This is an optimization exercise on Yosys and OpenROAD, whose aim is small area, a short achievable clock period and few clock cycles, not a production implementation. The RTL was checked by simulation tests, not by an equivalence proof against the original design. The series may have gaps, and a smaller design here may also do less where the tests do not look. Power and IR-drop figures of this design are not reliable: the tool's default activity estimate is inflated in some of its runs.

==> design/flow/design.v <==
module sd_input
  #(parameter width = 8)
  (
   input              clk,
   input              reset,
   input              c_srdy,
   output reg         c_drdy,
   input [width-1:0]  c_data,
   output reg         ip_srdy,
   input              ip_drdy,
   output reg [width-1:0] ip_data
   );
  reg 	  load;
  reg 	  drain;
  reg 	  occupied, nxt_occupied;
  reg [width-1:0] hold, nxt_hold;
  reg 		  nxt_c_drdy;
  always @*
    begin
      nxt_hold = hold;
      nxt_occupied = occupied;
      drain = occupied & ip_drdy;
      load = c_srdy & c_drdy & (!ip_drdy | drain);
      if (occupied)
	ip_data = hold;
      else
	ip_data = c_data;
      ip_srdy = (c_srdy & c_drdy) | occupied;
      if (load)
	begin
	  nxt_hold = c_data;
	  nxt_occupied =  1;
	end
      else if (drain)
	nxt_occupied = 0;
      nxt_c_drdy = (!occupied & !load) | (drain & !load);
    end
  always @(posedge clk or posedge reset)
    begin
      if (reset)
	begin
	  hold     <=  0;
	  occupied <=  0;
	  c_drdy   <=  0;
	end
      else
	begin
	  hold     <=  nxt_hold;
	  occupied <=  nxt_occupied;
	  c_drdy   <=  nxt_c_drdy;
	end  
    end  
endmodule
module sd_output
  #(parameter width = 8)
  (
   input              clk,
   input              reset,
   input              ic_srdy,
   output reg         ic_drdy,
   input [width-1:0]  ic_data,
   output reg         p_srdy,
   input              p_drdy,
   output reg [width-1:0] p_data
   );
  reg 	  load;    
  reg 	  nxt_p_srdy;
  always @*
    begin
      ic_drdy = p_drdy | !p_srdy;
      load  = ic_srdy & ic_drdy;
      nxt_p_srdy = load | (p_srdy & !p_drdy);
    end
  always @(posedge clk or posedge reset)
    begin
      if (reset)
	begin
	  p_srdy <=  0;
	end
      else
	begin
	  p_srdy <=  nxt_p_srdy;
	end  
    end  
  always @(posedge clk)
    if (load)
      p_data <=  ic_data;
endmodule  
module behave1p_mem
  #(parameter depth=256,
    parameter width=8,
    parameter addr_sz=$clog2(depth))
  ( 
  d_out,
  wr_en, rd_en, clk, d_in, addr
  );
  input        wr_en, rd_en, clk;
  input [width-1:0] d_in;
  input [addr_sz-1:0]     addr;
  output [width-1:0]     d_out;
  reg [addr_sz-1:0] r_addr;
  reg [width-1:0]            array[0:depth-1];
  always @(posedge clk)
    begin
      if (wr_en)
        begin
          array[addr] <= d_in;
        end
      else if (rd_en)
        begin
          r_addr <= addr;
        end
    end  
  assign d_out = array[r_addr];
endmodule
module sd_scoreboard_fsm
  #(parameter width=8,
    parameter items=64,
    parameter use_txid=0,
    parameter use_mask=0,
    parameter txid_sz=2,
    parameter asz=6)   
  (input      clk,
   input      reset,
   input      ip_srdy,
   output reg     ip_drdy,
   input      ip_req_type,  
   input [txid_sz-1:0] ip_txid,
   input [width-1:0] ip_mask,
   input [width-1:0] ip_data,
   input [asz-1:0]   ip_itemid,
   output reg     ic_srdy,
   input      ic_drdy,
   output reg [txid_sz-1:0] ic_txid,
   output reg [width-1:0]   ic_data,
   input [width-1:0]    d_out,
   output reg               wr_en,
   output reg               rd_en,
   output reg [width-1:0]   d_in,
   output reg [asz-1:0]     addr
   );
  localparam s_idle = 0, s_read = 1, s_rdmod = 2;
  reg [2:0]                 state, nxt_state;
  reg [txid_sz-1:0]         txid, nxt_txid;
  always @*
    begin
      ip_drdy = 0;
      ic_srdy = 0;
      ic_data = 0;
      wr_en = 0;
      rd_en = 0;
      d_in = 0;
      addr = ip_itemid;
      nxt_state = state;
      nxt_txid  = txid;
      if (use_txid)
        ic_txid = txid;
      else
        ic_txid = 0;
      nxt_state[s_read] = 0;
      if (state[s_idle])
        begin
	  if (state[s_read] & !ic_drdy)
	    begin
	    end
          else if (ip_srdy & (ip_req_type==1))
            begin
              if ((use_mask==0) | (ip_mask=={width{1'b1}}))
                begin
                  ip_drdy = 1;
                  wr_en   = 1;
                  d_in    = ip_data;
                end
              else
                begin
                  rd_en = 1;
                  nxt_state[s_rdmod] = 1;
                  nxt_state[s_idle]  = 0;
                end
            end
          else if (ip_srdy & (ip_req_type==0))
            begin
              rd_en = 1;
              nxt_state[s_read] = 1;
              nxt_txid  = ip_txid;
              ip_drdy   = 1;
            end
        end  
      if (state[s_read])
        begin
          ic_srdy = 1;
          ic_data = d_out;
          if (!ic_drdy)
            begin
              nxt_state[s_read] = 1;
            end
        end  
      if (state[s_rdmod])
        begin
          ip_drdy = 1;
          d_in = (d_out & ~ip_mask) | (ip_data & ip_mask);
          wr_en   = 1;
          nxt_state[s_rdmod] = 0;
          nxt_state[s_idle]  = 1;
        end
    end  
  always @(posedge clk or posedge reset)
    begin
      if (reset)
        begin
          state <=  1;
        end
      else
        begin
          state <=  nxt_state;
        end
    end  
  generate
    if (use_txid != 0)
      begin : gen_txid_hold
        always @(posedge clk or posedge reset)
          begin
            if (reset)
              begin
                txid  <=  0;
              end
            else
              begin
                txid  <=  nxt_txid;
              end
          end  
      end  
  endgenerate
endmodule  
module sd_scoreboard
  #(parameter width=32,
    parameter items=128,
    parameter use_txid=1,
    parameter use_mask=1,
    parameter txid_sz=4,
    parameter asz=7)   
  (input      clk,
   input      reset,
   input      c_srdy,
   output     c_drdy,
   input      c_req_type,  
   input [txid_sz-1:0] c_txid,
   input [width-1:0] c_mask,
   input [width-1:0] c_data,
   input [asz-1:0]   c_itemid,
   output     p_srdy,
   input      p_drdy,
   output [txid_sz-1:0] p_txid,
   output [width-1:0]   p_data
   );
  localparam tot_in_sz = ((use_mask)?width*2:width)+
                         ((use_txid)?txid_sz:0)+asz+1;
  wire                  ip_req_type;  
  wire [txid_sz-1:0]    ip_txid;
  wire [width-1:0]      ip_mask;
  wire [width-1:0]      ip_data;
  wire [asz-1:0]        ip_itemid;
  wire [txid_sz-1:0]    ic_txid;
  wire [width-1:0]      ic_data;
  wire [(asz)-1:0]      addr;                    
  wire [(width)-1:0]    d_in;                    
  wire [(width)-1:0]    d_out;                   
  wire                  ic_drdy;                 
  wire                  ic_srdy;                 
  wire                  ip_drdy;                 
  wire                  ip_srdy;                 
  wire                  rd_en;                   
  wire                  wr_en;                   
  wire [tot_in_sz-1:0]  c_hold_data, p_hold_data;
  generate if ((use_txid == 1) && (use_mask == 1))
    begin : txid_and_mask
      assign c_hold_data = {c_txid,c_req_type,c_itemid,c_mask,c_data};
      assign {ip_txid,ip_req_type,ip_itemid,ip_mask,ip_data} = p_hold_data;
    end
  else if ((use_txid == 0) && (use_mask == 1))
    begin : no_txid_and_mask
      assign c_hold_data = {c_req_type,c_itemid,c_mask,c_data};
      assign {ip_req_type,ip_itemid,ip_mask,ip_data} = p_hold_data;
      assign ip_txid = 0;
    end
  else if ((use_txid == 1) && (use_mask == 0))
    begin : txid_and_no_mask
      assign c_hold_data = {c_txid,c_req_type,c_itemid,c_data};
      assign {ip_txid,ip_req_type,ip_itemid,ip_data} = p_hold_data;
      assign ip_mask = 0;
    end
  else if ((use_txid == 0) && (use_mask == 0))
    begin : no_txid_no_mask
      assign c_hold_data = {c_req_type,c_itemid,c_data};
      assign {ip_req_type,ip_itemid,ip_data} = p_hold_data;
      assign ip_mask = 0;
      assign ip_txid = 0;
    end
  endgenerate
  sd_input #(.width(tot_in_sz)) inhold
    (
     .c_data     (c_hold_data),
     .ip_data    (p_hold_data),
     .c_drdy                            (c_drdy),
     .ip_srdy                           (ip_srdy),
     .clk                               (clk),
     .reset                             (reset),
     .c_srdy                            (c_srdy),
     .ip_drdy                           (ip_drdy));
  behave1p_mem #(.depth(items),
                 .addr_sz               (asz),  
                 .width                 (width)) sb_mem
    (
     .addr                              (addr[asz-1:0]),
     .d_out                             (d_out[(width)-1:0]),
     .wr_en                             (wr_en),
     .rd_en                             (rd_en),
     .clk                               (clk),
     .d_in                              (d_in[(width)-1:0]));
  sd_scoreboard_fsm #( 
                      .width            (width),
                      .items            (items),
                      .use_txid         (use_txid),
                      .use_mask         (use_mask),
                      .txid_sz          (txid_sz),
                      .asz              (asz)) fsm
    ( 
     .ip_drdy                           (ip_drdy),
     .ic_srdy                           (ic_srdy),
     .ic_txid                           (ic_txid[(txid_sz)-1:0]),
     .ic_data                           (ic_data[(width)-1:0]),
     .wr_en                             (wr_en),
     .rd_en                             (rd_en),
     .d_in                              (d_in[(width)-1:0]),
     .addr                              (addr[(asz)-1:0]),
     .clk                               (clk),
     .reset                             (reset),
     .ip_srdy                           (ip_srdy),
     .ip_req_type                       (ip_req_type),
     .ip_txid                           (ip_txid[(txid_sz)-1:0]),
     .ip_mask                           (ip_mask[(width)-1:0]),
     .ip_data                           (ip_data[(width)-1:0]),
     .ip_itemid                         (ip_itemid[(asz)-1:0]),
     .ic_drdy                           (ic_drdy),
     .d_out                             (d_out[(width)-1:0]));
  sd_output #(.width(width+txid_sz)) outhold
    (
     .p_data                            ({p_txid,p_data}),
     .ic_data                           ({ic_txid,ic_data}),
     .ic_drdy                           (ic_drdy),
     .p_srdy                            (p_srdy),
     .clk                               (clk),
     .reset                             (reset),
     .ic_srdy                           (ic_srdy),
     .p_drdy                            (p_drdy));
endmodule  
==> design/flow/run.sh <==
#!/bin/bash
# synth_recipe.tcl (not shown) runs the flow's synth.tcl, then flattens the netlist and writes it again
# the make line also repeats each setting of config.mk as NAME=value (left out here)
make -C /OpenROAD-flow-scripts/flow DESIGN_CONFIG=/design/flow/config.mk WORK_HOME=/design/flow/orfs CLKGATE_MAP_FILE= SYNTH_SCRIPT=/design/flow/synth_recipe.tcl finish
==> design/flow/config.mk <==
export PLATFORM = sky130hd
export DESIGN_NAME = sd_scoreboard
export DESIGN_NICKNAME = sd_scoreboard
export VERILOG_FILES = /design/flow/design.v
export SDC_FILE = /design/flow/constraint.sdc
export NUM_CORES = 4
export LEC_CHECK = 0
export CAP_MARGIN = 20
export CORE_MARGIN = 2
export CORE_UTILIZATION = 40
export SLEW_MARGIN = 20
==> design/flow/constraint.sdc <==
create_clock -name core_clock -period 6.5 [get_ports {clk}]
set_input_delay 1.3000 -clock core_clock [delete_from_list [all_inputs] [get_ports {clk}]]
set_output_delay 1.3000 -clock core_clock [all_outputs]
set_load 0.01 [all_outputs]
Run 1, the metal 4 layer:
Drawn at 1 px/um. Supply wires on this layer in gray.
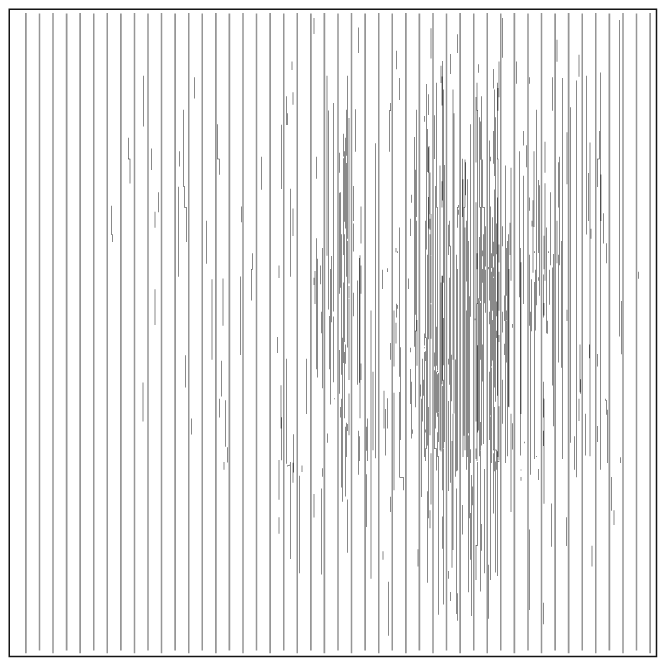
The layer carries 31.3 mm of wire. The wires run mostly vertical. The longest straight run is 397 um. The layer holds 5.8% of the routed length. 268 nets have wire on it.
DR vias: 90.3k
Total Wirelength: 541000 um

Run 1, M2 wires:
Drawn at 1 px/um.
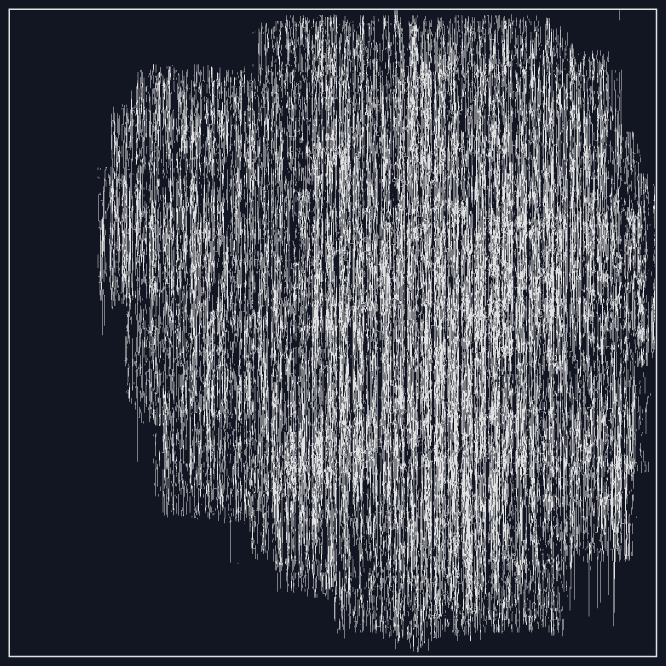
The wires run mostly vertical. The layer holds 44% of the routed length. 7922 nets have wire on it. The layer carries 237 mm of wire.

==> run summary, run 1 <==
die area=417000 um^2; Final ANT Viol Nets=0; clk sinks=4232; Worst Skew=111 ps; Placed Instances=between 10k and 15k; worst r2r dst=sb_mem.array[103][28]; Tightest Pin Transition=1280 ps; count of different cell masters after synthesis=57; Post-synth EDFFs=4139; largest cells by area after synthesis=edfxtp_1, mux4_2, mux2i_1; vias in the first global route=85.9k; largest area contributor in the netlist=edfxtp_1; min Tclk post-route=6170 ps; clock transition at the registers of the reported paths=about 60 ps; Clk Latency, worst-skew pair=1020 ps; hold path startpoint=fsm.txid[3]; most frequent cell after synthesis=edfxtp_1; FF-to-FF path depth=11; status=finished clean; Primary FF master, synth=edfxtp_1; I/O pins=118; core area=410000 um^2; gr usage total=roughly 25%; Rows=235; CTS Buf Count=417; max-slew violations=0; worst min path class=reg -> reg; # fillers=33.8k; RSZ-0062 raised after global routing=false; clock root buffer=clkbuf_16
Testbench counts for the RTL of run 1, summed over its fixed seeds: cycles 15,418.
Run 1, the metal 1 layer:
Drawn at 1 px/um. Supply wires on this layer in gray.
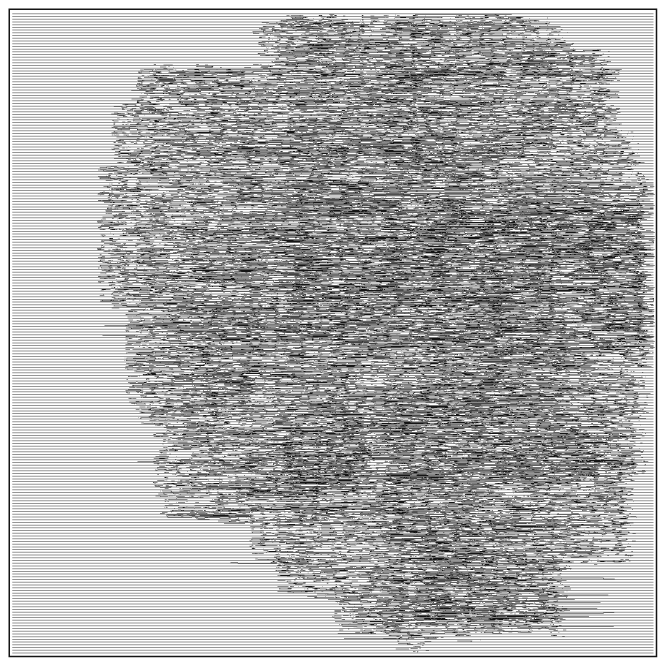
The wires run mostly horizontal. The layer holds 38% of the routed length.
met1 Use GR: 34.8%

run 1: cell usage in the layout (no fill, tap or decap), types with 161 or more instances in the layout:
| cell type | count |
|---|---|
| buf_12 | 161 |
| buf_4 | 416 |
| clkbuf_16 | 422 |
| edfxtp_1 | 4139 |
| mux2i_1 | 782 |
| mux4_2 | 668 |
| nand2_1 | 198 |
| nor2_1 | 175 |
| nor3_1 | 202 |
| o21ai_0 | 195 |
| o221ai_1 | 226 |
| o22ai_1 | 161 |
run 1: kinds of logic after synthesis:
group / share of synthesized area, %
DFF: 76.9
muxes: 14.5
and+or+nand+nor: 3.35
AOI/OAI and AO/OA: 3.56
buffers and inverters: 1.75
adders and majority gates: 0.00608
run 1: metrics by stage:
stage | area, um^2 | hold WS, ps | utilization [%] | setup WS [ps]
2_1_floorplan | 165000 | 418 | - | 1850
3_3_place_gp | 178000 | 431 | 43.3 | 253
3_5_place_dp | 178000 | 440 | 43.3 | 721
4_1_cts | 191000 | 454 | 46.6 | 734
5_1_grt | 191000 | 472 | 46.7 | 586
6_report | 191000 | 454 | 46.7 | 334
run 1: layer usage:
| layer | global-route usage [%] | vias up | wire (um) |
|---|---|---|---|
| met5 | 0 | - | 132 |
| met4 | 12.6 | 20 | 31300 |
| met3 | 7.05 | 944 | 66900 |
| met2 | 37.2 | 6155 | 237000 |
| met1 | 34.8 | 47700 | 205000 |
| li1 | - | 35600 | - |
run 1: final cells by class:
type | instances | area (um^2) | area share [%]
Inverter | 9 | 43.8 | 0.0229
Sequential cell | 4232 | 127000 | 66.2
Clock buffer | 507 | 10900 | 5.69
Multi-Input combinational cell | 3527 | 36700 | 19.2
Tap cell | 5451 | 6820 | 3.57
Timing Repair Buffer | 696 | 7550 | 3.95
Clock inverter | 264 | 2650 | 1.39
Antenna cell | 28 | 70.1 | 0.0366
run 1: state kept, by name (all words and copies together) (netlist names), named ones only:
signal           flops
fsm.txid             4
sb_mem.array      4096
inhold.occupied      1
outhold.p_data      36
fsm.state            3
sb_mem.r_addr        7
outhold.p_srdy       1
inhold.hold         76
inhold.c_drdy        1
run 1: worst max-delay path: stages, from the launching register on:
cell	delay, ps
dfxtp_4	750
nand2_4	360
buf_4	360
buf_4	330
o22ai_1	770
nor4_1	130
nor4_1	630
buf_4	280
nand4_1	340
nor3_2	710
a31o_4	750
buf_12	360
run 1: worst max-delay path by stage:
stage,slack (ps),cells after the start,start,end
final,330,11,flip-flop,sb_mem.array[103][28]
after global routing,590,11,flip-flop,sb_mem.array[33][28]
after CTS,730,10,flip-flop,sb_mem.array[8][28]
after detailed placement,720,10,flip-flop,sb_mem.array[33][28]
after global placement,250,10,flip-flop,sb_mem.array[32][28]
after floorplan,1850,8,c_mask[14],sb_mem.array[0][10]
Run 1, IR drop over the die:
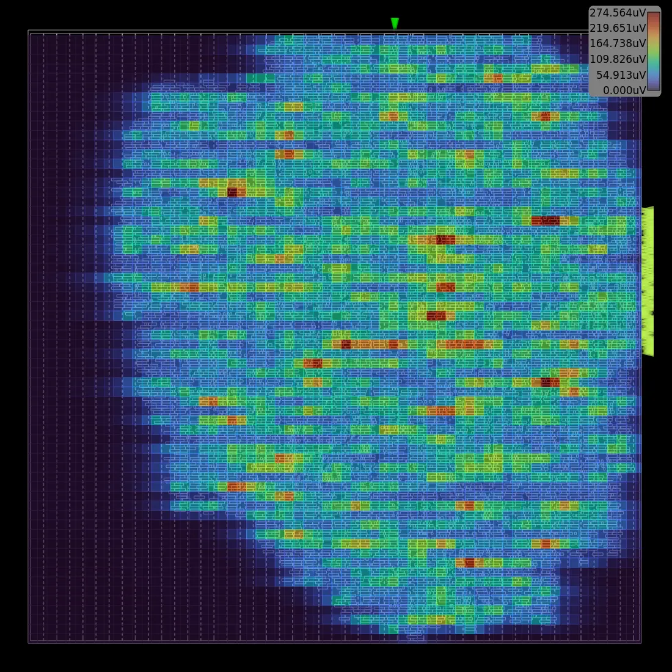

--- run 2 (changed files replaced; the others as in run 1) ---
==> design/flow/design.v <==
module sd_input
  #(parameter width = 8)
  (
   input              clk,
   input              reset,
   input              c_srdy,
   output reg         c_drdy,
   input [width-1:0]  c_data,
   output reg         ip_srdy,
   input              ip_drdy,
   output reg [width-1:0] ip_data
   );
  reg 	  load;
  reg 	  drain;
  reg 	  occupied, nxt_occupied;
  reg [width-1:0] hold, nxt_hold;
  reg 		  nxt_c_drdy;
  always @*
    begin
      nxt_hold = hold;
      nxt_occupied = occupied;
      drain = occupied & ip_drdy;
      load = c_srdy & c_drdy & (!ip_drdy | drain);
      if (occupied)
	ip_data = hold;
      else
	ip_data = c_data;
      ip_srdy = (c_srdy & c_drdy) | occupied;
      if (load)
	begin
	  nxt_hold = c_data;
	  nxt_occupied =  1;
	end
      else if (drain)
	nxt_occupied = 0;
      nxt_c_drdy = (!occupied & !load) | (drain & !load);
    end
  always @(posedge clk or posedge reset)
    begin
      if (reset)
	begin
	  hold     <=  0;
	  occupied <=  0;
	  c_drdy   <=  0;
	end
      else
	begin
	  hold     <=  nxt_hold;
	  occupied <=  nxt_occupied;
	  c_drdy   <=  nxt_c_drdy;
	end  
    end  
endmodule
module sd_output
  #(parameter width = 8)
  (
   input              clk,
   input              reset,
   input              ic_srdy,
   output reg         ic_drdy,
   input [width-1:0]  ic_data,
   output reg         p_srdy,
   input              p_drdy,
   output reg [width-1:0] p_data
   );
  reg 	  load;    
  reg 	  nxt_p_srdy;
  always @*
    begin
      ic_drdy = p_drdy | !p_srdy;
      load  = ic_srdy & ic_drdy;
      nxt_p_srdy = load | (p_srdy & !p_drdy);
    end
  always @(posedge clk or posedge reset)
    begin
      if (reset)
	begin
	  p_srdy <=  0;
	end
      else
	begin
	  p_srdy <=  nxt_p_srdy;
	end  
    end  
  always @(posedge clk)
    if (load)
      p_data <=  ic_data;
endmodule  
module sb_aoi222 (input a0, b0, a1, b1, a2, b2, output y);
  assign y = ~((a0 & b0) | (a1 & b1) | (a2 & b2));
endmodule
module sb_aoi22 (input a0, b0, a1, b1, output y);
  assign y = ~((a0 & b0) | (a1 & b1));
endmodule
module sb_nand4 (input a, b, c, d, output y);
  assign y = ~(a & b & c & d);
endmodule
module sb_nand3 (input a, b, c, output y);
  assign y = ~(a & b & c);
endmodule
module sb_nor4 (input a, b, c, d, output y);
  assign y = ~(a | b | c | d);
endmodule
module sb_nor3 (input a, b, c, output y);
  assign y = ~(a | b | c);
endmodule
module sb_rdbit (input [127:0] sel, input [127:0] d, output y);
  wire [42:0] l1;    
  wire [10:0] l2;    
  wire [2:0]  l3;    
  genvar i;
  generate
    for (i = 0; i < 42; i = i + 1)
      begin : g1
        sb_aoi222 u (.a0(sel[3*i]), .b0(d[3*i]), .a1(sel[3*i+1]), .b1(d[3*i+1]),
                     .a2(sel[3*i+2]), .b2(d[3*i+2]), .y(l1[i]));
      end
    for (i = 0; i < 10; i = i + 1)
      begin : g2
        sb_nand4 u (.a(l1[4*i]), .b(l1[4*i+1]), .c(l1[4*i+2]), .d(l1[4*i+3]), .y(l2[i]));
      end
  endgenerate
  sb_aoi22 u1l (.a0(sel[126]), .b0(d[126]), .a1(sel[127]), .b1(d[127]), .y(l1[42]));
  sb_nand3 u2l (.a(l1[40]), .b(l1[41]), .c(l1[42]), .y(l2[10]));
  sb_nor4  u3a (.a(l2[0]), .b(l2[1]), .c(l2[2]), .d(l2[3]), .y(l3[0]));
  sb_nor4  u3b (.a(l2[4]), .b(l2[5]), .c(l2[6]), .d(l2[7]), .y(l3[1]));
  sb_nor3  u3c (.a(l2[8]), .b(l2[9]), .c(l2[10]), .y(l3[2]));
  sb_nand3 u4  (.a(l3[0]), .b(l3[1]), .c(l3[2]), .y(y));
endmodule
module sd_scoreboard_fsm
  #(parameter width=8,
    parameter items=64,
    parameter use_txid=0,
    parameter use_mask=0,
    parameter txid_sz=2,
    parameter asz=6)   
  (input      clk,
   input      reset,
   input      ip_srdy,
   output reg     ip_drdy,
   input      ip_req_type,  
   input [txid_sz-1:0] ip_txid,
   input [width-1:0] ip_mask,
   input [width-1:0] ip_data,
   input [asz-1:0]   ip_itemid,
   output reg     ic_srdy,
   input      ic_drdy,
   output reg [txid_sz-1:0] ic_txid,
   output reg [width-1:0]   ic_data,
   input [width-1:0]    d_out,
   output reg               wr_en,
   output reg               rd_en,
   output reg [width-1:0]   d_in,
   output reg [asz-1:0]     addr
   );
  localparam s_idle = 0, s_read = 1, s_rdmod = 2;
  reg [2:0]                 state, nxt_state;
  reg [txid_sz-1:0]         txid, nxt_txid;
  always @*
    begin
      ip_drdy = 0;
      ic_srdy = 0;
      ic_data = 0;
      wr_en = 0;
      rd_en = 0;
      d_in = 0;
      addr = ip_itemid;
      nxt_state = state;
      nxt_txid  = txid;
      if (use_txid)
        ic_txid = txid;
      else
        ic_txid = 0;
      nxt_state[s_read] = 0;
      if (state[s_idle])
        begin
	  if (state[s_read] & !ic_drdy)
	    begin
	    end
          else if (ip_srdy & (ip_req_type==1))
            begin
              if ((use_mask==0) | (ip_mask=={width{1'b1}}))
                begin
                  ip_drdy = 1;
                  wr_en   = 1;
                  d_in    = ip_data;
                end
              else
                begin
                  rd_en = 1;
                  nxt_state[s_rdmod] = 1;
                  nxt_state[s_idle]  = 0;
                end
            end
          else if (ip_srdy & (ip_req_type==0))
            begin
              rd_en = 1;
              nxt_state[s_read] = 1;
              nxt_txid  = ip_txid;
              ip_drdy   = 1;
            end
        end  
      if (state[s_read])
        begin
          ic_srdy = 1;
          ic_data = d_out;
          if (!ic_drdy)
            begin
              nxt_state[s_read] = 1;
            end
        end  
      if (state[s_rdmod])
        begin
          ip_drdy = 1;
          d_in = (d_out & ~ip_mask) | (ip_data & ip_mask);
          wr_en   = 1;
          nxt_state[s_rdmod] = 0;
          nxt_state[s_idle]  = 1;
        end
    end  
  always @(posedge clk or posedge reset)
    begin
      if (reset)
        begin
          state <=  1;
        end
      else
        begin
          state <=  nxt_state;
        end
    end  
  generate
    if (use_txid != 0)
      begin : gen_txid_hold
        always @(posedge clk or posedge reset)
          begin
            if (reset)
              begin
                txid  <=  0;
              end
            else
              begin
                txid  <=  nxt_txid;
              end
          end  
      end  
  endgenerate
endmodule  
module sd_scoreboard
  #(parameter width=32,
    parameter items=128,
    parameter use_txid=1,
    parameter use_mask=1,
    parameter txid_sz=4,
    parameter asz=7)   
  (input      clk,
   input      reset,
   input      c_srdy,
   output reg c_drdy,
   input      c_req_type,  
   input [txid_sz-1:0] c_txid,
   input [width-1:0] c_mask,
   input [width-1:0] c_data,
   input [asz-1:0]   c_itemid,
   output reg p_srdy,
   input      p_drdy,
   output reg [txid_sz-1:0] p_txid,
   output reg [width-1:0]   p_data
   );
  localparam qdepth = 3;           
  localparam qsz    = 2;           
  localparam csz    = 3;           
  wire                c_acc = c_srdy & c_drdy;
  localparam nlo = 8;
  localparam nhi = items / nlo;
  reg                 s2_rd;       
  reg [txid_sz-1:0]   s2_txid;
  reg [width-1:0]     s2_val;
  reg [nlo-1:0]       s2_wlo;      
  reg [nhi-1:0]       s2_whi;      
  wire [nlo-1:0]      c_lo = {{nlo-1{1'b0}}, 1'b1} << c_itemid[2:0];
  wire [nhi-1:0]      c_hi = {{nhi-1{1'b0}}, 1'b1} << c_itemid[asz-1:3];
  wire [items*width-1:0] flat;
  wire [items-1:0]    rsel;
  genvar w, b;
  generate
    for (w = 0; w < items; w = w + 1)
      begin : rec
        reg [width-1:0] word;
        always @(posedge clk)
          if (s2_whi[w/nlo] & s2_wlo[w%nlo])
            word <= s2_val;
        assign flat[w*width +: width] = word;
        assign rsel[w] = c_hi[w/nlo] & c_lo[w%nlo];
      end
  endgenerate
  wire [width-1:0]    rd;
  generate
    for (b = 0; b < width; b = b + 1)
      begin : col
        wire [items-1:0] bits;
        for (w = 0; w < items; w = w + 1)
          begin : pick
            assign bits[w] = flat[w*width+b];
          end
        sb_rdbit rdb (.sel(rsel), .d(bits), .y(rd[b]));
      end
  endgenerate
  wire                fwd = (|(s2_whi & c_hi)) & (|(s2_wlo & c_lo));
  wire [width-1:0]    old = fwd ? s2_val : rd;
  wire [width-1:0]    mm  = (~c_req_type) ? {width{1'b0}} :
                            (use_mask)    ? c_mask : {width{1'b1}};
  wire [width-1:0]    nv  = (old & ~mm) | (c_data & mm);
  always @(posedge clk or posedge reset)
    if (reset)
      begin
        s2_rd  <= 0;
        s2_whi <= 0;
      end
    else
      begin
        s2_rd  <= c_acc & ~c_req_type;
        s2_whi <= c_hi & {nhi{c_acc & c_req_type}};
      end
  always @(posedge clk)
    begin
      s2_txid <= (use_txid) ? c_txid : {txid_sz{1'b0}};
      s2_val  <= nv;
      s2_wlo  <= c_lo;
    end
  reg [txid_sz-1:0]   q_txid [0:qdepth-1];
  reg [width-1:0]     q_data [0:qdepth-1];
  reg [qsz-1:0]       q_rp, q_wp;
  reg [qsz:0]         q_cnt;
  reg [csz-1:0]       owed;        
  wire                push  = s2_rd;
  wire                ofree = ~p_srdy | p_drdy;
  wire                qempty = (q_cnt == 0);
  wire                pop   = ofree & ~qempty;
  wire                byp   = ofree & qempty & push;
  wire                enq   = push & ~byp;
  wire                xfer  = p_srdy & p_drdy;
  wire [csz-1:0]      owed_nxt = owed + {{csz-1{1'b0}}, c_acc & ~c_req_type}
                                 - {{csz-1{1'b0}}, xfer};
  always @(posedge clk or posedge reset)
    if (reset)
      begin
        p_srdy <= 0;
        q_rp   <= 0;
        q_wp   <= 0;
        q_cnt  <= 0;
        owed   <= 0;
        c_drdy <= 0;
      end
    else
      begin
        if (ofree)
          p_srdy <= ~qempty | push;
        if (pop)
          q_rp <= (q_rp == qdepth-1) ? {qsz{1'b0}} : q_rp + 1'b1;
        if (enq)
          q_wp <= (q_wp == qdepth-1) ? {qsz{1'b0}} : q_wp + 1'b1;
        q_cnt  <= q_cnt + {{qsz{1'b0}}, enq} - {{qsz{1'b0}}, pop};
        owed   <= owed_nxt;
        c_drdy <= (owed_nxt <= qdepth);
      end
  always @(posedge clk)
    begin
      if (pop)
        begin
          p_txid <= q_txid[q_rp];
          p_data <= q_data[q_rp];
        end
      else if (byp)
        begin
          p_txid <= s2_txid;
          p_data <= s2_val;
        end
      if (enq)
        begin
          q_txid[q_wp] <= s2_txid;
          q_data[q_wp] <= s2_val;
        end
    end
endmodule  
==> design/flow/config.mk <==
export PLATFORM = sky130hd
export DESIGN_NAME = sd_scoreboard
export DESIGN_NICKNAME = sd_scoreboard
export VERILOG_FILES = /design/flow/design.v
export SDC_FILE = /design/flow/constraint.sdc
export NUM_CORES = 4
export LEC_CHECK = 0
export ABC_CLOCK_PERIOD_IN_PS = 3500
export CAP_MARGIN = 20
export CORE_MARGIN = 2
export CORE_UTILIZATION = 55
export CTS_BUF_LIST = sky130_fd_sc_hd__clkbuf_16
export CTS_CLUSTER_DIAMETER = 80
export CTS_CLUSTER_SIZE = 24
export SETUP_SLACK_MARGIN = 3.0
export SLEW_MARGIN = 20
export SYNTH_HIERARCHICAL = 1
export SYNTH_MINIMUM_KEEP_SIZE = 0
Run 2, IR drop over the die:
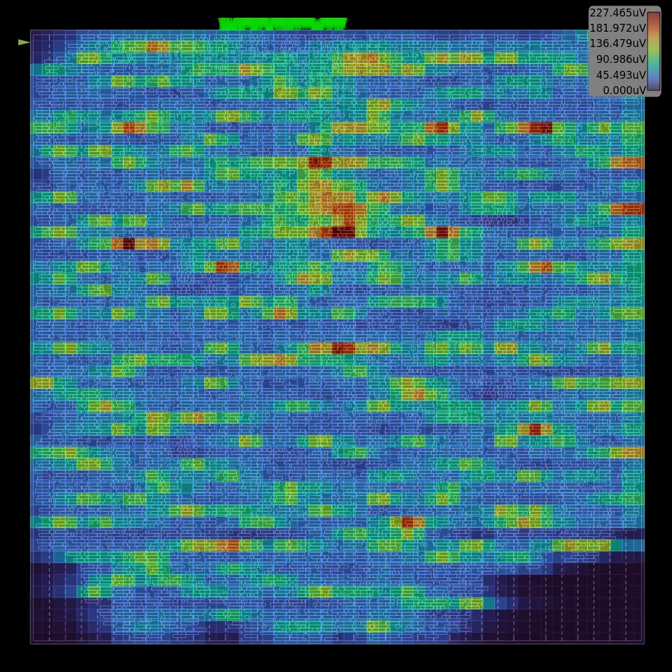

Run 2, M3 wires:
Drawn at 1 px/um. Cells faint in the background.
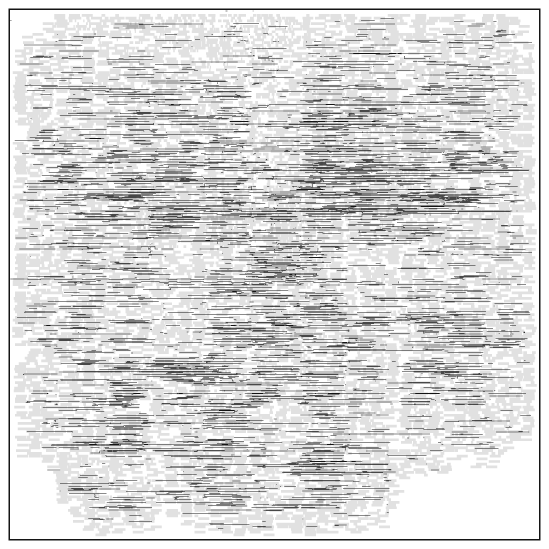
The layer holds 12% of the routed length. 1264 nets have wire on it. The layer carries 58.1 mm of wire.

Run 2, the metal 1 layer:
Drawn at 1 px/um. Supply wires on this layer in gray.
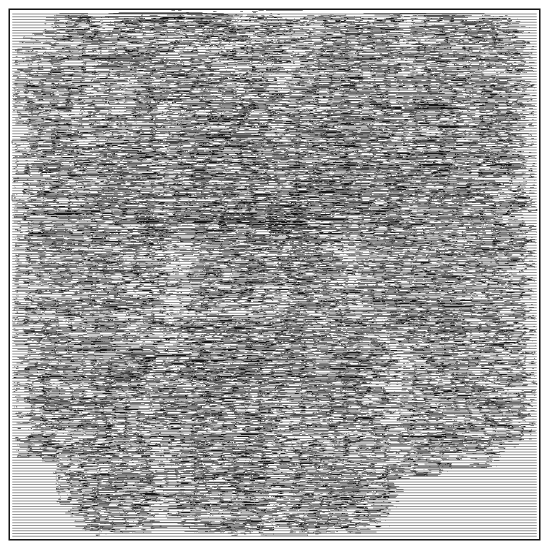
7862 nets have wire on it. The layer carries 175 mm of wire. The longest straight run is 126 um. The wires run mostly horizontal. The layer holds 36% of the routed length.
Total Wirelength: 482000 um
met1 Use GR: 47.6%
DR vias: 85.9k

==> run summary, run 2 <==
status=finished clean; largest cells by area after synthesis=edfxtp_1, a222oi_1, nand4_1; vias in the first global route=79.7k; FF-to-FF path depth=6; clock root buffer=clkbuf_16; Tightest Pin Transition=1230 ps; RSZ-0062 raised after global routing=true; core area=274000 um^2; count of different cell masters after synthesis=50; max-slew violations=0; clock transition at the registers of the reported paths=90 ps; Primary FF master, synth=edfxtp_1; Critical Path RT=7130 ps; Post-synth EDFFs=4272; largest reg by FF count=rec.word; flip-flop count of the largest register after layout=4096; Worst Skew=59.7 ps; min Tclk post-route=between 4000 and 5000 ps; Final ANT Viol Nets=0; share of flip-flops with an asynchronous set or reset=less than 1%; I/O pins=118; top flop regs=rec.word x4096, q_data x96, p_data x32; Critical path origin=c_itemid[3]; largest area contributor in the netlist=edfxtp_1; Clk Latency, worst-skew pair=960 ps; worst min path class=reg -> reg; CTS Buf Count=about 210; crit end category=flip-flop; clk sinks=between 4k and 5k; Placed Instances=11.0k; Rows=192; synthesized area=152000 um^2; Final Hold Violating Endpoints=0; gr usage total=33.6%; most frequent cell after synthesis=edfxtp_1; most frequent cells in the layout=edfxtp_1, a222oi_1, buf_4; hold path startpoint=s2_txid[1]; commonest non-fill, non-tap cell in the layout=edfxtp_1
Testbench counts for the RTL of run 2, summed over its fixed seeds: cycles 12,044.
[run 2: cell count changes after synthesis, sizes merged, moves of 133 or more]
cell and delta:
edfxtp +133, mux2i -746, clkbuf -194, o22ai -161, mux4 -667, o221ai -228
buf -229, nand4 +247, nor3 -190, a222oi +1344, o21ai -190
[run 2: layout make-up]
class	count	area, um^2
multi-input combinational	2627	24300
antenna	20	50.0
sequential	4313	129000
tap	3589	4490
fill	18900	102000
timing repair buffer	779	7770
clock inverter	62	479
clock buffer	211	5280
inverter	20	75.1
[run 2: how the worst max path moves through the flow]
stage	endpoint	slack, ps
finish	flip-flop	2300
detailed placement	flip-flop	-160
floorplan	flip-flop	2790
global placement	flip-flop	-170
CTS	flip-flop	2370
global route	flip-flop	2370
[run 2: layer usage]
| metal | track usage (%) | vias up | routed length [um] |
|---|---|---|---|
| met2 | 51.4 | 6067 | 223000 |
| met3 | 5.53 | 736 | 58100 |
| li1 | - | 34200 | - |
| met4 | 16.2 | 0 | 26200 |
| met1 | 47.6 | 45000 | 175000 |
| met5 | 0 | - | 0 |
[run 2: worst max-delay path, cell delays in order]
cell	delay [ps]
buf_12	120
buf_8	120
nor2b_4	120
buf_6	120
nand2_8	90
nor2_4	50
buf_12	120
buf_6	110
buf_12	140
a222oi_1	680
nand4_1	510
nor4_4	810
nand3_2	230
a41oi_2	190
o31ai_1	90
[run 2: cells by family after synthesis]
group           after synthesis  share of synthesized area [%]
simple gates                983                           3.85
mux                          44                          0.307
xor+xnor                      4                         0.0231
buf+inv                      99                          0.309
flops                      4313                           85.3
compound gates             1555                           10.2
fa+ha+maj                     6                         0.0594
[run 2: per-module statistics from Yosys (local to each module, per instance), a selection]
module	cell area, um^2	flops+latches
sb_nand4	6.26	0
sd_scoreboard	134000	4313
sb_aoi22	12.5	0
sb_nand3	5.00	0
sb_nor4	12.5	0
sb_nor3	10.0	0
sb_aoi222	10.0	0
[run 2: repair_timing]
action,in CTS,in global routing
hold endpoints to repair,0,0
endpoints found under the setup margin,50,32
pin swaps,170,194
hold buffers,0,0
resized for setup,261,113
setup buffers,161,88
cloned,26,21
[run 2: metrics by stage]
step | setup WS, ps | cell area (um^2) | utilization [%] | hold slack, ps | TNS (ps)
after floorplan | 2790 | 152000 | - | 436 | 0
after global placement | -171 | 161000 | 58.8 | 456 | -591
after detailed placement | -159 | 161000 | 58.9 | 461 | -186
after CTS | 2370 | 170000 | 62.1 | 482 | 0
after global routing | 2370 | 172000 | 62.7 | 501 | 0
final | 2300 | 172000 | 62.7 | 481 | 0
Run 2, M2 wires:
Drawn at 1 px/um.
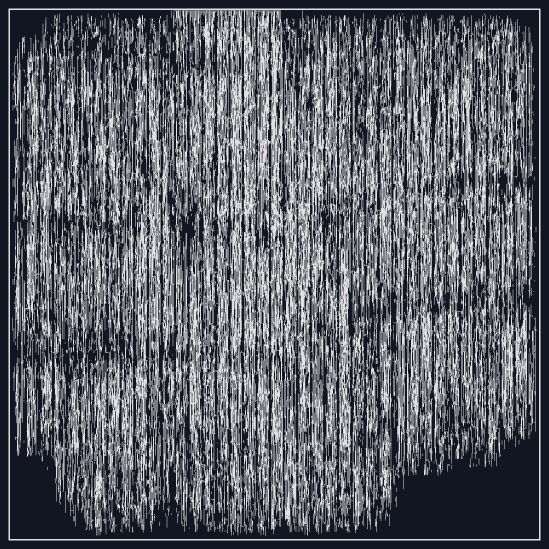

==> run 3: a larger rewrite; changed files in full <==
removed: design/flow/run.sh
==> design/flow/design.v <==
module sd_input
  #(parameter width = 8)
  (
   input              clk,
   input              reset,
   input              c_srdy,
   output reg         c_drdy,
   input [width-1:0]  c_data,
   output reg         ip_srdy,
   input              ip_drdy,
   output reg [width-1:0] ip_data
   );
  reg 	  load;
  reg 	  drain;
  reg 	  occupied, nxt_occupied;
  reg [width-1:0] hold, nxt_hold;
  reg 		  nxt_c_drdy;
  always @*
    begin
      nxt_hold = hold;
      nxt_occupied = occupied;
      drain = occupied & ip_drdy;
      load = c_srdy & c_drdy & (!ip_drdy | drain);
      if (occupied)
	ip_data = hold;
      else
	ip_data = c_data;
      ip_srdy = (c_srdy & c_drdy) | occupied;
      if (load)
	begin
	  nxt_hold = c_data;
	  nxt_occupied =  1;
	end
      else if (drain)
	nxt_occupied = 0;
      nxt_c_drdy = (!occupied & !load) | (drain & !load);
    end
  always @(posedge clk or posedge reset)
    begin
      if (reset)
	begin
	  hold     <=  0;
	  occupied <=  0;
	  c_drdy   <=  0;
	end
      else
	begin
	  hold     <=  nxt_hold;
	  occupied <=  nxt_occupied;
	  c_drdy   <=  nxt_c_drdy;
	end  
    end  
endmodule
module sd_output
  #(parameter width = 8)
  (
   input              clk,
   input              reset,
   input              ic_srdy,
   output reg         ic_drdy,
   input [width-1:0]  ic_data,
   output reg         p_srdy,
   input              p_drdy,
   output reg [width-1:0] p_data
   );
  reg 	  load;    
  reg 	  nxt_p_srdy;
  always @*
    begin
      ic_drdy = p_drdy | !p_srdy;
      load  = ic_srdy & ic_drdy;
      nxt_p_srdy = load | (p_srdy & !p_drdy);
    end
  always @(posedge clk or posedge reset)
    begin
      if (reset)
	begin
	  p_srdy <=  0;
	end
      else
	begin
	  p_srdy <=  nxt_p_srdy;
	end  
    end  
  always @(posedge clk)
    if (load)
      p_data <=  ic_data;
endmodule  
module sb_aoi222 (input a0, b0, a1, b1, a2, b2, output y);
  assign y = ~((a0 & b0) | (a1 & b1) | (a2 & b2));
endmodule
module sb_aoi22 (input a0, b0, a1, b1, output y);
  assign y = ~((a0 & b0) | (a1 & b1));
endmodule
module sb_nand4 (input a, b, c, d, output y);
  assign y = ~(a & b & c & d);
endmodule
module sb_nand3 (input a, b, c, output y);
  assign y = ~(a & b & c);
endmodule
module sb_nor4 (input a, b, c, d, output y);
  assign y = ~(a | b | c | d);
endmodule
module sb_nor3 (input a, b, c, output y);
  assign y = ~(a | b | c);
endmodule
module sb_rd32 (input [31:0] sel, input [31:0] d, output yn);
  wire [10:0] l1;    
  wire [2:0]  l2;    
  genvar i;
  generate
    for (i = 0; i < 10; i = i + 1)
      begin : g1
        sb_aoi222 u (.a0(sel[3*i]), .b0(d[3*i]), .a1(sel[3*i+1]), .b1(d[3*i+1]),
                     .a2(sel[3*i+2]), .b2(d[3*i+2]), .y(l1[i]));
      end
  endgenerate
  sb_aoi22 u1l (.a0(sel[30]), .b0(d[30]), .a1(sel[31]), .b1(d[31]), .y(l1[10]));
  sb_nand4 u2a (.a(l1[0]), .b(l1[1]), .c(l1[2]), .d(l1[3]), .y(l2[0]));
  sb_nand4 u2b (.a(l1[4]), .b(l1[5]), .c(l1[6]), .d(l1[7]), .y(l2[1]));
  sb_nand3 u2c (.a(l1[8]), .b(l1[9]), .c(l1[10]), .y(l2[2]));
  sb_nor3  u3  (.a(l2[0]), .b(l2[1]), .c(l2[2]), .y(yn));
endmodule
module sd_scoreboard_fsm
  #(parameter width=8,
    parameter items=64,
    parameter use_txid=0,
    parameter use_mask=0,
    parameter txid_sz=2,
    parameter asz=6)   
  (input      clk,
   input      reset,
   input      ip_srdy,
   output reg     ip_drdy,
   input      ip_req_type,  
   input [txid_sz-1:0] ip_txid,
   input [width-1:0] ip_mask,
   input [width-1:0] ip_data,
   input [asz-1:0]   ip_itemid,
   output reg     ic_srdy,
   input      ic_drdy,
   output reg [txid_sz-1:0] ic_txid,
   output reg [width-1:0]   ic_data,
   input [width-1:0]    d_out,
   output reg               wr_en,
   output reg               rd_en,
   output reg [width-1:0]   d_in,
   output reg [asz-1:0]     addr
   );
  localparam s_idle = 0, s_read = 1, s_rdmod = 2;
  reg [2:0]                 state, nxt_state;
  reg [txid_sz-1:0]         txid, nxt_txid;
  always @*
    begin
      ip_drdy = 0;
      ic_srdy = 0;
      ic_data = 0;
      wr_en = 0;
      rd_en = 0;
      d_in = 0;
      addr = ip_itemid;
      nxt_state = state;
      nxt_txid  = txid;
      if (use_txid)
        ic_txid = txid;
      else
        ic_txid = 0;
      nxt_state[s_read] = 0;
      if (state[s_idle])
        begin
	  if (state[s_read] & !ic_drdy)
	    begin
	    end
          else if (ip_srdy & (ip_req_type==1))
            begin
              if ((use_mask==0) | (ip_mask=={width{1'b1}}))
                begin
                  ip_drdy = 1;
                  wr_en   = 1;
                  d_in    = ip_data;
                end
              else
                begin
                  rd_en = 1;
                  nxt_state[s_rdmod] = 1;
                  nxt_state[s_idle]  = 0;
                end
            end
          else if (ip_srdy & (ip_req_type==0))
            begin
              rd_en = 1;
              nxt_state[s_read] = 1;
              nxt_txid  = ip_txid;
              ip_drdy   = 1;
            end
        end  
      if (state[s_read])
        begin
          ic_srdy = 1;
          ic_data = d_out;
          if (!ic_drdy)
            begin
              nxt_state[s_read] = 1;
            end
        end  
      if (state[s_rdmod])
        begin
          ip_drdy = 1;
          d_in = (d_out & ~ip_mask) | (ip_data & ip_mask);
          wr_en   = 1;
          nxt_state[s_rdmod] = 0;
          nxt_state[s_idle]  = 1;
        end
    end  
  always @(posedge clk or posedge reset)
    begin
      if (reset)
        begin
          state <=  1;
        end
      else
        begin
          state <=  nxt_state;
        end
    end  
  generate
    if (use_txid != 0)
      begin : gen_txid_hold
        always @(posedge clk or posedge reset)
          begin
            if (reset)
              begin
                txid  <=  0;
              end
            else
              begin
                txid  <=  nxt_txid;
              end
          end  
      end  
  endgenerate
endmodule  
module sd_scoreboard
  #(parameter width=32,
    parameter items=128,
    parameter use_txid=1,
    parameter use_mask=1,
    parameter txid_sz=4,
    parameter asz=7)   
  (input      clk,
   input      reset,
   input      c_srdy,
   output reg c_drdy,
   input      c_req_type,  
   input [txid_sz-1:0] c_txid,
   input [width-1:0] c_mask,
   input [width-1:0] c_data,
   input [asz-1:0]   c_itemid,
   output reg p_srdy,
   input      p_drdy,
   output reg [txid_sz-1:0] p_txid,
   output reg [width-1:0]   p_data
   );
  localparam qdepth = 4;           
  localparam qsz    = 2;           
  localparam csz    = 3;           
  localparam nlo = 8;
  localparam nhi = items / nlo;
  localparam gsz = 32;             
  localparam ngr = items / gsz;
  wire                c_acc = c_srdy & c_drdy;
  wire [nlo-1:0]      c_lo = {{nlo-1{1'b0}}, 1'b1} << c_itemid[2:0];
  wire [nhi-1:0]      c_hi = {{nhi-1{1'b0}}, 1'b1} << c_itemid[asz-1:3];
  reg                 s0_rd;       
  reg                 s0_wv;       
  reg [nhi-1:0]       s0_hi;       
  reg [nlo-1:0]       s0_lo;       
  reg [txid_sz-1:0]   s0_txid;
  reg [width-1:0]     s0_mm;       
  reg [width-1:0]     s0_nd;       
  reg                 s1_rd;
  reg [nhi-1:0]       s1_whi;      
  reg [nlo-1:0]       s1_lo;
  reg [txid_sz-1:0]   s1_txid;
  reg [width-1:0]     s1_km;       
  reg [width-1:0]     s1_kf;       
  reg [width-1:0]     s1_nd;       
  reg                 s1_f2;       
  reg [width-1:0]     s1_grp [0:ngr-1];   
  reg                 s2_rd;
  reg [nhi-1:0]       s2_whi;
  reg [nlo-1:0]       s2_lo;
  reg [txid_sz-1:0]   s2_txid;
  reg [width-1:0]     s2_val;
  reg [width-1:0]     s3_val;      
  wire [width-1:0]    c_mm = (~c_req_type) ? {width{1'b0}} :
                             (use_mask)    ? c_mask : {width{1'b1}};
  always @(posedge clk or posedge reset)
    if (reset)
      begin
        s0_rd <= 0;
        s0_wv <= 0;
      end
    else
      begin
        s0_rd <= c_acc & ~c_req_type;
        s0_wv <= c_acc & c_req_type;
      end
  always @(posedge clk)
    begin
      s0_hi   <= c_hi;
      s0_lo   <= c_lo;
      s0_txid <= (use_txid) ? c_txid : {txid_sz{1'b0}};
      s0_mm   <= c_mm;
      s0_nd   <= c_data & c_mm;
    end
  wire [items*width-1:0] flat;
  wire [items-1:0]    rsel;
  genvar w, b, g;
  generate
    for (w = 0; w < items; w = w + 1)
      begin : rec
        reg [width-1:0] word;
        always @(posedge clk)
          if (s2_whi[w/nlo] & s2_lo[w%nlo])
            word <= s2_val;
        assign flat[w*width +: width] = word;
        assign rsel[w] = s0_hi[w/nlo] & s0_lo[w%nlo];
      end
    for (g = 0; g < ngr; g = g + 1)
      begin : grp
        wire [width-1:0] yn;
        for (b = 0; b < width; b = b + 1)
          begin : col
            wire [gsz-1:0] bits;
            for (w = 0; w < gsz; w = w + 1)
              begin : pick
                assign bits[w] = flat[(g*gsz+w)*width+b];
              end
            sb_rd32 rdg (.sel(rsel[g*gsz +: gsz]), .d(bits), .yn(yn[b]));
          end
        always @(posedge clk)
          s1_grp[g] <= yn;
      end
  endgenerate
  wire                hit1 = (|(s1_whi & s0_hi)) & (|(s1_lo & s0_lo));
  wire                hit2 = (|(s2_whi & s0_hi)) & (|(s2_lo & s0_lo));
  always @(posedge clk or posedge reset)
    if (reset)
      begin
        s1_rd  <= 0;
        s1_whi <= 0;
      end
    else
      begin
        s1_rd  <= s0_rd;
        s1_whi <= s0_hi & {nhi{s0_wv}};
      end
  always @(posedge clk)
    begin
      s1_lo   <= s0_lo;
      s1_txid <= s0_txid;
      s1_km   <= ~s0_mm & {width{~(hit1 | hit2)}};
      s1_kf   <= ~s0_mm & {width{hit1 | hit2}};
      s1_nd   <= s0_nd;
      s1_f2   <= hit1;
    end
  wire [width-1:0]    rd;
  integer             k;
  reg [width-1:0]     all_n;
  always @*
    begin
      all_n = {width{1'b1}};
      for (k = 0; k < ngr; k = k + 1)
        all_n = all_n & s1_grp[k];
    end
  assign rd = ~all_n;
  wire [width-1:0]    fv = s1_f2 ? s2_val : s3_val;
  wire [width-1:0]    nv = (rd & s1_km) | (fv & s1_kf) | s1_nd;
  always @(posedge clk or posedge reset)
    if (reset)
      begin
        s2_rd  <= 0;
        s2_whi <= 0;
      end
    else
      begin
        s2_rd  <= s1_rd;
        s2_whi <= s1_whi;
      end
  always @(posedge clk)
    begin
      s2_lo   <= s1_lo;
      s2_txid <= s1_txid;
      s2_val  <= nv;
      s3_val  <= s2_val;
    end
  reg [txid_sz-1:0]   q_txid [0:qdepth-1];
  reg [width-1:0]     q_data [0:qdepth-1];
  reg [qsz-1:0]       q_rp, q_wp;
  reg [qsz:0]         q_cnt;
  reg [csz-1:0]       owed;        
  wire                push  = s2_rd;
  wire                ofree = ~p_srdy | p_drdy;
  wire                qempty = (q_cnt == 0);
  wire                pop   = ofree & ~qempty;
  wire                byp   = ofree & qempty & push;
  wire                enq   = push & ~byp;
  wire                xfer  = p_srdy & p_drdy;
  wire [csz-1:0]      owed_nxt = owed + {{csz-1{1'b0}}, c_acc & ~c_req_type}
                                 - {{csz-1{1'b0}}, xfer};
  always @(posedge clk or posedge reset)
    if (reset)
      begin
        p_srdy <= 0;
        q_rp   <= 0;
        q_wp   <= 0;
        q_cnt  <= 0;
        owed   <= 0;
        c_drdy <= 0;
      end
    else
      begin
        if (ofree)
          p_srdy <= ~qempty | push;
        if (pop)
          q_rp <= (q_rp == qdepth-1) ? {qsz{1'b0}} : q_rp + 1'b1;
        if (enq)
          q_wp <= (q_wp == qdepth-1) ? {qsz{1'b0}} : q_wp + 1'b1;
        q_cnt  <= q_cnt + {{qsz{1'b0}}, enq} - {{qsz{1'b0}}, pop};
        owed   <= owed_nxt;
        c_drdy <= (owed_nxt <= qdepth);
      end
  always @(posedge clk)
    begin
      if (pop)
        begin
          p_txid <= q_txid[q_rp];
          p_data <= q_data[q_rp];
        end
      else if (byp)
        begin
          p_txid <= s2_txid;
          p_data <= s2_val;
        end
      if (enq)
        begin
          q_txid[q_wp] <= s2_txid;
          q_data[q_wp] <= s2_val;
        end
    end
endmodule  
==> design/flow/flow/run.sh <==
#!/bin/bash
# Standard layout, with one change: the port buffers that ORFS inserts
# are buf_4 cells instead of its default choice (a delay cell).
# Each tool's full output stays in the ORFS logs under orfs/logs; make's
# output goes to standard.log.
set -euo pipefail
cat >> config.mk <<'EOF'
export BUFFER_PORTS_ARGS = -buffer_cell sky130_fd_sc_hd__buf_4
EOF
bash standard.sh > standard.log 2>&1
==> design/flow/standard.sh <==
#!/bin/bash
# synth_recipe.tcl (not shown) runs the flow's synth.tcl, then flattens the netlist and writes it again
# the make line also repeats each setting of config.mk as NAME=value (left out here)
make -C /OpenROAD-flow-scripts/flow DESIGN_CONFIG=/design/flow/config.mk WORK_HOME=/design/flow/orfs CLKGATE_MAP_FILE= SYNTH_SCRIPT=/design/flow/synth_recipe.tcl "${@:-finish}"
==> design/flow/config.mk <==
export PLATFORM = sky130hd
export DESIGN_NAME = sd_scoreboard
export DESIGN_NICKNAME = sd_scoreboard
export VERILOG_FILES = /design/flow/design.v
export SDC_FILE = /design/flow/constraint.sdc
export NUM_CORES = 4
export LEC_CHECK = 0
export ABC_CLOCK_PERIOD_IN_PS = 3500
export CAP_MARGIN = 20
export CORE_MARGIN = 2
export CORE_UTILIZATION = 55
export CTS_BUF_LIST = sky130_fd_sc_hd__clkbuf_16
export CTS_CLUSTER_DIAMETER = 80
export CTS_CLUSTER_SIZE = 24
export SETUP_SLACK_MARGIN = 3.0
export SLEW_MARGIN = 20
export SYNTH_HIERARCHICAL = 1
export SYNTH_MINIMUM_KEEP_SIZE = 0
export BUFFER_PORTS_ARGS = -buffer_cell sky130_fd_sc_hd__buf_4
Run 3, M2 wires:
Drawn at 1 px/um.
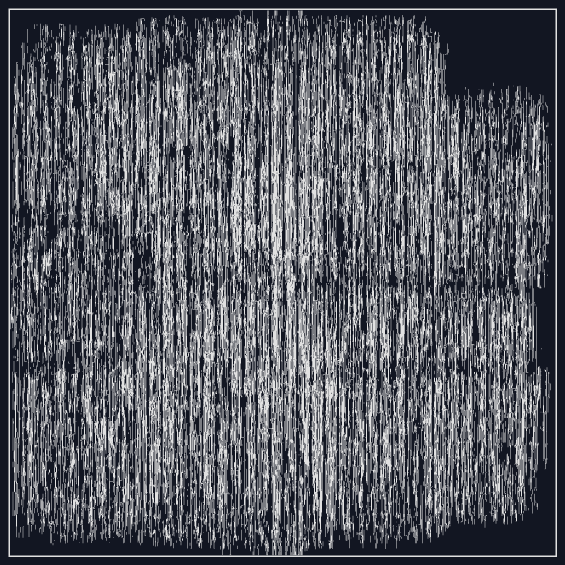
The layer carries 215 mm of wire. The wires run mostly vertical. The layer holds 47% of the routed length. The longest straight run is 184 um. 6858 nets have wire on it.

Run 3, IR drop over the die:
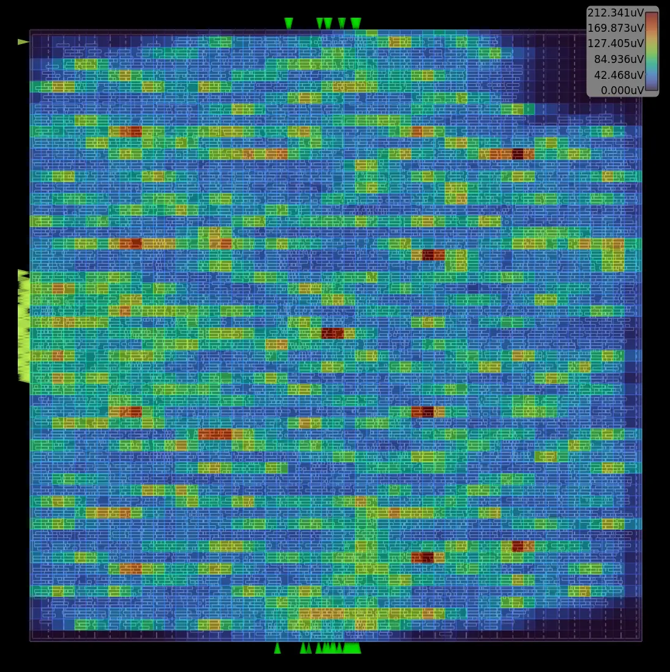

Run 3, the metal 1 layer:
Drawn at 1 px/um. Supply wires on this layer in gray.
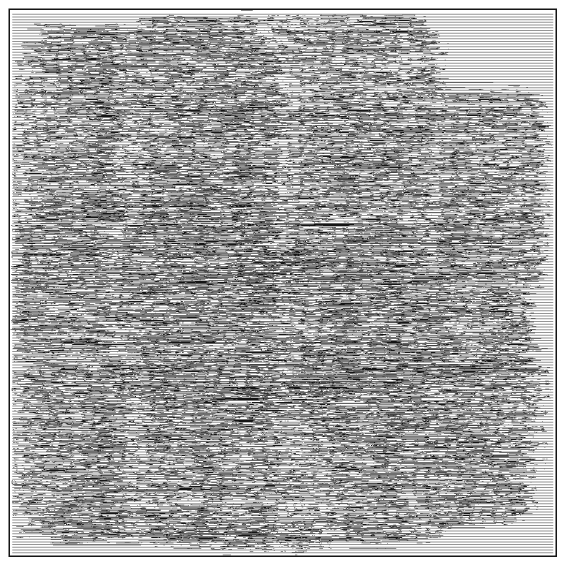
The longest straight run is 135 um. The wires run mostly horizontal.
met1 Use GR: 42.7%
DR vias: 84.4k
Total Wirelength: 460000 um

==> run summary, run 3 <==
worst min path class=reg -> reg; clk sinks=roughly 4.7k; hold path startpoint=s0_nd[30]; vias in the first global route=79.6k; FF-to-FF path depth=6; crit end category=flip-flop; die area=298000 um^2; Primary FF master, synth=edfxtp_1; top flop regs=rec.word x4096, q_data x128, s1_grp x128; final worst slack=3500 ps; max-slew violations=0; number of vias per cell=roughly 7.1; largest reg by FF count=rec.word; commonest non-fill, non-tap cell in the layout=edfxtp_1; most frequent cell after synthesis=edfxtp_1; Final Hold Violating Endpoints=0; min Tclk post-route=3000 ps; Initial Util=between 50% and 60%; layout cell share with drive strength beyond 1=13.8%; Worst EP arrival=3790 ps; largest cells by area after synthesis=edfxtp_1, a222oi_1, dfxtp_1; Final ANT Viol Nets=0; clock transition at the registers of the reported paths=90 ps; I/O pins=118; Yosys reg bits=~4.7k; post-CTS setup buffer count=0; share of flip-flops with an asynchronous set or reset=1.02%; Worst Skew=45.1 ps; status=finished clean; most frequent cells in the layout=edfxtp_1, a222oi_1, dfxtp_1; Rows=198; RSZ-0062 raised after global routing=false; Placed Instances=11.5k; flip-flop count of the largest register after layout=4096; pre-CTS WS=2890 ps; gr usage total=a little under a third; CTS Buf Count=220; largest area contributor in the netlist=edfxtp_1; synthesized area=161000 um^2; startpoint types=flip-flop; core area=around 290000 um^2; hold_buf cts=0; Finished Layout Cells=between 10k and 15k; clock root buffer=clkbuf_16; Chip Width=545 um; Critical Path RT=~7300 ps; worst r2r dst=s1_km[25]; Setup TNS Final=0 ps; count of different cell masters after synthesis=44; Tightest Pin Transition=1240 ps; cells resized by post-CTS repair=0; Post-synth EDFFs=4276
Testbench counts for the RTL of run 3, summed over its fixed seeds: cycles 12,090.
run 3: modules after synthesis, one instance, submodules excluded, excerpt:
module	cells	copies in the design	cell area [um^2]	flip-flops and latches
sb_aoi22	1	128	12.5	0
sb_aoi222	1	1280	10.0	0
sb_nand3	1	128	5.00	0
sb_nand4	1	256	6.26	0
sb_nor3	1	128	10.0	0
sd_scoreboard	5471	1	143000	4729
run 3: metrics by stage:
step	instance area (um^2)	hold WS, ps	utilization, %
6_report	175000	327	60.1
5_1_grt	175000	341	60.1
4_1_cts	175000	332	60.0
3_5_place_dp	168000	312	57.8
3_3_place_gp	168000	310	57.8
2_1_floorplan	161000	310	-
run 3: kinds of logic after synthesis:
| family | share of synthesized area [%] |
|---|---|
| AOI/OAI and AO/OA | 9.31 |
| adders and majority gates | 0.0947 |
| buffers and inverters | 0.223 |
| xor gates and xnor gates | 0.0217 |
| DFF | 85.4 |
| muxes | 0.996 |
| and+or+nand+nor | 3.95 |
run 3: how the worst max path moves through the flow:
stage / start / end / slack (ps) / cells past startpoint
2_1_floorplan: p_drdy / p_data[0] / 3000 / 2
3_3_place_gp: c_req_type / c_drdy / 2840 / 11
3_5_place_dp: p_drdy / q_cnt[2] / 2890 / 11
4_1_cts: p_data[17] / p_data[17] / 3530 / 1
5_1_grt: s2_lo[2] / s1_km[25] / 3460 / 6
6_report: s2_lo[2] / s1_km[25] / 3500 / 6
run 3: layout make-up:
cell class,count,area [um^2]
Timing Repair Buffer,315,2460
Sequential cell,4729,138000
Clock buffer,227,5680
Clock inverter,159,697
Fill cell,20900,116000
Inverter,11,41.3
Tap cell,3900,4880
Multi-Input combinational cell,2589,23400
Antenna cell,26,65.1
run 3: worst max-delay path, stage by stage (launching register included):
cell and delay [ps]:
dfxtp_1 990, buf_4 500, a22oi_1 150, and4_1 340, o22ai_4 130, buf_4 590
nor2_1 110
run 3: routing by layer:
| layer | share of wire (%) | GRT usage (%) | vias to the layer above |
|---|---|---|---|
| met4 | 3.6 | 10.1 | 34 |
| li1 | - | - | 34300 |
| met2 | 47 | 47.4 | 5125 |
| met1 | 38 | 42.7 | 44300 |
| met5 | 0.052 | 0 | - |
| met3 | 11 | 6.44 | 642 |
Run 3, M3 wires:
Drawn at 1 px/um. Cells faint in the background.
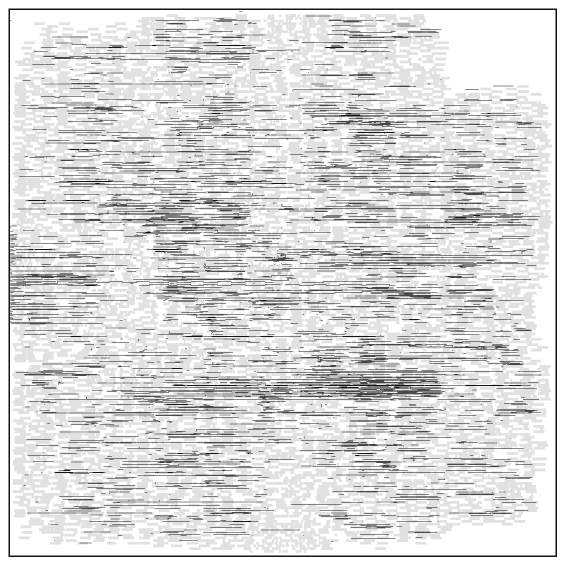

--- run 4 (diff from run 3) ---
--- a/design/flow/design.v
+++ b/design/flow/design.v
@@ -122,4 +122,10 @@
   sb_nor3  u3  (.a(l2[0]), .b(l2[1]), .c(l2[2]), .y(yn));
 endmodule
+module sb_upd (input s, we, wn, dd, output y);
+  assign y = ~((s | we) & (wn | dd));
+endmodule
+module sb_outsel (input q, input qd, input sd, input pop, input byp, output y);
+  assign y = pop ? qd : (byp ? sd : q);
+endmodule
 module sd_scoreboard_fsm
   #(parameter width=8,
@@ -287,4 +293,5 @@
   reg [width-1:0]     s1_nd;       
   reg                 s1_f2;       
+  reg                 s1_ph;       
   reg [width-1:0]     s1_grp [0:ngr-1];   
   reg                 s2_rd;
@@ -317,12 +324,24 @@
   wire [items*width-1:0] flat;
   wire [items-1:0]    rsel;
+  reg                 phase;
+  always @(posedge clk or posedge reset)
+    if (reset)
+      phase <= 1'b0;
+    else
+      phase <= ~phase;
+  wire [width-1:0]    wdd = s2_val ^ {width{phase}};
   genvar w, b, g;
   generate
     for (w = 0; w < items; w = w + 1)
       begin : rec
-        reg [width-1:0] word;
+        reg  [width-1:0] word;
+        wire [width-1:0] nxt;
+        wire             we = s2_whi[w/nlo] & s2_lo[w%nlo];
+        for (b = 0; b < width; b = b + 1)
+          begin : bt
+            sb_upd u (.s(word[b]), .we(we), .wn(~we), .dd(wdd[b]), .y(nxt[b]));
+          end
         always @(posedge clk)
-          if (s2_whi[w/nlo] & s2_lo[w%nlo])
-            word <= s2_val;
+          word <= nxt;
         assign flat[w*width +: width] = word;
         assign rsel[w] = s0_hi[w/nlo] & s0_lo[w%nlo];
@@ -365,4 +384,5 @@
       s1_nd   <= s0_nd;
       s1_f2   <= hit1;
+      s1_ph   <= phase;
     end
   wire [width-1:0]    rd;
@@ -375,5 +395,5 @@
         all_n = all_n & s1_grp[k];
     end
-  assign rd = ~all_n;
+  assign rd = ~all_n ^ {width{s1_ph}};
   wire [width-1:0]    fv = s1_f2 ? s2_val : s3_val;
   wire [width-1:0]    nv = (rd & s1_km) | (fv & s1_kf) | s1_nd;
@@ -410,4 +430,21 @@
   wire [csz-1:0]      owed_nxt = owed + {{csz-1{1'b0}}, c_acc & ~c_req_type}
                                  - {{csz-1{1'b0}}, xfer};
+  wire [txid_sz-1:0]  q_txid_hd = q_txid[q_rp];
+  wire [width-1:0]    q_data_hd = q_data[q_rp];
+  wire [txid_sz-1:0]  p_txid_nxt;
+  wire [width-1:0]    p_data_nxt;
+  genvar o;
+  generate
+    for (o = 0; o < txid_sz; o = o + 1)
+      begin : otx
+        sb_outsel u (.q(p_txid[o]), .qd(q_txid_hd[o]), .sd(s2_txid[o]),
+                     .pop(pop), .byp(byp), .y(p_txid_nxt[o]));
+      end
+    for (o = 0; o < width; o = o + 1)
+      begin : odt
+        sb_outsel u (.q(p_data[o]), .qd(q_data_hd[o]), .sd(s2_val[o]),
+                     .pop(pop), .byp(byp), .y(p_data_nxt[o]));
+      end
+  endgenerate
   always @(posedge clk or posedge reset)
     if (reset)
@@ -434,14 +471,6 @@
   always @(posedge clk)
     begin
-      if (pop)
-        begin
-          p_txid <= q_txid[q_rp];
-          p_data <= q_data[q_rp];
-        end
-      else if (byp)
-        begin
-          p_txid <= s2_txid;
-          p_data <= s2_val;
-        end
+      p_txid <= p_txid_nxt;
+      p_data <= p_data_nxt;
       if (enq)
         begin
--- a/design/flow/config.mk
+++ b/design/flow/config.mk
@@ -6,5 +6,5 @@
 export NUM_CORES = 4
 export LEC_CHECK = 0
-export ABC_CLOCK_PERIOD_IN_PS = 3500
+export ABC_CLOCK_PERIOD_IN_PS = 3000
 export CAP_MARGIN = 20
 export CORE_MARGIN = 2
@@ -13,5 +13,5 @@
 export CTS_CLUSTER_DIAMETER = 80
 export CTS_CLUSTER_SIZE = 24
-export SETUP_SLACK_MARGIN = 3.0
+export SETUP_SLACK_MARGIN = 3.8
 export SLEW_MARGIN = 20
 export SYNTH_HIERARCHICAL = 1
Run 4, M3 wires:
Drawn at 1 px/um. Cells faint in the background.
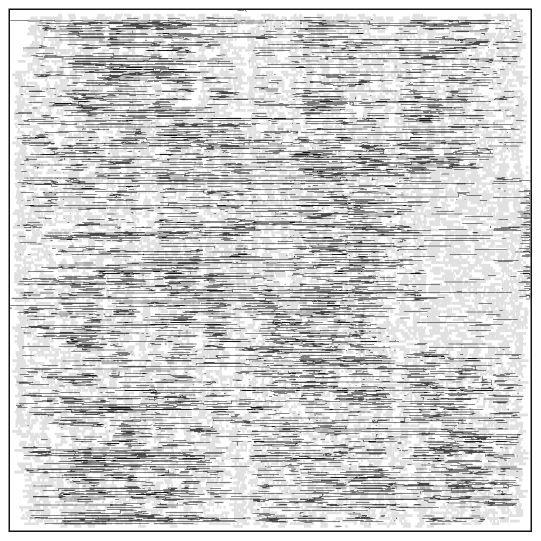
2019 nets have wire on it. The layer carries 82.1 mm of wire.
GR met3 Demand/Resource: 11.5%
Total Wirelength: 598000 um

Run 4, the metal 1 layer:
Drawn at 1 px/um. Supply wires on this layer in gray.
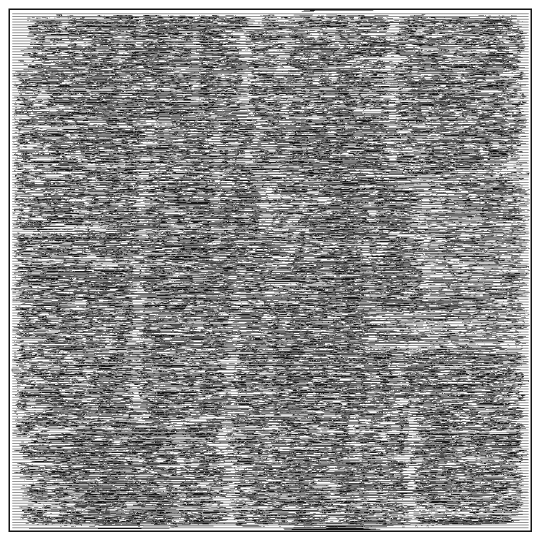
12398 nets have wire on it. The longest straight run is 123 um.
met1 Use GR: 57.8%
DR vias: 127k

==> run summary, run 4 <==
most frequent cells in the layout=dfxtp_1, o22ai_1, a222oi_1; Synth Area in Adders=0.104%; Rows=189; clock root buffer=clkbuf_16; gr usage total=41.4%; commonest non-fill, non-tap cell in the layout=dfxtp_1; Final ANT Viol Nets=0; Critical Path RT=7310 ps; Worst Skew=41.6 ps; vias in the first global route=116k; Final Hold Violating Endpoints=0; Clk Latency, worst-skew pair=980 ps; Tightest Pin Transition=between 1000 and 1500 ps; FF-to-FF path depth=8; Min Hold Slack=around 330 ps; clk sinks=roughly 4.7k; Worst EP arrival=between 3000 and 4000 ps; Chip Width=521 um; XOR/XNOR Fraction of Synth Area=0.406%; status=finished clean; startpoint types=flip-flop; CTS Buf Count=220; crit end category=flip-flop; flip-flop count of the largest register after layout=4096; Max stage delay on crit path=between 700 and 800 ps; Yosys reg bits=4731; count of different cell masters after synthesis=45; largest family of logic cells by synthesized area=compound AO/OA/AOI/OAI gates; hold_buf cts=0; Initial Util=55.3%; Area after DPL=~160000 um^2; max-slew violations=0; Primary FF master, synth=dfxtp_1; die area=271000 um^2; clock transition at the registers of the reported paths=90 ps; pre-CTS WS=about 2900 ps; final worst slack=3490 ps; layout cell share with drive strength beyond 1=11.9%; min Tclk post-route=3010 ps; Finished Cell Area=165000 um^2; Synth Area in Simple Gates=4.26%; Post-synth EDFFs=approximately 140; share of flip-flops with an asynchronous set or reset=1.04%; slowest cell on the critical path=a222oi_1; Critical Path, Cell by Cell=buf_12, and2_4, buf_12, buf_4, buf_6, a222oi_1, nand4_1, nor3_4; core area=265000 um^2; I/O pins=118; largest reg by FF count=rec.word; # fillers=21.0k
Testbench counts for the RTL of run 4, summed over its fixed seeds: cycles 12,090.
Run 4, M2 wires:
Drawn at 1 px/um.
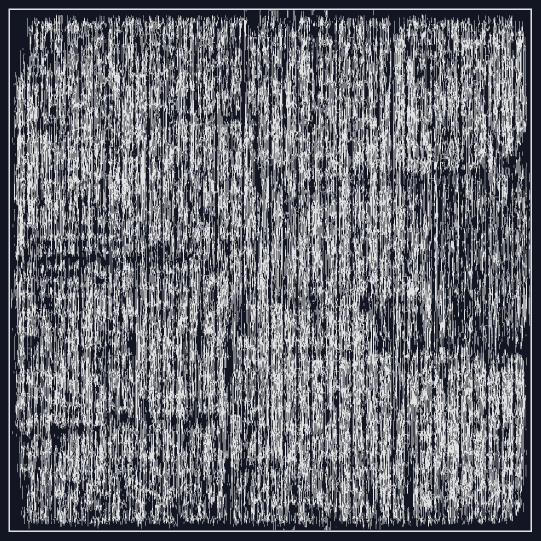
The longest straight run is 159 um. The layer holds 42% of the routed length.

[run 4: path summary, 6_finish.rpt]
check | slack, ps | end | start
worst max-delay path | 3490 | s1_grp[2][17] | s0_lo[6]
worst min-delay path | 330 | s1_nd[28] | s0_nd[28]
worst max register to register | 3490 | s1_grp[2][17] | s0_lo[6]
worst min register to register | 330 | s1_nd[28] | s0_nd[28]
max in group asynchronous | 5270 | phase | reset
min in group asynchronous | 610 | s2_whi[12] | reset
[run 4: timing repair]
item | in CTS | in global routing
endpoints found under the setup margin | 3003 | 483
cloned | 11 | 21
pin swaps | 94 | 107
setup buffers | 61 | 56
gates resized for setup | 275 | 139
[run 4: per-layer routing]
layer | track usage [%] | wire, um | vias to the layer above
met5 | 0 | 219 | -
met4 | 21.7 | 36600 | 24
met3 | 11.5 | 82100 | 1269
met2 | 58.3 | 248000 | 9425
met1 | 57.8 | 231000 | 64200
li1 | - | - | 52500
[run 4: logic make-up after synthesis]
kind of cell,after synthesis
xor gates and xnor gates,68
AOI/OAI and AO/OA,5601
adders and majority gates,11
and+or+nand+nor,1034
muxes,106
buffers and inverters,231
DFF,4731
[run 4: cell type report]
cell class / count / area, um^2 / share of cell area, %
clock inverters: 43 / 225 / 0.136
diodes: 17 / 42.5 / 0.0257
inverters: 141 / 627 / 0.379
repair buffers: 679 / 7060 / 4.27
well taps: 3533 / 4420 / 2.68
repair inverters: 1 / 5.00 / 0.00303
multi-input cells: 6825 / 50500 / 30.6
clock buffers: 230 / 5760 / 3.48
flip-flops and latches: 4731 / 96600 / 58.4
[run 4: worst max-delay path: cells and delay by family, from the launching register on]
kind | cells | cell delay, ps
simple gates | 3 | 1230
compound gates | 1 | 720
buf+inv | 4 | 530
flops | 1 | 350
[run 4: modules after synthesis (local to each module, per instance), a selection]
module / flops+latches / cells / times used / area [um^2]
sb_nand4: 0 / 1 / 256 / 6.26
sb_outsel: 0 / 3 / 36 / 18.8
sb_nor3: 0 / 1 / 128 / 10.0
sd_scoreboard: 4731 / 5658 / 1 / 103000
sb_aoi222: 0 / 1 / 1280 / 10.0
sb_upd: 0 / 1 / 4096 / 6.26
sb_aoi22: 0 / 1 / 128 / 12.5
[run 4: stage by stage]
step	utilization [%]	instances
final	62.3	16200
after global routing	62.3	16200
after detailed placement	58.7	15700
after floorplan	-	11800
after global placement	58.6	15700
after CTS	61.7	16100
Run 4, IR drop over the die:
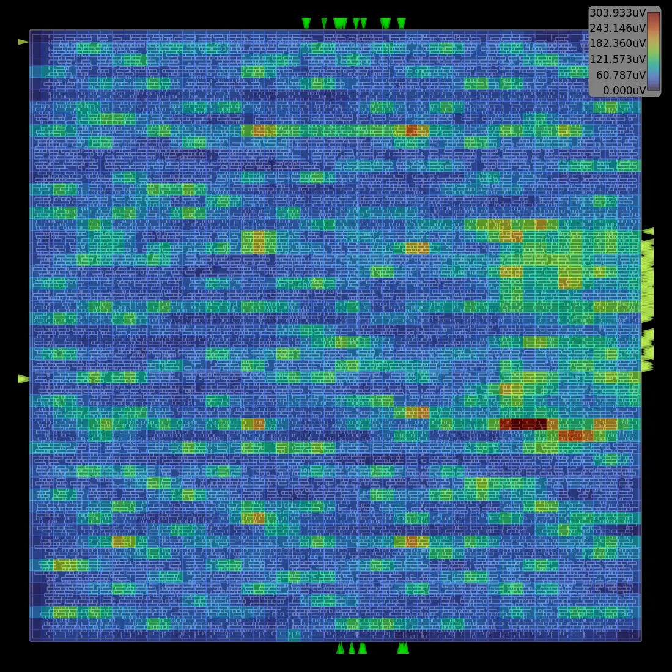

--- run 5 (diff from run 4) ---
--- a/design/flow/design.v
+++ b/design/flow/design.v
@@ -289,7 +289,7 @@
   reg [nlo-1:0]       s1_lo;
   reg [txid_sz-1:0]   s1_txid;
-  reg [width-1:0]     s1_km;       
-  reg [width-1:0]     s1_kf;       
+  reg [width-1:0]     s1_keep;     
   reg [width-1:0]     s1_nd;       
+  reg                 s1_fw;       
   reg                 s1_f2;       
   reg                 s1_ph;       
@@ -380,6 +380,6 @@
       s1_lo   <= s0_lo;
       s1_txid <= s0_txid;
-      s1_km   <= ~s0_mm & {width{~(hit1 | hit2)}};
-      s1_kf   <= ~s0_mm & {width{hit1 | hit2}};
+      s1_keep <= ~s0_mm;
+      s1_fw   <= hit1 | hit2;
       s1_nd   <= s0_nd;
       s1_f2   <= hit1;
@@ -397,5 +397,6 @@
   assign rd = ~all_n ^ {width{s1_ph}};
   wire [width-1:0]    fv = s1_f2 ? s2_val : s3_val;
-  wire [width-1:0]    nv = (rd & s1_km) | (fv & s1_kf) | s1_nd;
+  wire [width-1:0]    old = s1_fw ? fv : rd;
+  wire [width-1:0]    nv = (old & s1_keep) | s1_nd;
   always @(posedge clk or posedge reset)
     if (reset)
==> design/flow/flow/run.sh (replaced) <==
#!/bin/bash
# Standard layout, with two changes:
#  - the port buffers that ORFS inserts are buf_4 cells instead of its
#    default choice (a delay cell);
#  - the floorplan's timing repair runs with no setup margin; the later
#    repairs (after CTS and global routing) aim for 3.8 ns of setup slack.
# Each tool's full output stays in the ORFS logs under orfs/logs; make's
# output goes to standard_*.log.
set -euo pipefail
cat >> config.mk <<'EOF'
export BUFFER_PORTS_ARGS = -buffer_cell sky130_fd_sc_hd__buf_4
EOF
bash standard.sh floorplan > standard_floorplan.log 2>&1
cat >> config.mk <<'EOF'
export SETUP_SLACK_MARGIN = 3.8
EOF
bash standard.sh > standard_finish.log 2>&1
--- a/design/flow/config.mk
+++ b/design/flow/config.mk
@@ -9,11 +9,11 @@
 export CAP_MARGIN = 20
 export CORE_MARGIN = 2
-export CORE_UTILIZATION = 55
+export CORE_UTILIZATION = 65
 export CTS_BUF_LIST = sky130_fd_sc_hd__clkbuf_16
 export CTS_CLUSTER_DIAMETER = 80
 export CTS_CLUSTER_SIZE = 24
-export SETUP_SLACK_MARGIN = 3.8
 export SLEW_MARGIN = 20
 export SYNTH_HIERARCHICAL = 1
 export SYNTH_MINIMUM_KEEP_SIZE = 0
 export BUFFER_PORTS_ARGS = -buffer_cell sky130_fd_sc_hd__buf_4
+export SETUP_SLACK_MARGIN = 3.8
Run 5, IR drop over the die:
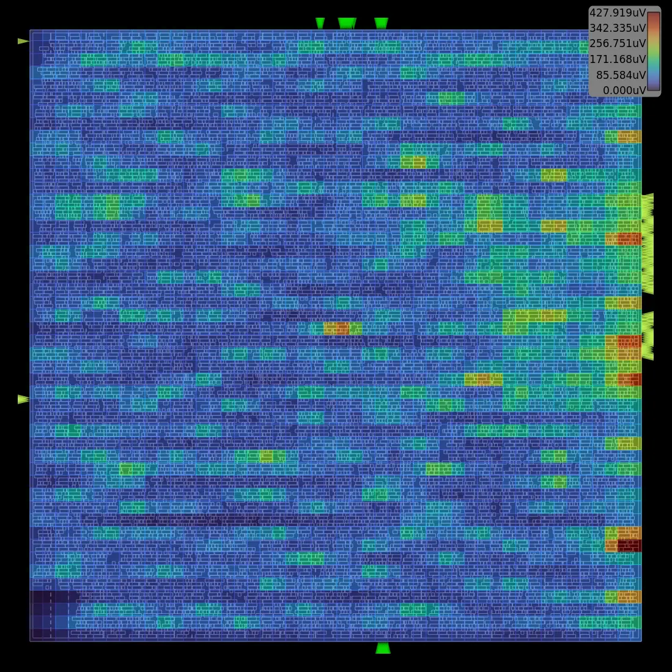

Run 5, the metal 1 layer:
Drawn at 1 px/um. Supply wires on this layer in gray.
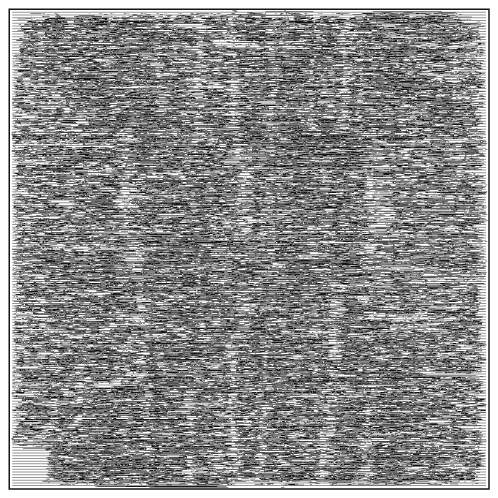
The layer carries 201 mm of wire. The wires run mostly horizontal. The longest straight run is 119 um.
DR vias: 128k
Total Wirelength: 564000 um

==> run summary, run 5 <==
Chip Width=about 480 um; status=finished clean; max-slew violations=0; # fillers=15.6k; Multi-input gate area=roughly 50000 um^2; most frequent cell after synthesis=dfxtp_1; commonest non-fill, non-tap cell in the layout=dfxtp_1; vias in the first global route=117k; top flop regs=rec.word x4096, q_data x128, s1_grp x128; Critical path origin=s0_lo[6]; Crit path depth=7; layout cell share with drive strength beyond 1=10.7%; Worst EP arrival=3780 ps; Post-synth EDFFs=144; Primary FF master, synth=dfxtp_1; flip-flop count of the largest register after layout=4096; worst r2r dst=s1_grp[0][21]; Min Hold Slack=321 ps; share of flip-flops with an asynchronous set or reset=1.04%; core area=~220000 um^2; FF-to-FF path depth=7; clock transition at the registers of the reported paths=100 ps; gr usage total=46.4%; Final ANT Viol Nets=0; met3 WL=87900 um
Testbench counts for the RTL of run 5, summed over its fixed seeds: cycles 12,090.
Run 5, M2 wires:
Drawn at 1 px/um.
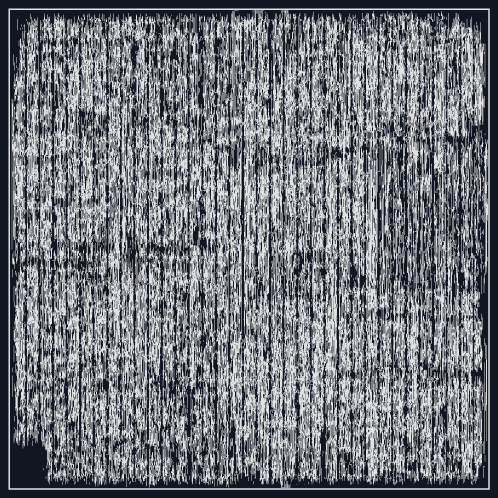
GRT met2 Usage: 64.0%

==> run 5: cell count changes after synthesis, moves of 32 or more <==
cell,delta
nor2_1,-33
a221o_1,-32
inv_1,+32
mux2_2,-32
mux2i_1,+32
nand2b_1,+32
o211ai_1,+32
==> run 5: worst min-delay path by stage <==
stage,endpoint,slack [ps],cells after the start
after detailed placement,s1_nd[13],310,0
after global placement,s1_nd[18],310,0
final,s2_txid[0],320,0
after floorplan,s1_nd[0],310,0
after CTS,s1_nd[13],330,0
after global routing,s1_nd[17],340,0
==> run 5: logic make-up after synthesis <==
group / synth area share, %
AO/OA/AOI/OAI: 27.8
flip-flops: 65.5
AND/OR/NAND/NOR: 4.28
buffers and inverters: 0.814
multiplexers: 1.06
XOR/XNOR: 0.407
adder cells (fa/ha/maj): 0.104
==> run 5: routing by layer <==
| metal | global-route usage, % | up-vias |
|---|---|---|
| met5 | 0.252 | - |
| met4 | 29.6 | 54 |
| met3 | 16.0 | 1767 |
| met2 | 64.0 | 10600 |
| met1 | 62.0 | 63100 |
| li1 | - | 52200 |
==> run 5: layout make-up <==
class / instances / area share (%)
sequential: 4700 / 59.1
multi-input combinational: 6819 / 30.9
timing repair buffer: 588 / 3.59
clock buffer: 221 / 3.41
tap: 2992 / 2.31
inverter: 173 / 0.498
clock inverter: 32 / 0.0910
antenna: 24 / 0.0370
==> run 5: metrics by stage <==
step           instance area [um^2]
6_report                     162000
5_1_grt                      162000
4_1_cts                      161000
3_5_place_dp                 154000
3_3_place_gp                 154000
2_1_floorplan                146000
==> run 5: Yosys stat by module (local to each module, per instance), a selection <==
module	flops+latches	cell area [um^2]	cells inside	copies in the design
sb_aoi22	0	12.5	1	128
sd_scoreboard	4700	102000	5658	1
sb_aoi222	0	10.0	1	1280
sb_upd	0	6.26	1	4096
sb_nand3	0	5.00	1	128
sb_nor3	0	10.0	1	128
sb_outsel	0	18.8	3	36
sb_nand4	0	6.26	1	256
==> run 5: repair_timing <==
action                     in CTS  in global routing
cloned                          1                 14
pin swaps                      34                 59
setup buffers                  27                 44
setup endpoints to repair    2944                947
gates resized for setup       172                157
Run 5, the metal 4 layer:
Drawn at 1 px/um. Supply wires on this layer in gray.
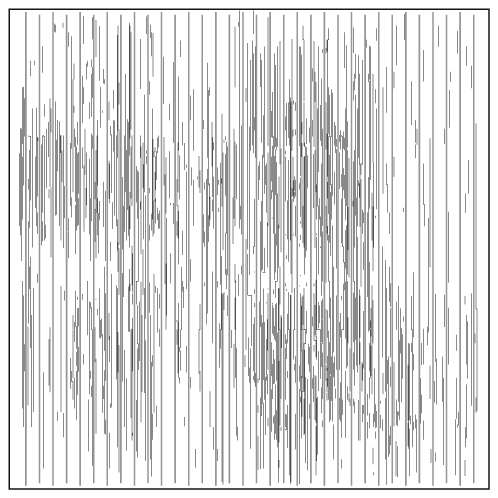

--- run 6 (diff from run 5) ---
--- a/design/flow/config.mk
+++ b/design/flow/config.mk
@@ -12,5 +12,5 @@
 export CTS_BUF_LIST = sky130_fd_sc_hd__clkbuf_16
 export CTS_CLUSTER_DIAMETER = 80
-export CTS_CLUSTER_SIZE = 24
+export CTS_CLUSTER_SIZE = 30
 export SLEW_MARGIN = 20
 export SYNTH_HIERARCHICAL = 1
Run 6, the metal 4 layer:
Drawn at 1 px/um. Supply wires on this layer in gray.
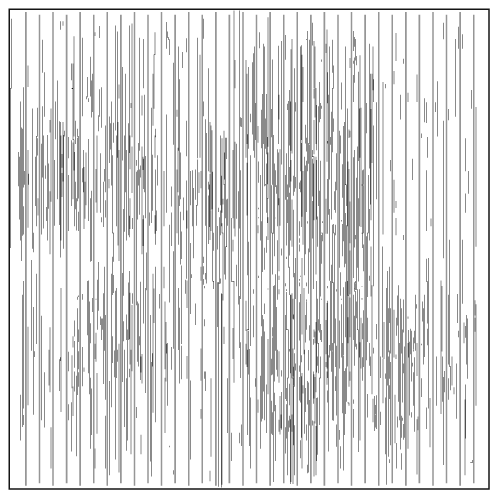
The layer holds 7.8% of the routed length. The wires run mostly vertical. The layer carries 43.8 mm of wire. The longest straight run is 218 um.
Total Wirelength: 561000 um
DR vias: 127k

Run 6, the metal 1 layer:
Drawn at 1 px/um. Supply wires on this layer in gray.
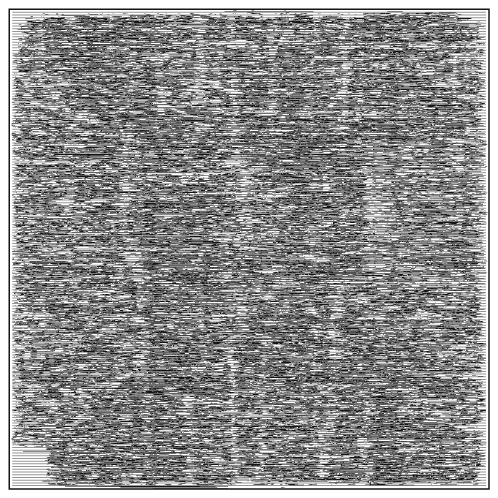
The layer holds 35% of the routed length. The wires run mostly horizontal. 12230 nets have wire on it. The longest straight run is 118 um. The layer carries 199 mm of wire.

==> run summary, run 6 <==
Post-synth EDFFs=144; Chip Width=roughly 480 um; largest reg by FF count=rec.word; clock root buffer=clkbuf_16; CP bufs+invs=2; Critical Path, Cell by Cell=buf_12, and2_4, buf_12, a222oi_1, nand4_1, nor3_2; Area after DPL=154000 um^2; min Tclk post-route=3030 ps; vias in the first global route=about 120k; die area=around 230000 um^2; top flop regs=rec.word x4096, q_data x128, s1_grp x128; Final ANT Viol Nets=0; gr usage total=between 40% and 50%; Yosys reg bits=4700; Worst Skew=49.5 ps; commonest non-fill, non-tap cell in the layout=dfxtp_1; crit-path leading delay family=simple AND/OR/NAND/NOR gates; hold_buf cts=0; clock transition at the registers of the reported paths=110 ps; status=finished clean; most used cell along the critical path=buf_12; Finished Layout Cells=15.5k; layout cell share with drive strength beyond 1=10.3%; Final Hold Violating Endpoints=0
Run 6, M2 wires:
Drawn at 1 px/um.
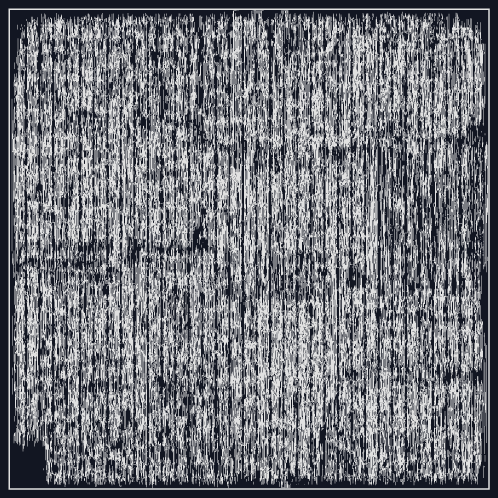
GRT met2 Usage: 63.7%

run 6: worst paths after layout:
kind / slack [ps] / end / start / depth (start not counted)
worst max-delay path: 3470 / s1_grp[0][21] / s0_lo[7] / 6
worst max register to register: 3470 / s1_grp[0][21] / s0_lo[7] / 6
worst min-delay path: 320 / s2_txid[0] / s1_txid[0] / 0
max in group asynchronous: 5220 / phase / reset / 3
worst min register to register: 320 / s2_txid[0] / s1_txid[0] / 0
min in group asynchronous: 650 / s2_whi[12] / reset / 3
run 6: cells by family after synthesis:
family	Yosys count	share of synthesized area [%]
muxes	108	1.06
DFF	4700	65.5
buffers and inverters	264	0.814
AOI/OAI and AO/OA	5598	27.8
adders and majority gates	11	0.104
xor gates and xnor gates	68	0.407
and+or+nand+nor	1033	4.28
run 6: repair_timing:
item / 4_1_cts / 5_1_grt
resized for setup: 170 / 136
setup buffers: 20 / 29
cloned: 1 / 9
endpoints found under the setup margin: 2992 / 612
pin swaps: 39 / 52
run 6: layout make-up:
cell class,instances,area [um^2]
diodes,25,62.6
clock buffers,184,4600
clock inverters,40,279
fillers,15700,62900
inverters,173,796
multi-input cells,6819,50100
flip-flops and latches,4700,95900
well taps,2992,3740
repair buffers,573,5760
run 6: Yosys stat by module (local to each module, per instance), a selection:
module         cell area, um^2  copies in the design
sb_nand4                  6.26                   256
sb_aoi22                  12.5                   128
sb_aoi222                 10.0                  1280
sb_nand3                  5.00                   128
sb_upd                    6.26                  4096
sb_nor3                   10.0                   128
sb_outsel                 18.8                    36
sd_scoreboard           102000                     1
run 6: layer usage:
layer / vias up / GRT usage, % / part of all wire, %
met3: 1805 / 15.5 / 16
met4: 58 / 29.9 / 7.8
met2: 10400 / 63.7 / 41
li1: 52100 / - / -
met5: - / 0.273 / 0.078
met1: 62800 / 62.2 / 35
run 6: stage by stage:
step | utilization [%] | setup slack, ps | hold slack (ps)
floorplan | - | 603 | 310
global route | 71.9 | 3630 | 339
CTS | 71.2 | 3690 | 328
finish | 71.9 | 3470 | 321
detailed placement | 68.7 | 2740 | 313
global placement | 68.6 | 2640 | 315
Run 6, IR drop over the die:
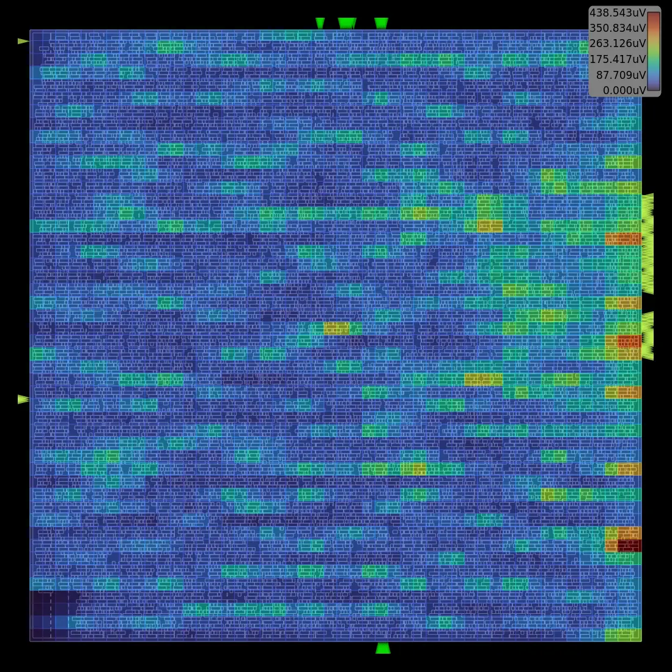

--- run 7 (diff from run 6) ---
--- a/design/flow/design.v
+++ b/design/flow/design.v
@@ -122,4 +122,26 @@
   sb_nor3  u3  (.a(l2[0]), .b(l2[1]), .c(l2[2]), .y(yn));
 endmodule
+module sb_rd16 (input [15:0] sel, input [15:0] d, output yn);
+  wire [5:0] l1;     
+  wire [1:0] l2;     
+  genvar i;
+  generate
+    for (i = 0; i < 5; i = i + 1)
+      begin : g1
+        sb_aoi222 u (.a0(sel[3*i]), .b0(d[3*i]), .a1(sel[3*i+1]), .b1(d[3*i+1]),
+                     .a2(sel[3*i+2]), .b2(d[3*i+2]), .y(l1[i]));
+      end
+  endgenerate
+  sb_nand2 u1l (.a(sel[15]), .b(d[15]), .y(l1[5]));
+  sb_nand3 u2a (.a(l1[0]), .b(l1[1]), .c(l1[2]), .y(l2[0]));
+  sb_nand3 u2b (.a(l1[3]), .b(l1[4]), .c(l1[5]), .y(l2[1]));
+  sb_nor2  u3  (.a(l2[0]), .b(l2[1]), .y(yn));
+endmodule
+module sb_nand2 (input a, b, output y);
+  assign y = ~(a & b);
+endmodule
+module sb_nor2 (input a, b, output y);
+  assign y = ~(a | b);
+endmodule
 module sb_upd (input s, we, wn, dd, output y);
   assign y = ~((s | we) & (wn | dd));
@@ -273,5 +295,5 @@
   localparam nlo = 8;
   localparam nhi = items / nlo;
-  localparam gsz = 32;             
+  localparam gsz = 16;             
   localparam ngr = items / gsz;
   wire                c_acc = c_srdy & c_drdy;
@@ -357,5 +379,5 @@
                 assign bits[w] = flat[(g*gsz+w)*width+b];
               end
-            sb_rd32 rdg (.sel(rsel[g*gsz +: gsz]), .d(bits), .yn(yn[b]));
+            sb_rd16 rdg (.sel(rsel[g*gsz +: gsz]), .d(bits), .yn(yn[b]));
           end
         always @(posedge clk)
--- a/design/flow/config.mk
+++ b/design/flow/config.mk
@@ -9,8 +9,8 @@
 export CAP_MARGIN = 20
 export CORE_MARGIN = 2
-export CORE_UTILIZATION = 65
+export CORE_UTILIZATION = 55
 export CTS_BUF_LIST = sky130_fd_sc_hd__clkbuf_16
 export CTS_CLUSTER_DIAMETER = 80
-export CTS_CLUSTER_SIZE = 30
+export CTS_CLUSTER_SIZE = 24
 export SLEW_MARGIN = 20
 export SYNTH_HIERARCHICAL = 1
Run 7, IR drop over the die:
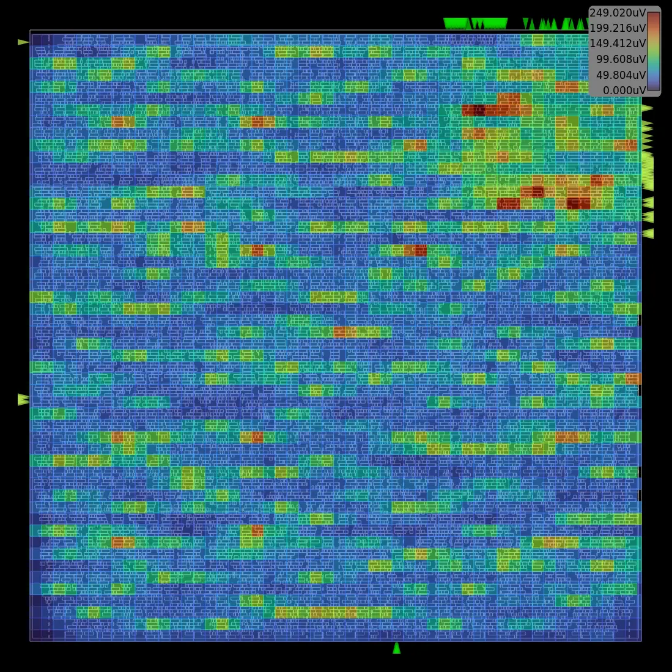

Run 7, the metal 4 layer:
Drawn at 1 px/um. Supply wires on this layer in gray.
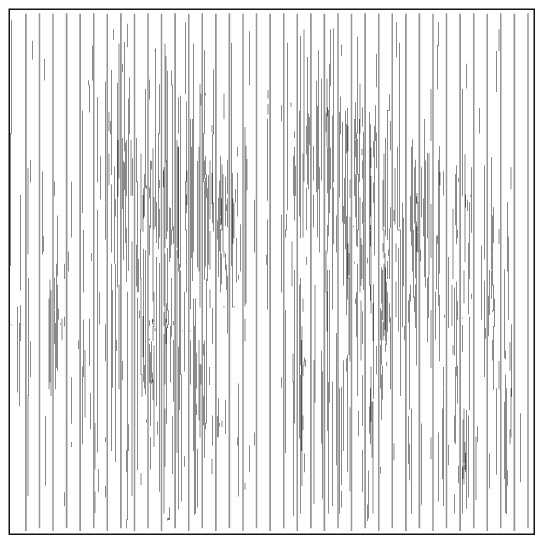
The layer holds 6.5% of the routed length. The layer carries 36.5 mm of wire. The wires run mostly vertical.

Run 7, M2 wires:
Drawn at 1 px/um.
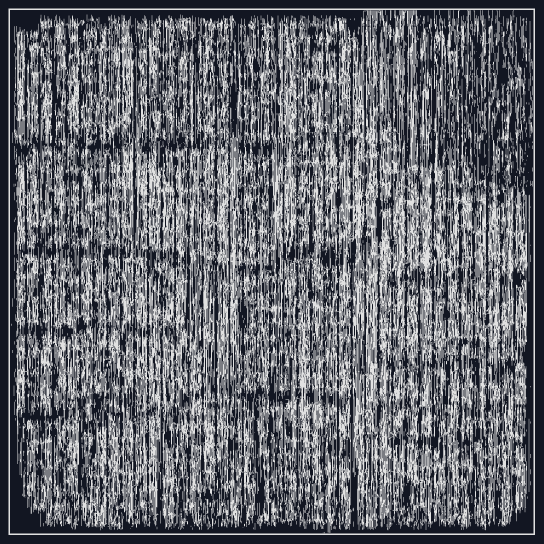
The wires run mostly vertical. The layer carries 239 mm of wire.
GRT met2 Usage: 55.8%
DR vias: 126k
Total Wirelength: 560000 um

==> run summary, run 7 <==
Worst Skew=54.4 ps; Post-synth EDFFs=144; Final ANT Viol Nets=0; Primary FF master, synth=dfxtp_1; count of different cell masters after synthesis=just over 40; CP bufs+invs=1; commonest non-fill, non-tap cell in the layout=dfxtp_1; # fillers=21.7k; share of flip-flops with an asynchronous set or reset=under 10%; min Tclk post-route=roughly 2800 ps; Clk Latency, worst-skew pair=between 900 and 1000 ps; gr usage total=38.6%; Synth Area in Simple Gates=between 4 and 5%; met1 Use GR=52.3%; worst min path class=reg -> reg; core area=268000 um^2; top flop regs=rec.word x4096, s1_grp x256, q_data x128; CTS Buf Count=approximately 220; Min Hold Slack=313 ps; number of vias per cell=7.58; startpoint types=flip-flop; Initial Util=55.4%; busiest grt layer=met2; most frequent cell after synthesis=dfxtp_1; slowest cell on the critical path=nor2_1; layout cell share with drive strength beyond 1=7.72%; Setup TNS Final=0 ps; Chip Width=524 um; Max stage delay on crit path=between 600 and 700 ps; crit-path leading delay family=simple AND/OR/NAND/NOR gates; Rows=190; largest family of logic cells by synthesized area=compound AO/OA/AOI/OAI gates; clock transition at the registers of the reported paths=around 100 ps; RSZ-0062 raised after global routing=true; max-slew violations=0; largest cells by area after synthesis=dfxtp_1, o22ai_1, a222oi_1; crit end category=flip-flop; flip-flop count of the largest register after layout=around 4k; most frequent cells in the layout=dfxtp_1, o22ai_1, a222oi_1; clock root buffer=clkbuf_16; die area=274000 um^2; vias in the first global route=117k; clk sinks=4828; status=finished clean; mux contribution to synthesized area=1.07%; Final Hold Violating Endpoints=0; I/O pins=roughly 120; Synth Area in Adders=0.103%
Testbench counts for the RTL of run 7, summed over its fixed seeds: cycles 12,090.
[run 7: per-module statistics from Yosys (local to each module, per instance), excerpt]
module	cells inside	times used	cell area, um^2
sb_upd	1	4096	6.26
sb_nand2	1	256	3.75
sb_nand3	1	512	5.00
sb_outsel	3	36	18.8
sb_nor2	1	256	3.75
sd_scoreboard	5850	1	105000
[run 7: what timing repair did]
action                                   CTS  global route
hold buffers                               0             0
buffers inserted                          15             3
hold endpoints to repair                   0             0
pin swaps                                  4             6
gates cloned                               1             2
endpoints found under the setup margin  1106           488
gates resized for setup                  113            34
[run 7: final cells by class]
| type | count | area, um^2 | area share [%] |
|---|---|---|---|
| clock buffers | 229 | 5730 | 3.49 |
| flip-flops and latches | 4828 | 98400 | 60.0 |
| inverters | 173 | 758 | 0.462 |
| multi-input cells | 7269 | 49700 | 30.3 |
| repair buffers | 531 | 4720 | 2.87 |
| well taps | 3552 | 4440 | 2.71 |
| clock inverters | 33 | 206 | 0.126 |
| diodes | 20 | 50.0 | 0.0305 |
[run 7: final timing paths]
kind	cells past startpoint	slack, ps	end	from
setup reg to reg	5	3670	s1_grp[0][18]	s0_lo[2]
min in group asynchronous	3	540	owed[0]	reset
setup / recovery	5	3670	s1_grp[0][18]	s0_lo[2]
hold / removal	0	310	s2_lo[7]	s1_lo[7]
max in group asynchronous	3	5290	s1_whi[11]	reset
hold reg to reg	0	310	s2_lo[7]	s1_lo[7]
[run 7: per-stage QoR]
stage | cell area, um^2 | util (%) | cells | setup WS, ps
floorplan | 148000 | - | 12400 | 603
global placement | 157000 | 58.6 | 16300 | 2740
detailed placement | 157000 | 58.6 | 16300 | 2910
CTS | 164000 | 61.0 | 16600 | 3680
global route | 164000 | 61.2 | 16600 | 3670
finish | 164000 | 61.2 | 16600 | 3670
[run 7: cells by family after synthesis]
kind of cell,count (synthesis)
AO/OA/AOI/OAI,5502
XOR/XNOR,68
adder cells (fa/ha/maj),11
buffers and inverters,264
flip-flops,4828
multiplexers,108
AND/OR/NAND/NOR,1577
[run 7: worst reg2reg max path: cells and delay by family, from the launching register on]
family | cells | cell delay [ps]
AOI/OAI and AO/OA | 1 | 420
buffers and inverters | 1 | 350
and+or+nand+nor | 3 | 1370
DFF | 1 | 500
[run 7: metal layers]
metal | vias up | share of wire, %
met2 | 8048 | 43
met4 | 26 | 6.5
met3 | 1232 | 12
met5 | - | 0.029
met1 | 63400 | 39
li1 | 53400 | -

==> notes/layouts.md <==
Pictures saved along the way, in no particular order.

The metal 4 layer.
Drawn at 1 px/um. Supply wires on this layer in gray.
panel A
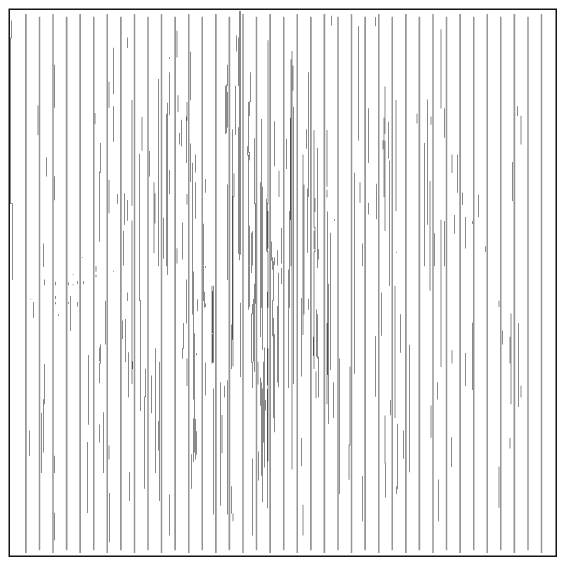
panel B
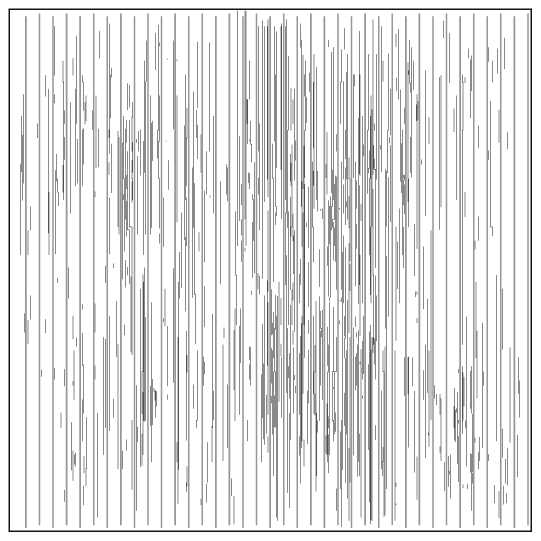
run 3 -> panel A
run 4 -> panel B

Key to panel B:
The longest straight run is 258 um. 408 nets have wire on it. The layer holds 6.1% of the routed length. The wires run mostly vertical.


==> gallery <==
M3 wires.
Drawn at 1 px/um. Cells faint in the background.
picture 1
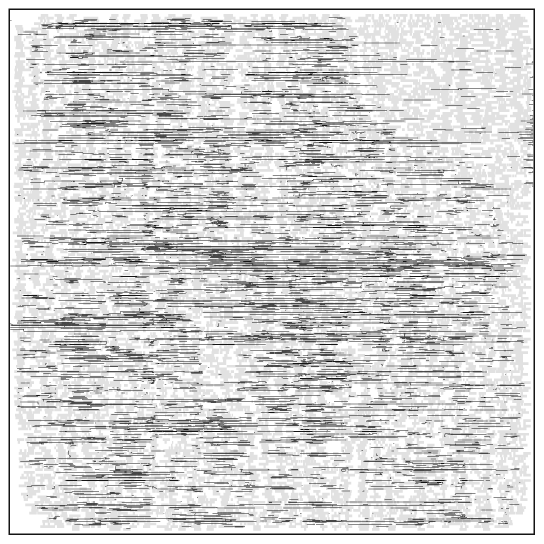
picture 2
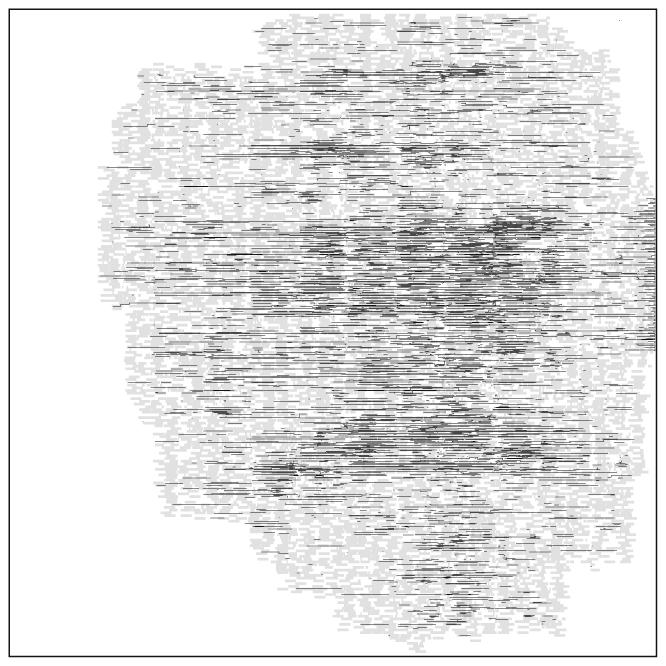
picture 3
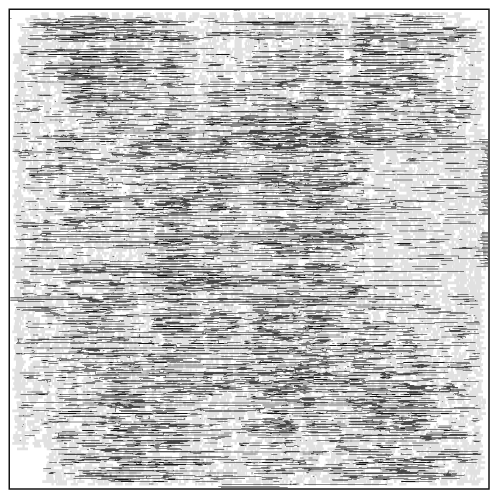
| from | picture |
|---|---|
| run 1 | picture 2 |
| run 7 | picture 1 |
| run 6 | picture 3 |

Key to picture 1:
The layer carries 67.6 mm of wire. The longest straight run is 369 um. 1664 nets have wire on it.

[afterwards: timing with drivers on the ports]
No port has a modelled driver above. Below, the same layouts with a new extraction and two added sets of constraints. Step 1 (the two cells are an assumption about what drives the block):
set clk [get_ports {clk}]
set_driving_cell -lib_cell sky130_fd_sc_hd__clkbuf_16 $clk
set_driving_cell -lib_cell sky130_fd_sc_hd__buf_2 [delete_from_list [all_inputs] $clk]
Step 2 adds t to the input delays and takes it off the output delays; t is the mean of the earliest and latest rising clock arrival at the registers after step 1. Input paths then give back, and output paths get back, about the clock's delay inside the block. Slacks: no drivers / after step 1 / after step 2; pairs: no drivers / after step 1.
run | shift t [ns] | setup WS [ns] | latest minus earliest clock arrival (ns) | cell pins on the clock port's net
run 1 | 1.089 | 0.334 / 0.334 / 0.334 | 0.112 / 0.112 | 1
run 2 | 1.028 | 2.300 / 2.200 / 1.173 | 0.061 / 0.061 | 1
run 3 | 1.041 | 3.498 / 3.486 / 2.909 | 0.051 / 0.050 | 1
run 4 | 1.071 | 3.487 / 3.487 / 3.209 | 0.044 / 0.044 | 1
run 5 | 1.004 | 3.496 / 3.496 / 2.989 | 0.044 / 0.043 | 1
run 6 | 0.978 | 3.475 / 3.475 / 2.976 | 0.054 / 0.054 | 1
run 7 | 1.046 | 3.673 / 3.623 / 2.973 | 0.057 / 0.056 | 1
After both steps every run listed still meets setup and hold. For run 2, which loses most, drivers alone change the setup slack by -0.100 ns; drivers and shift together by -1.127 ns.
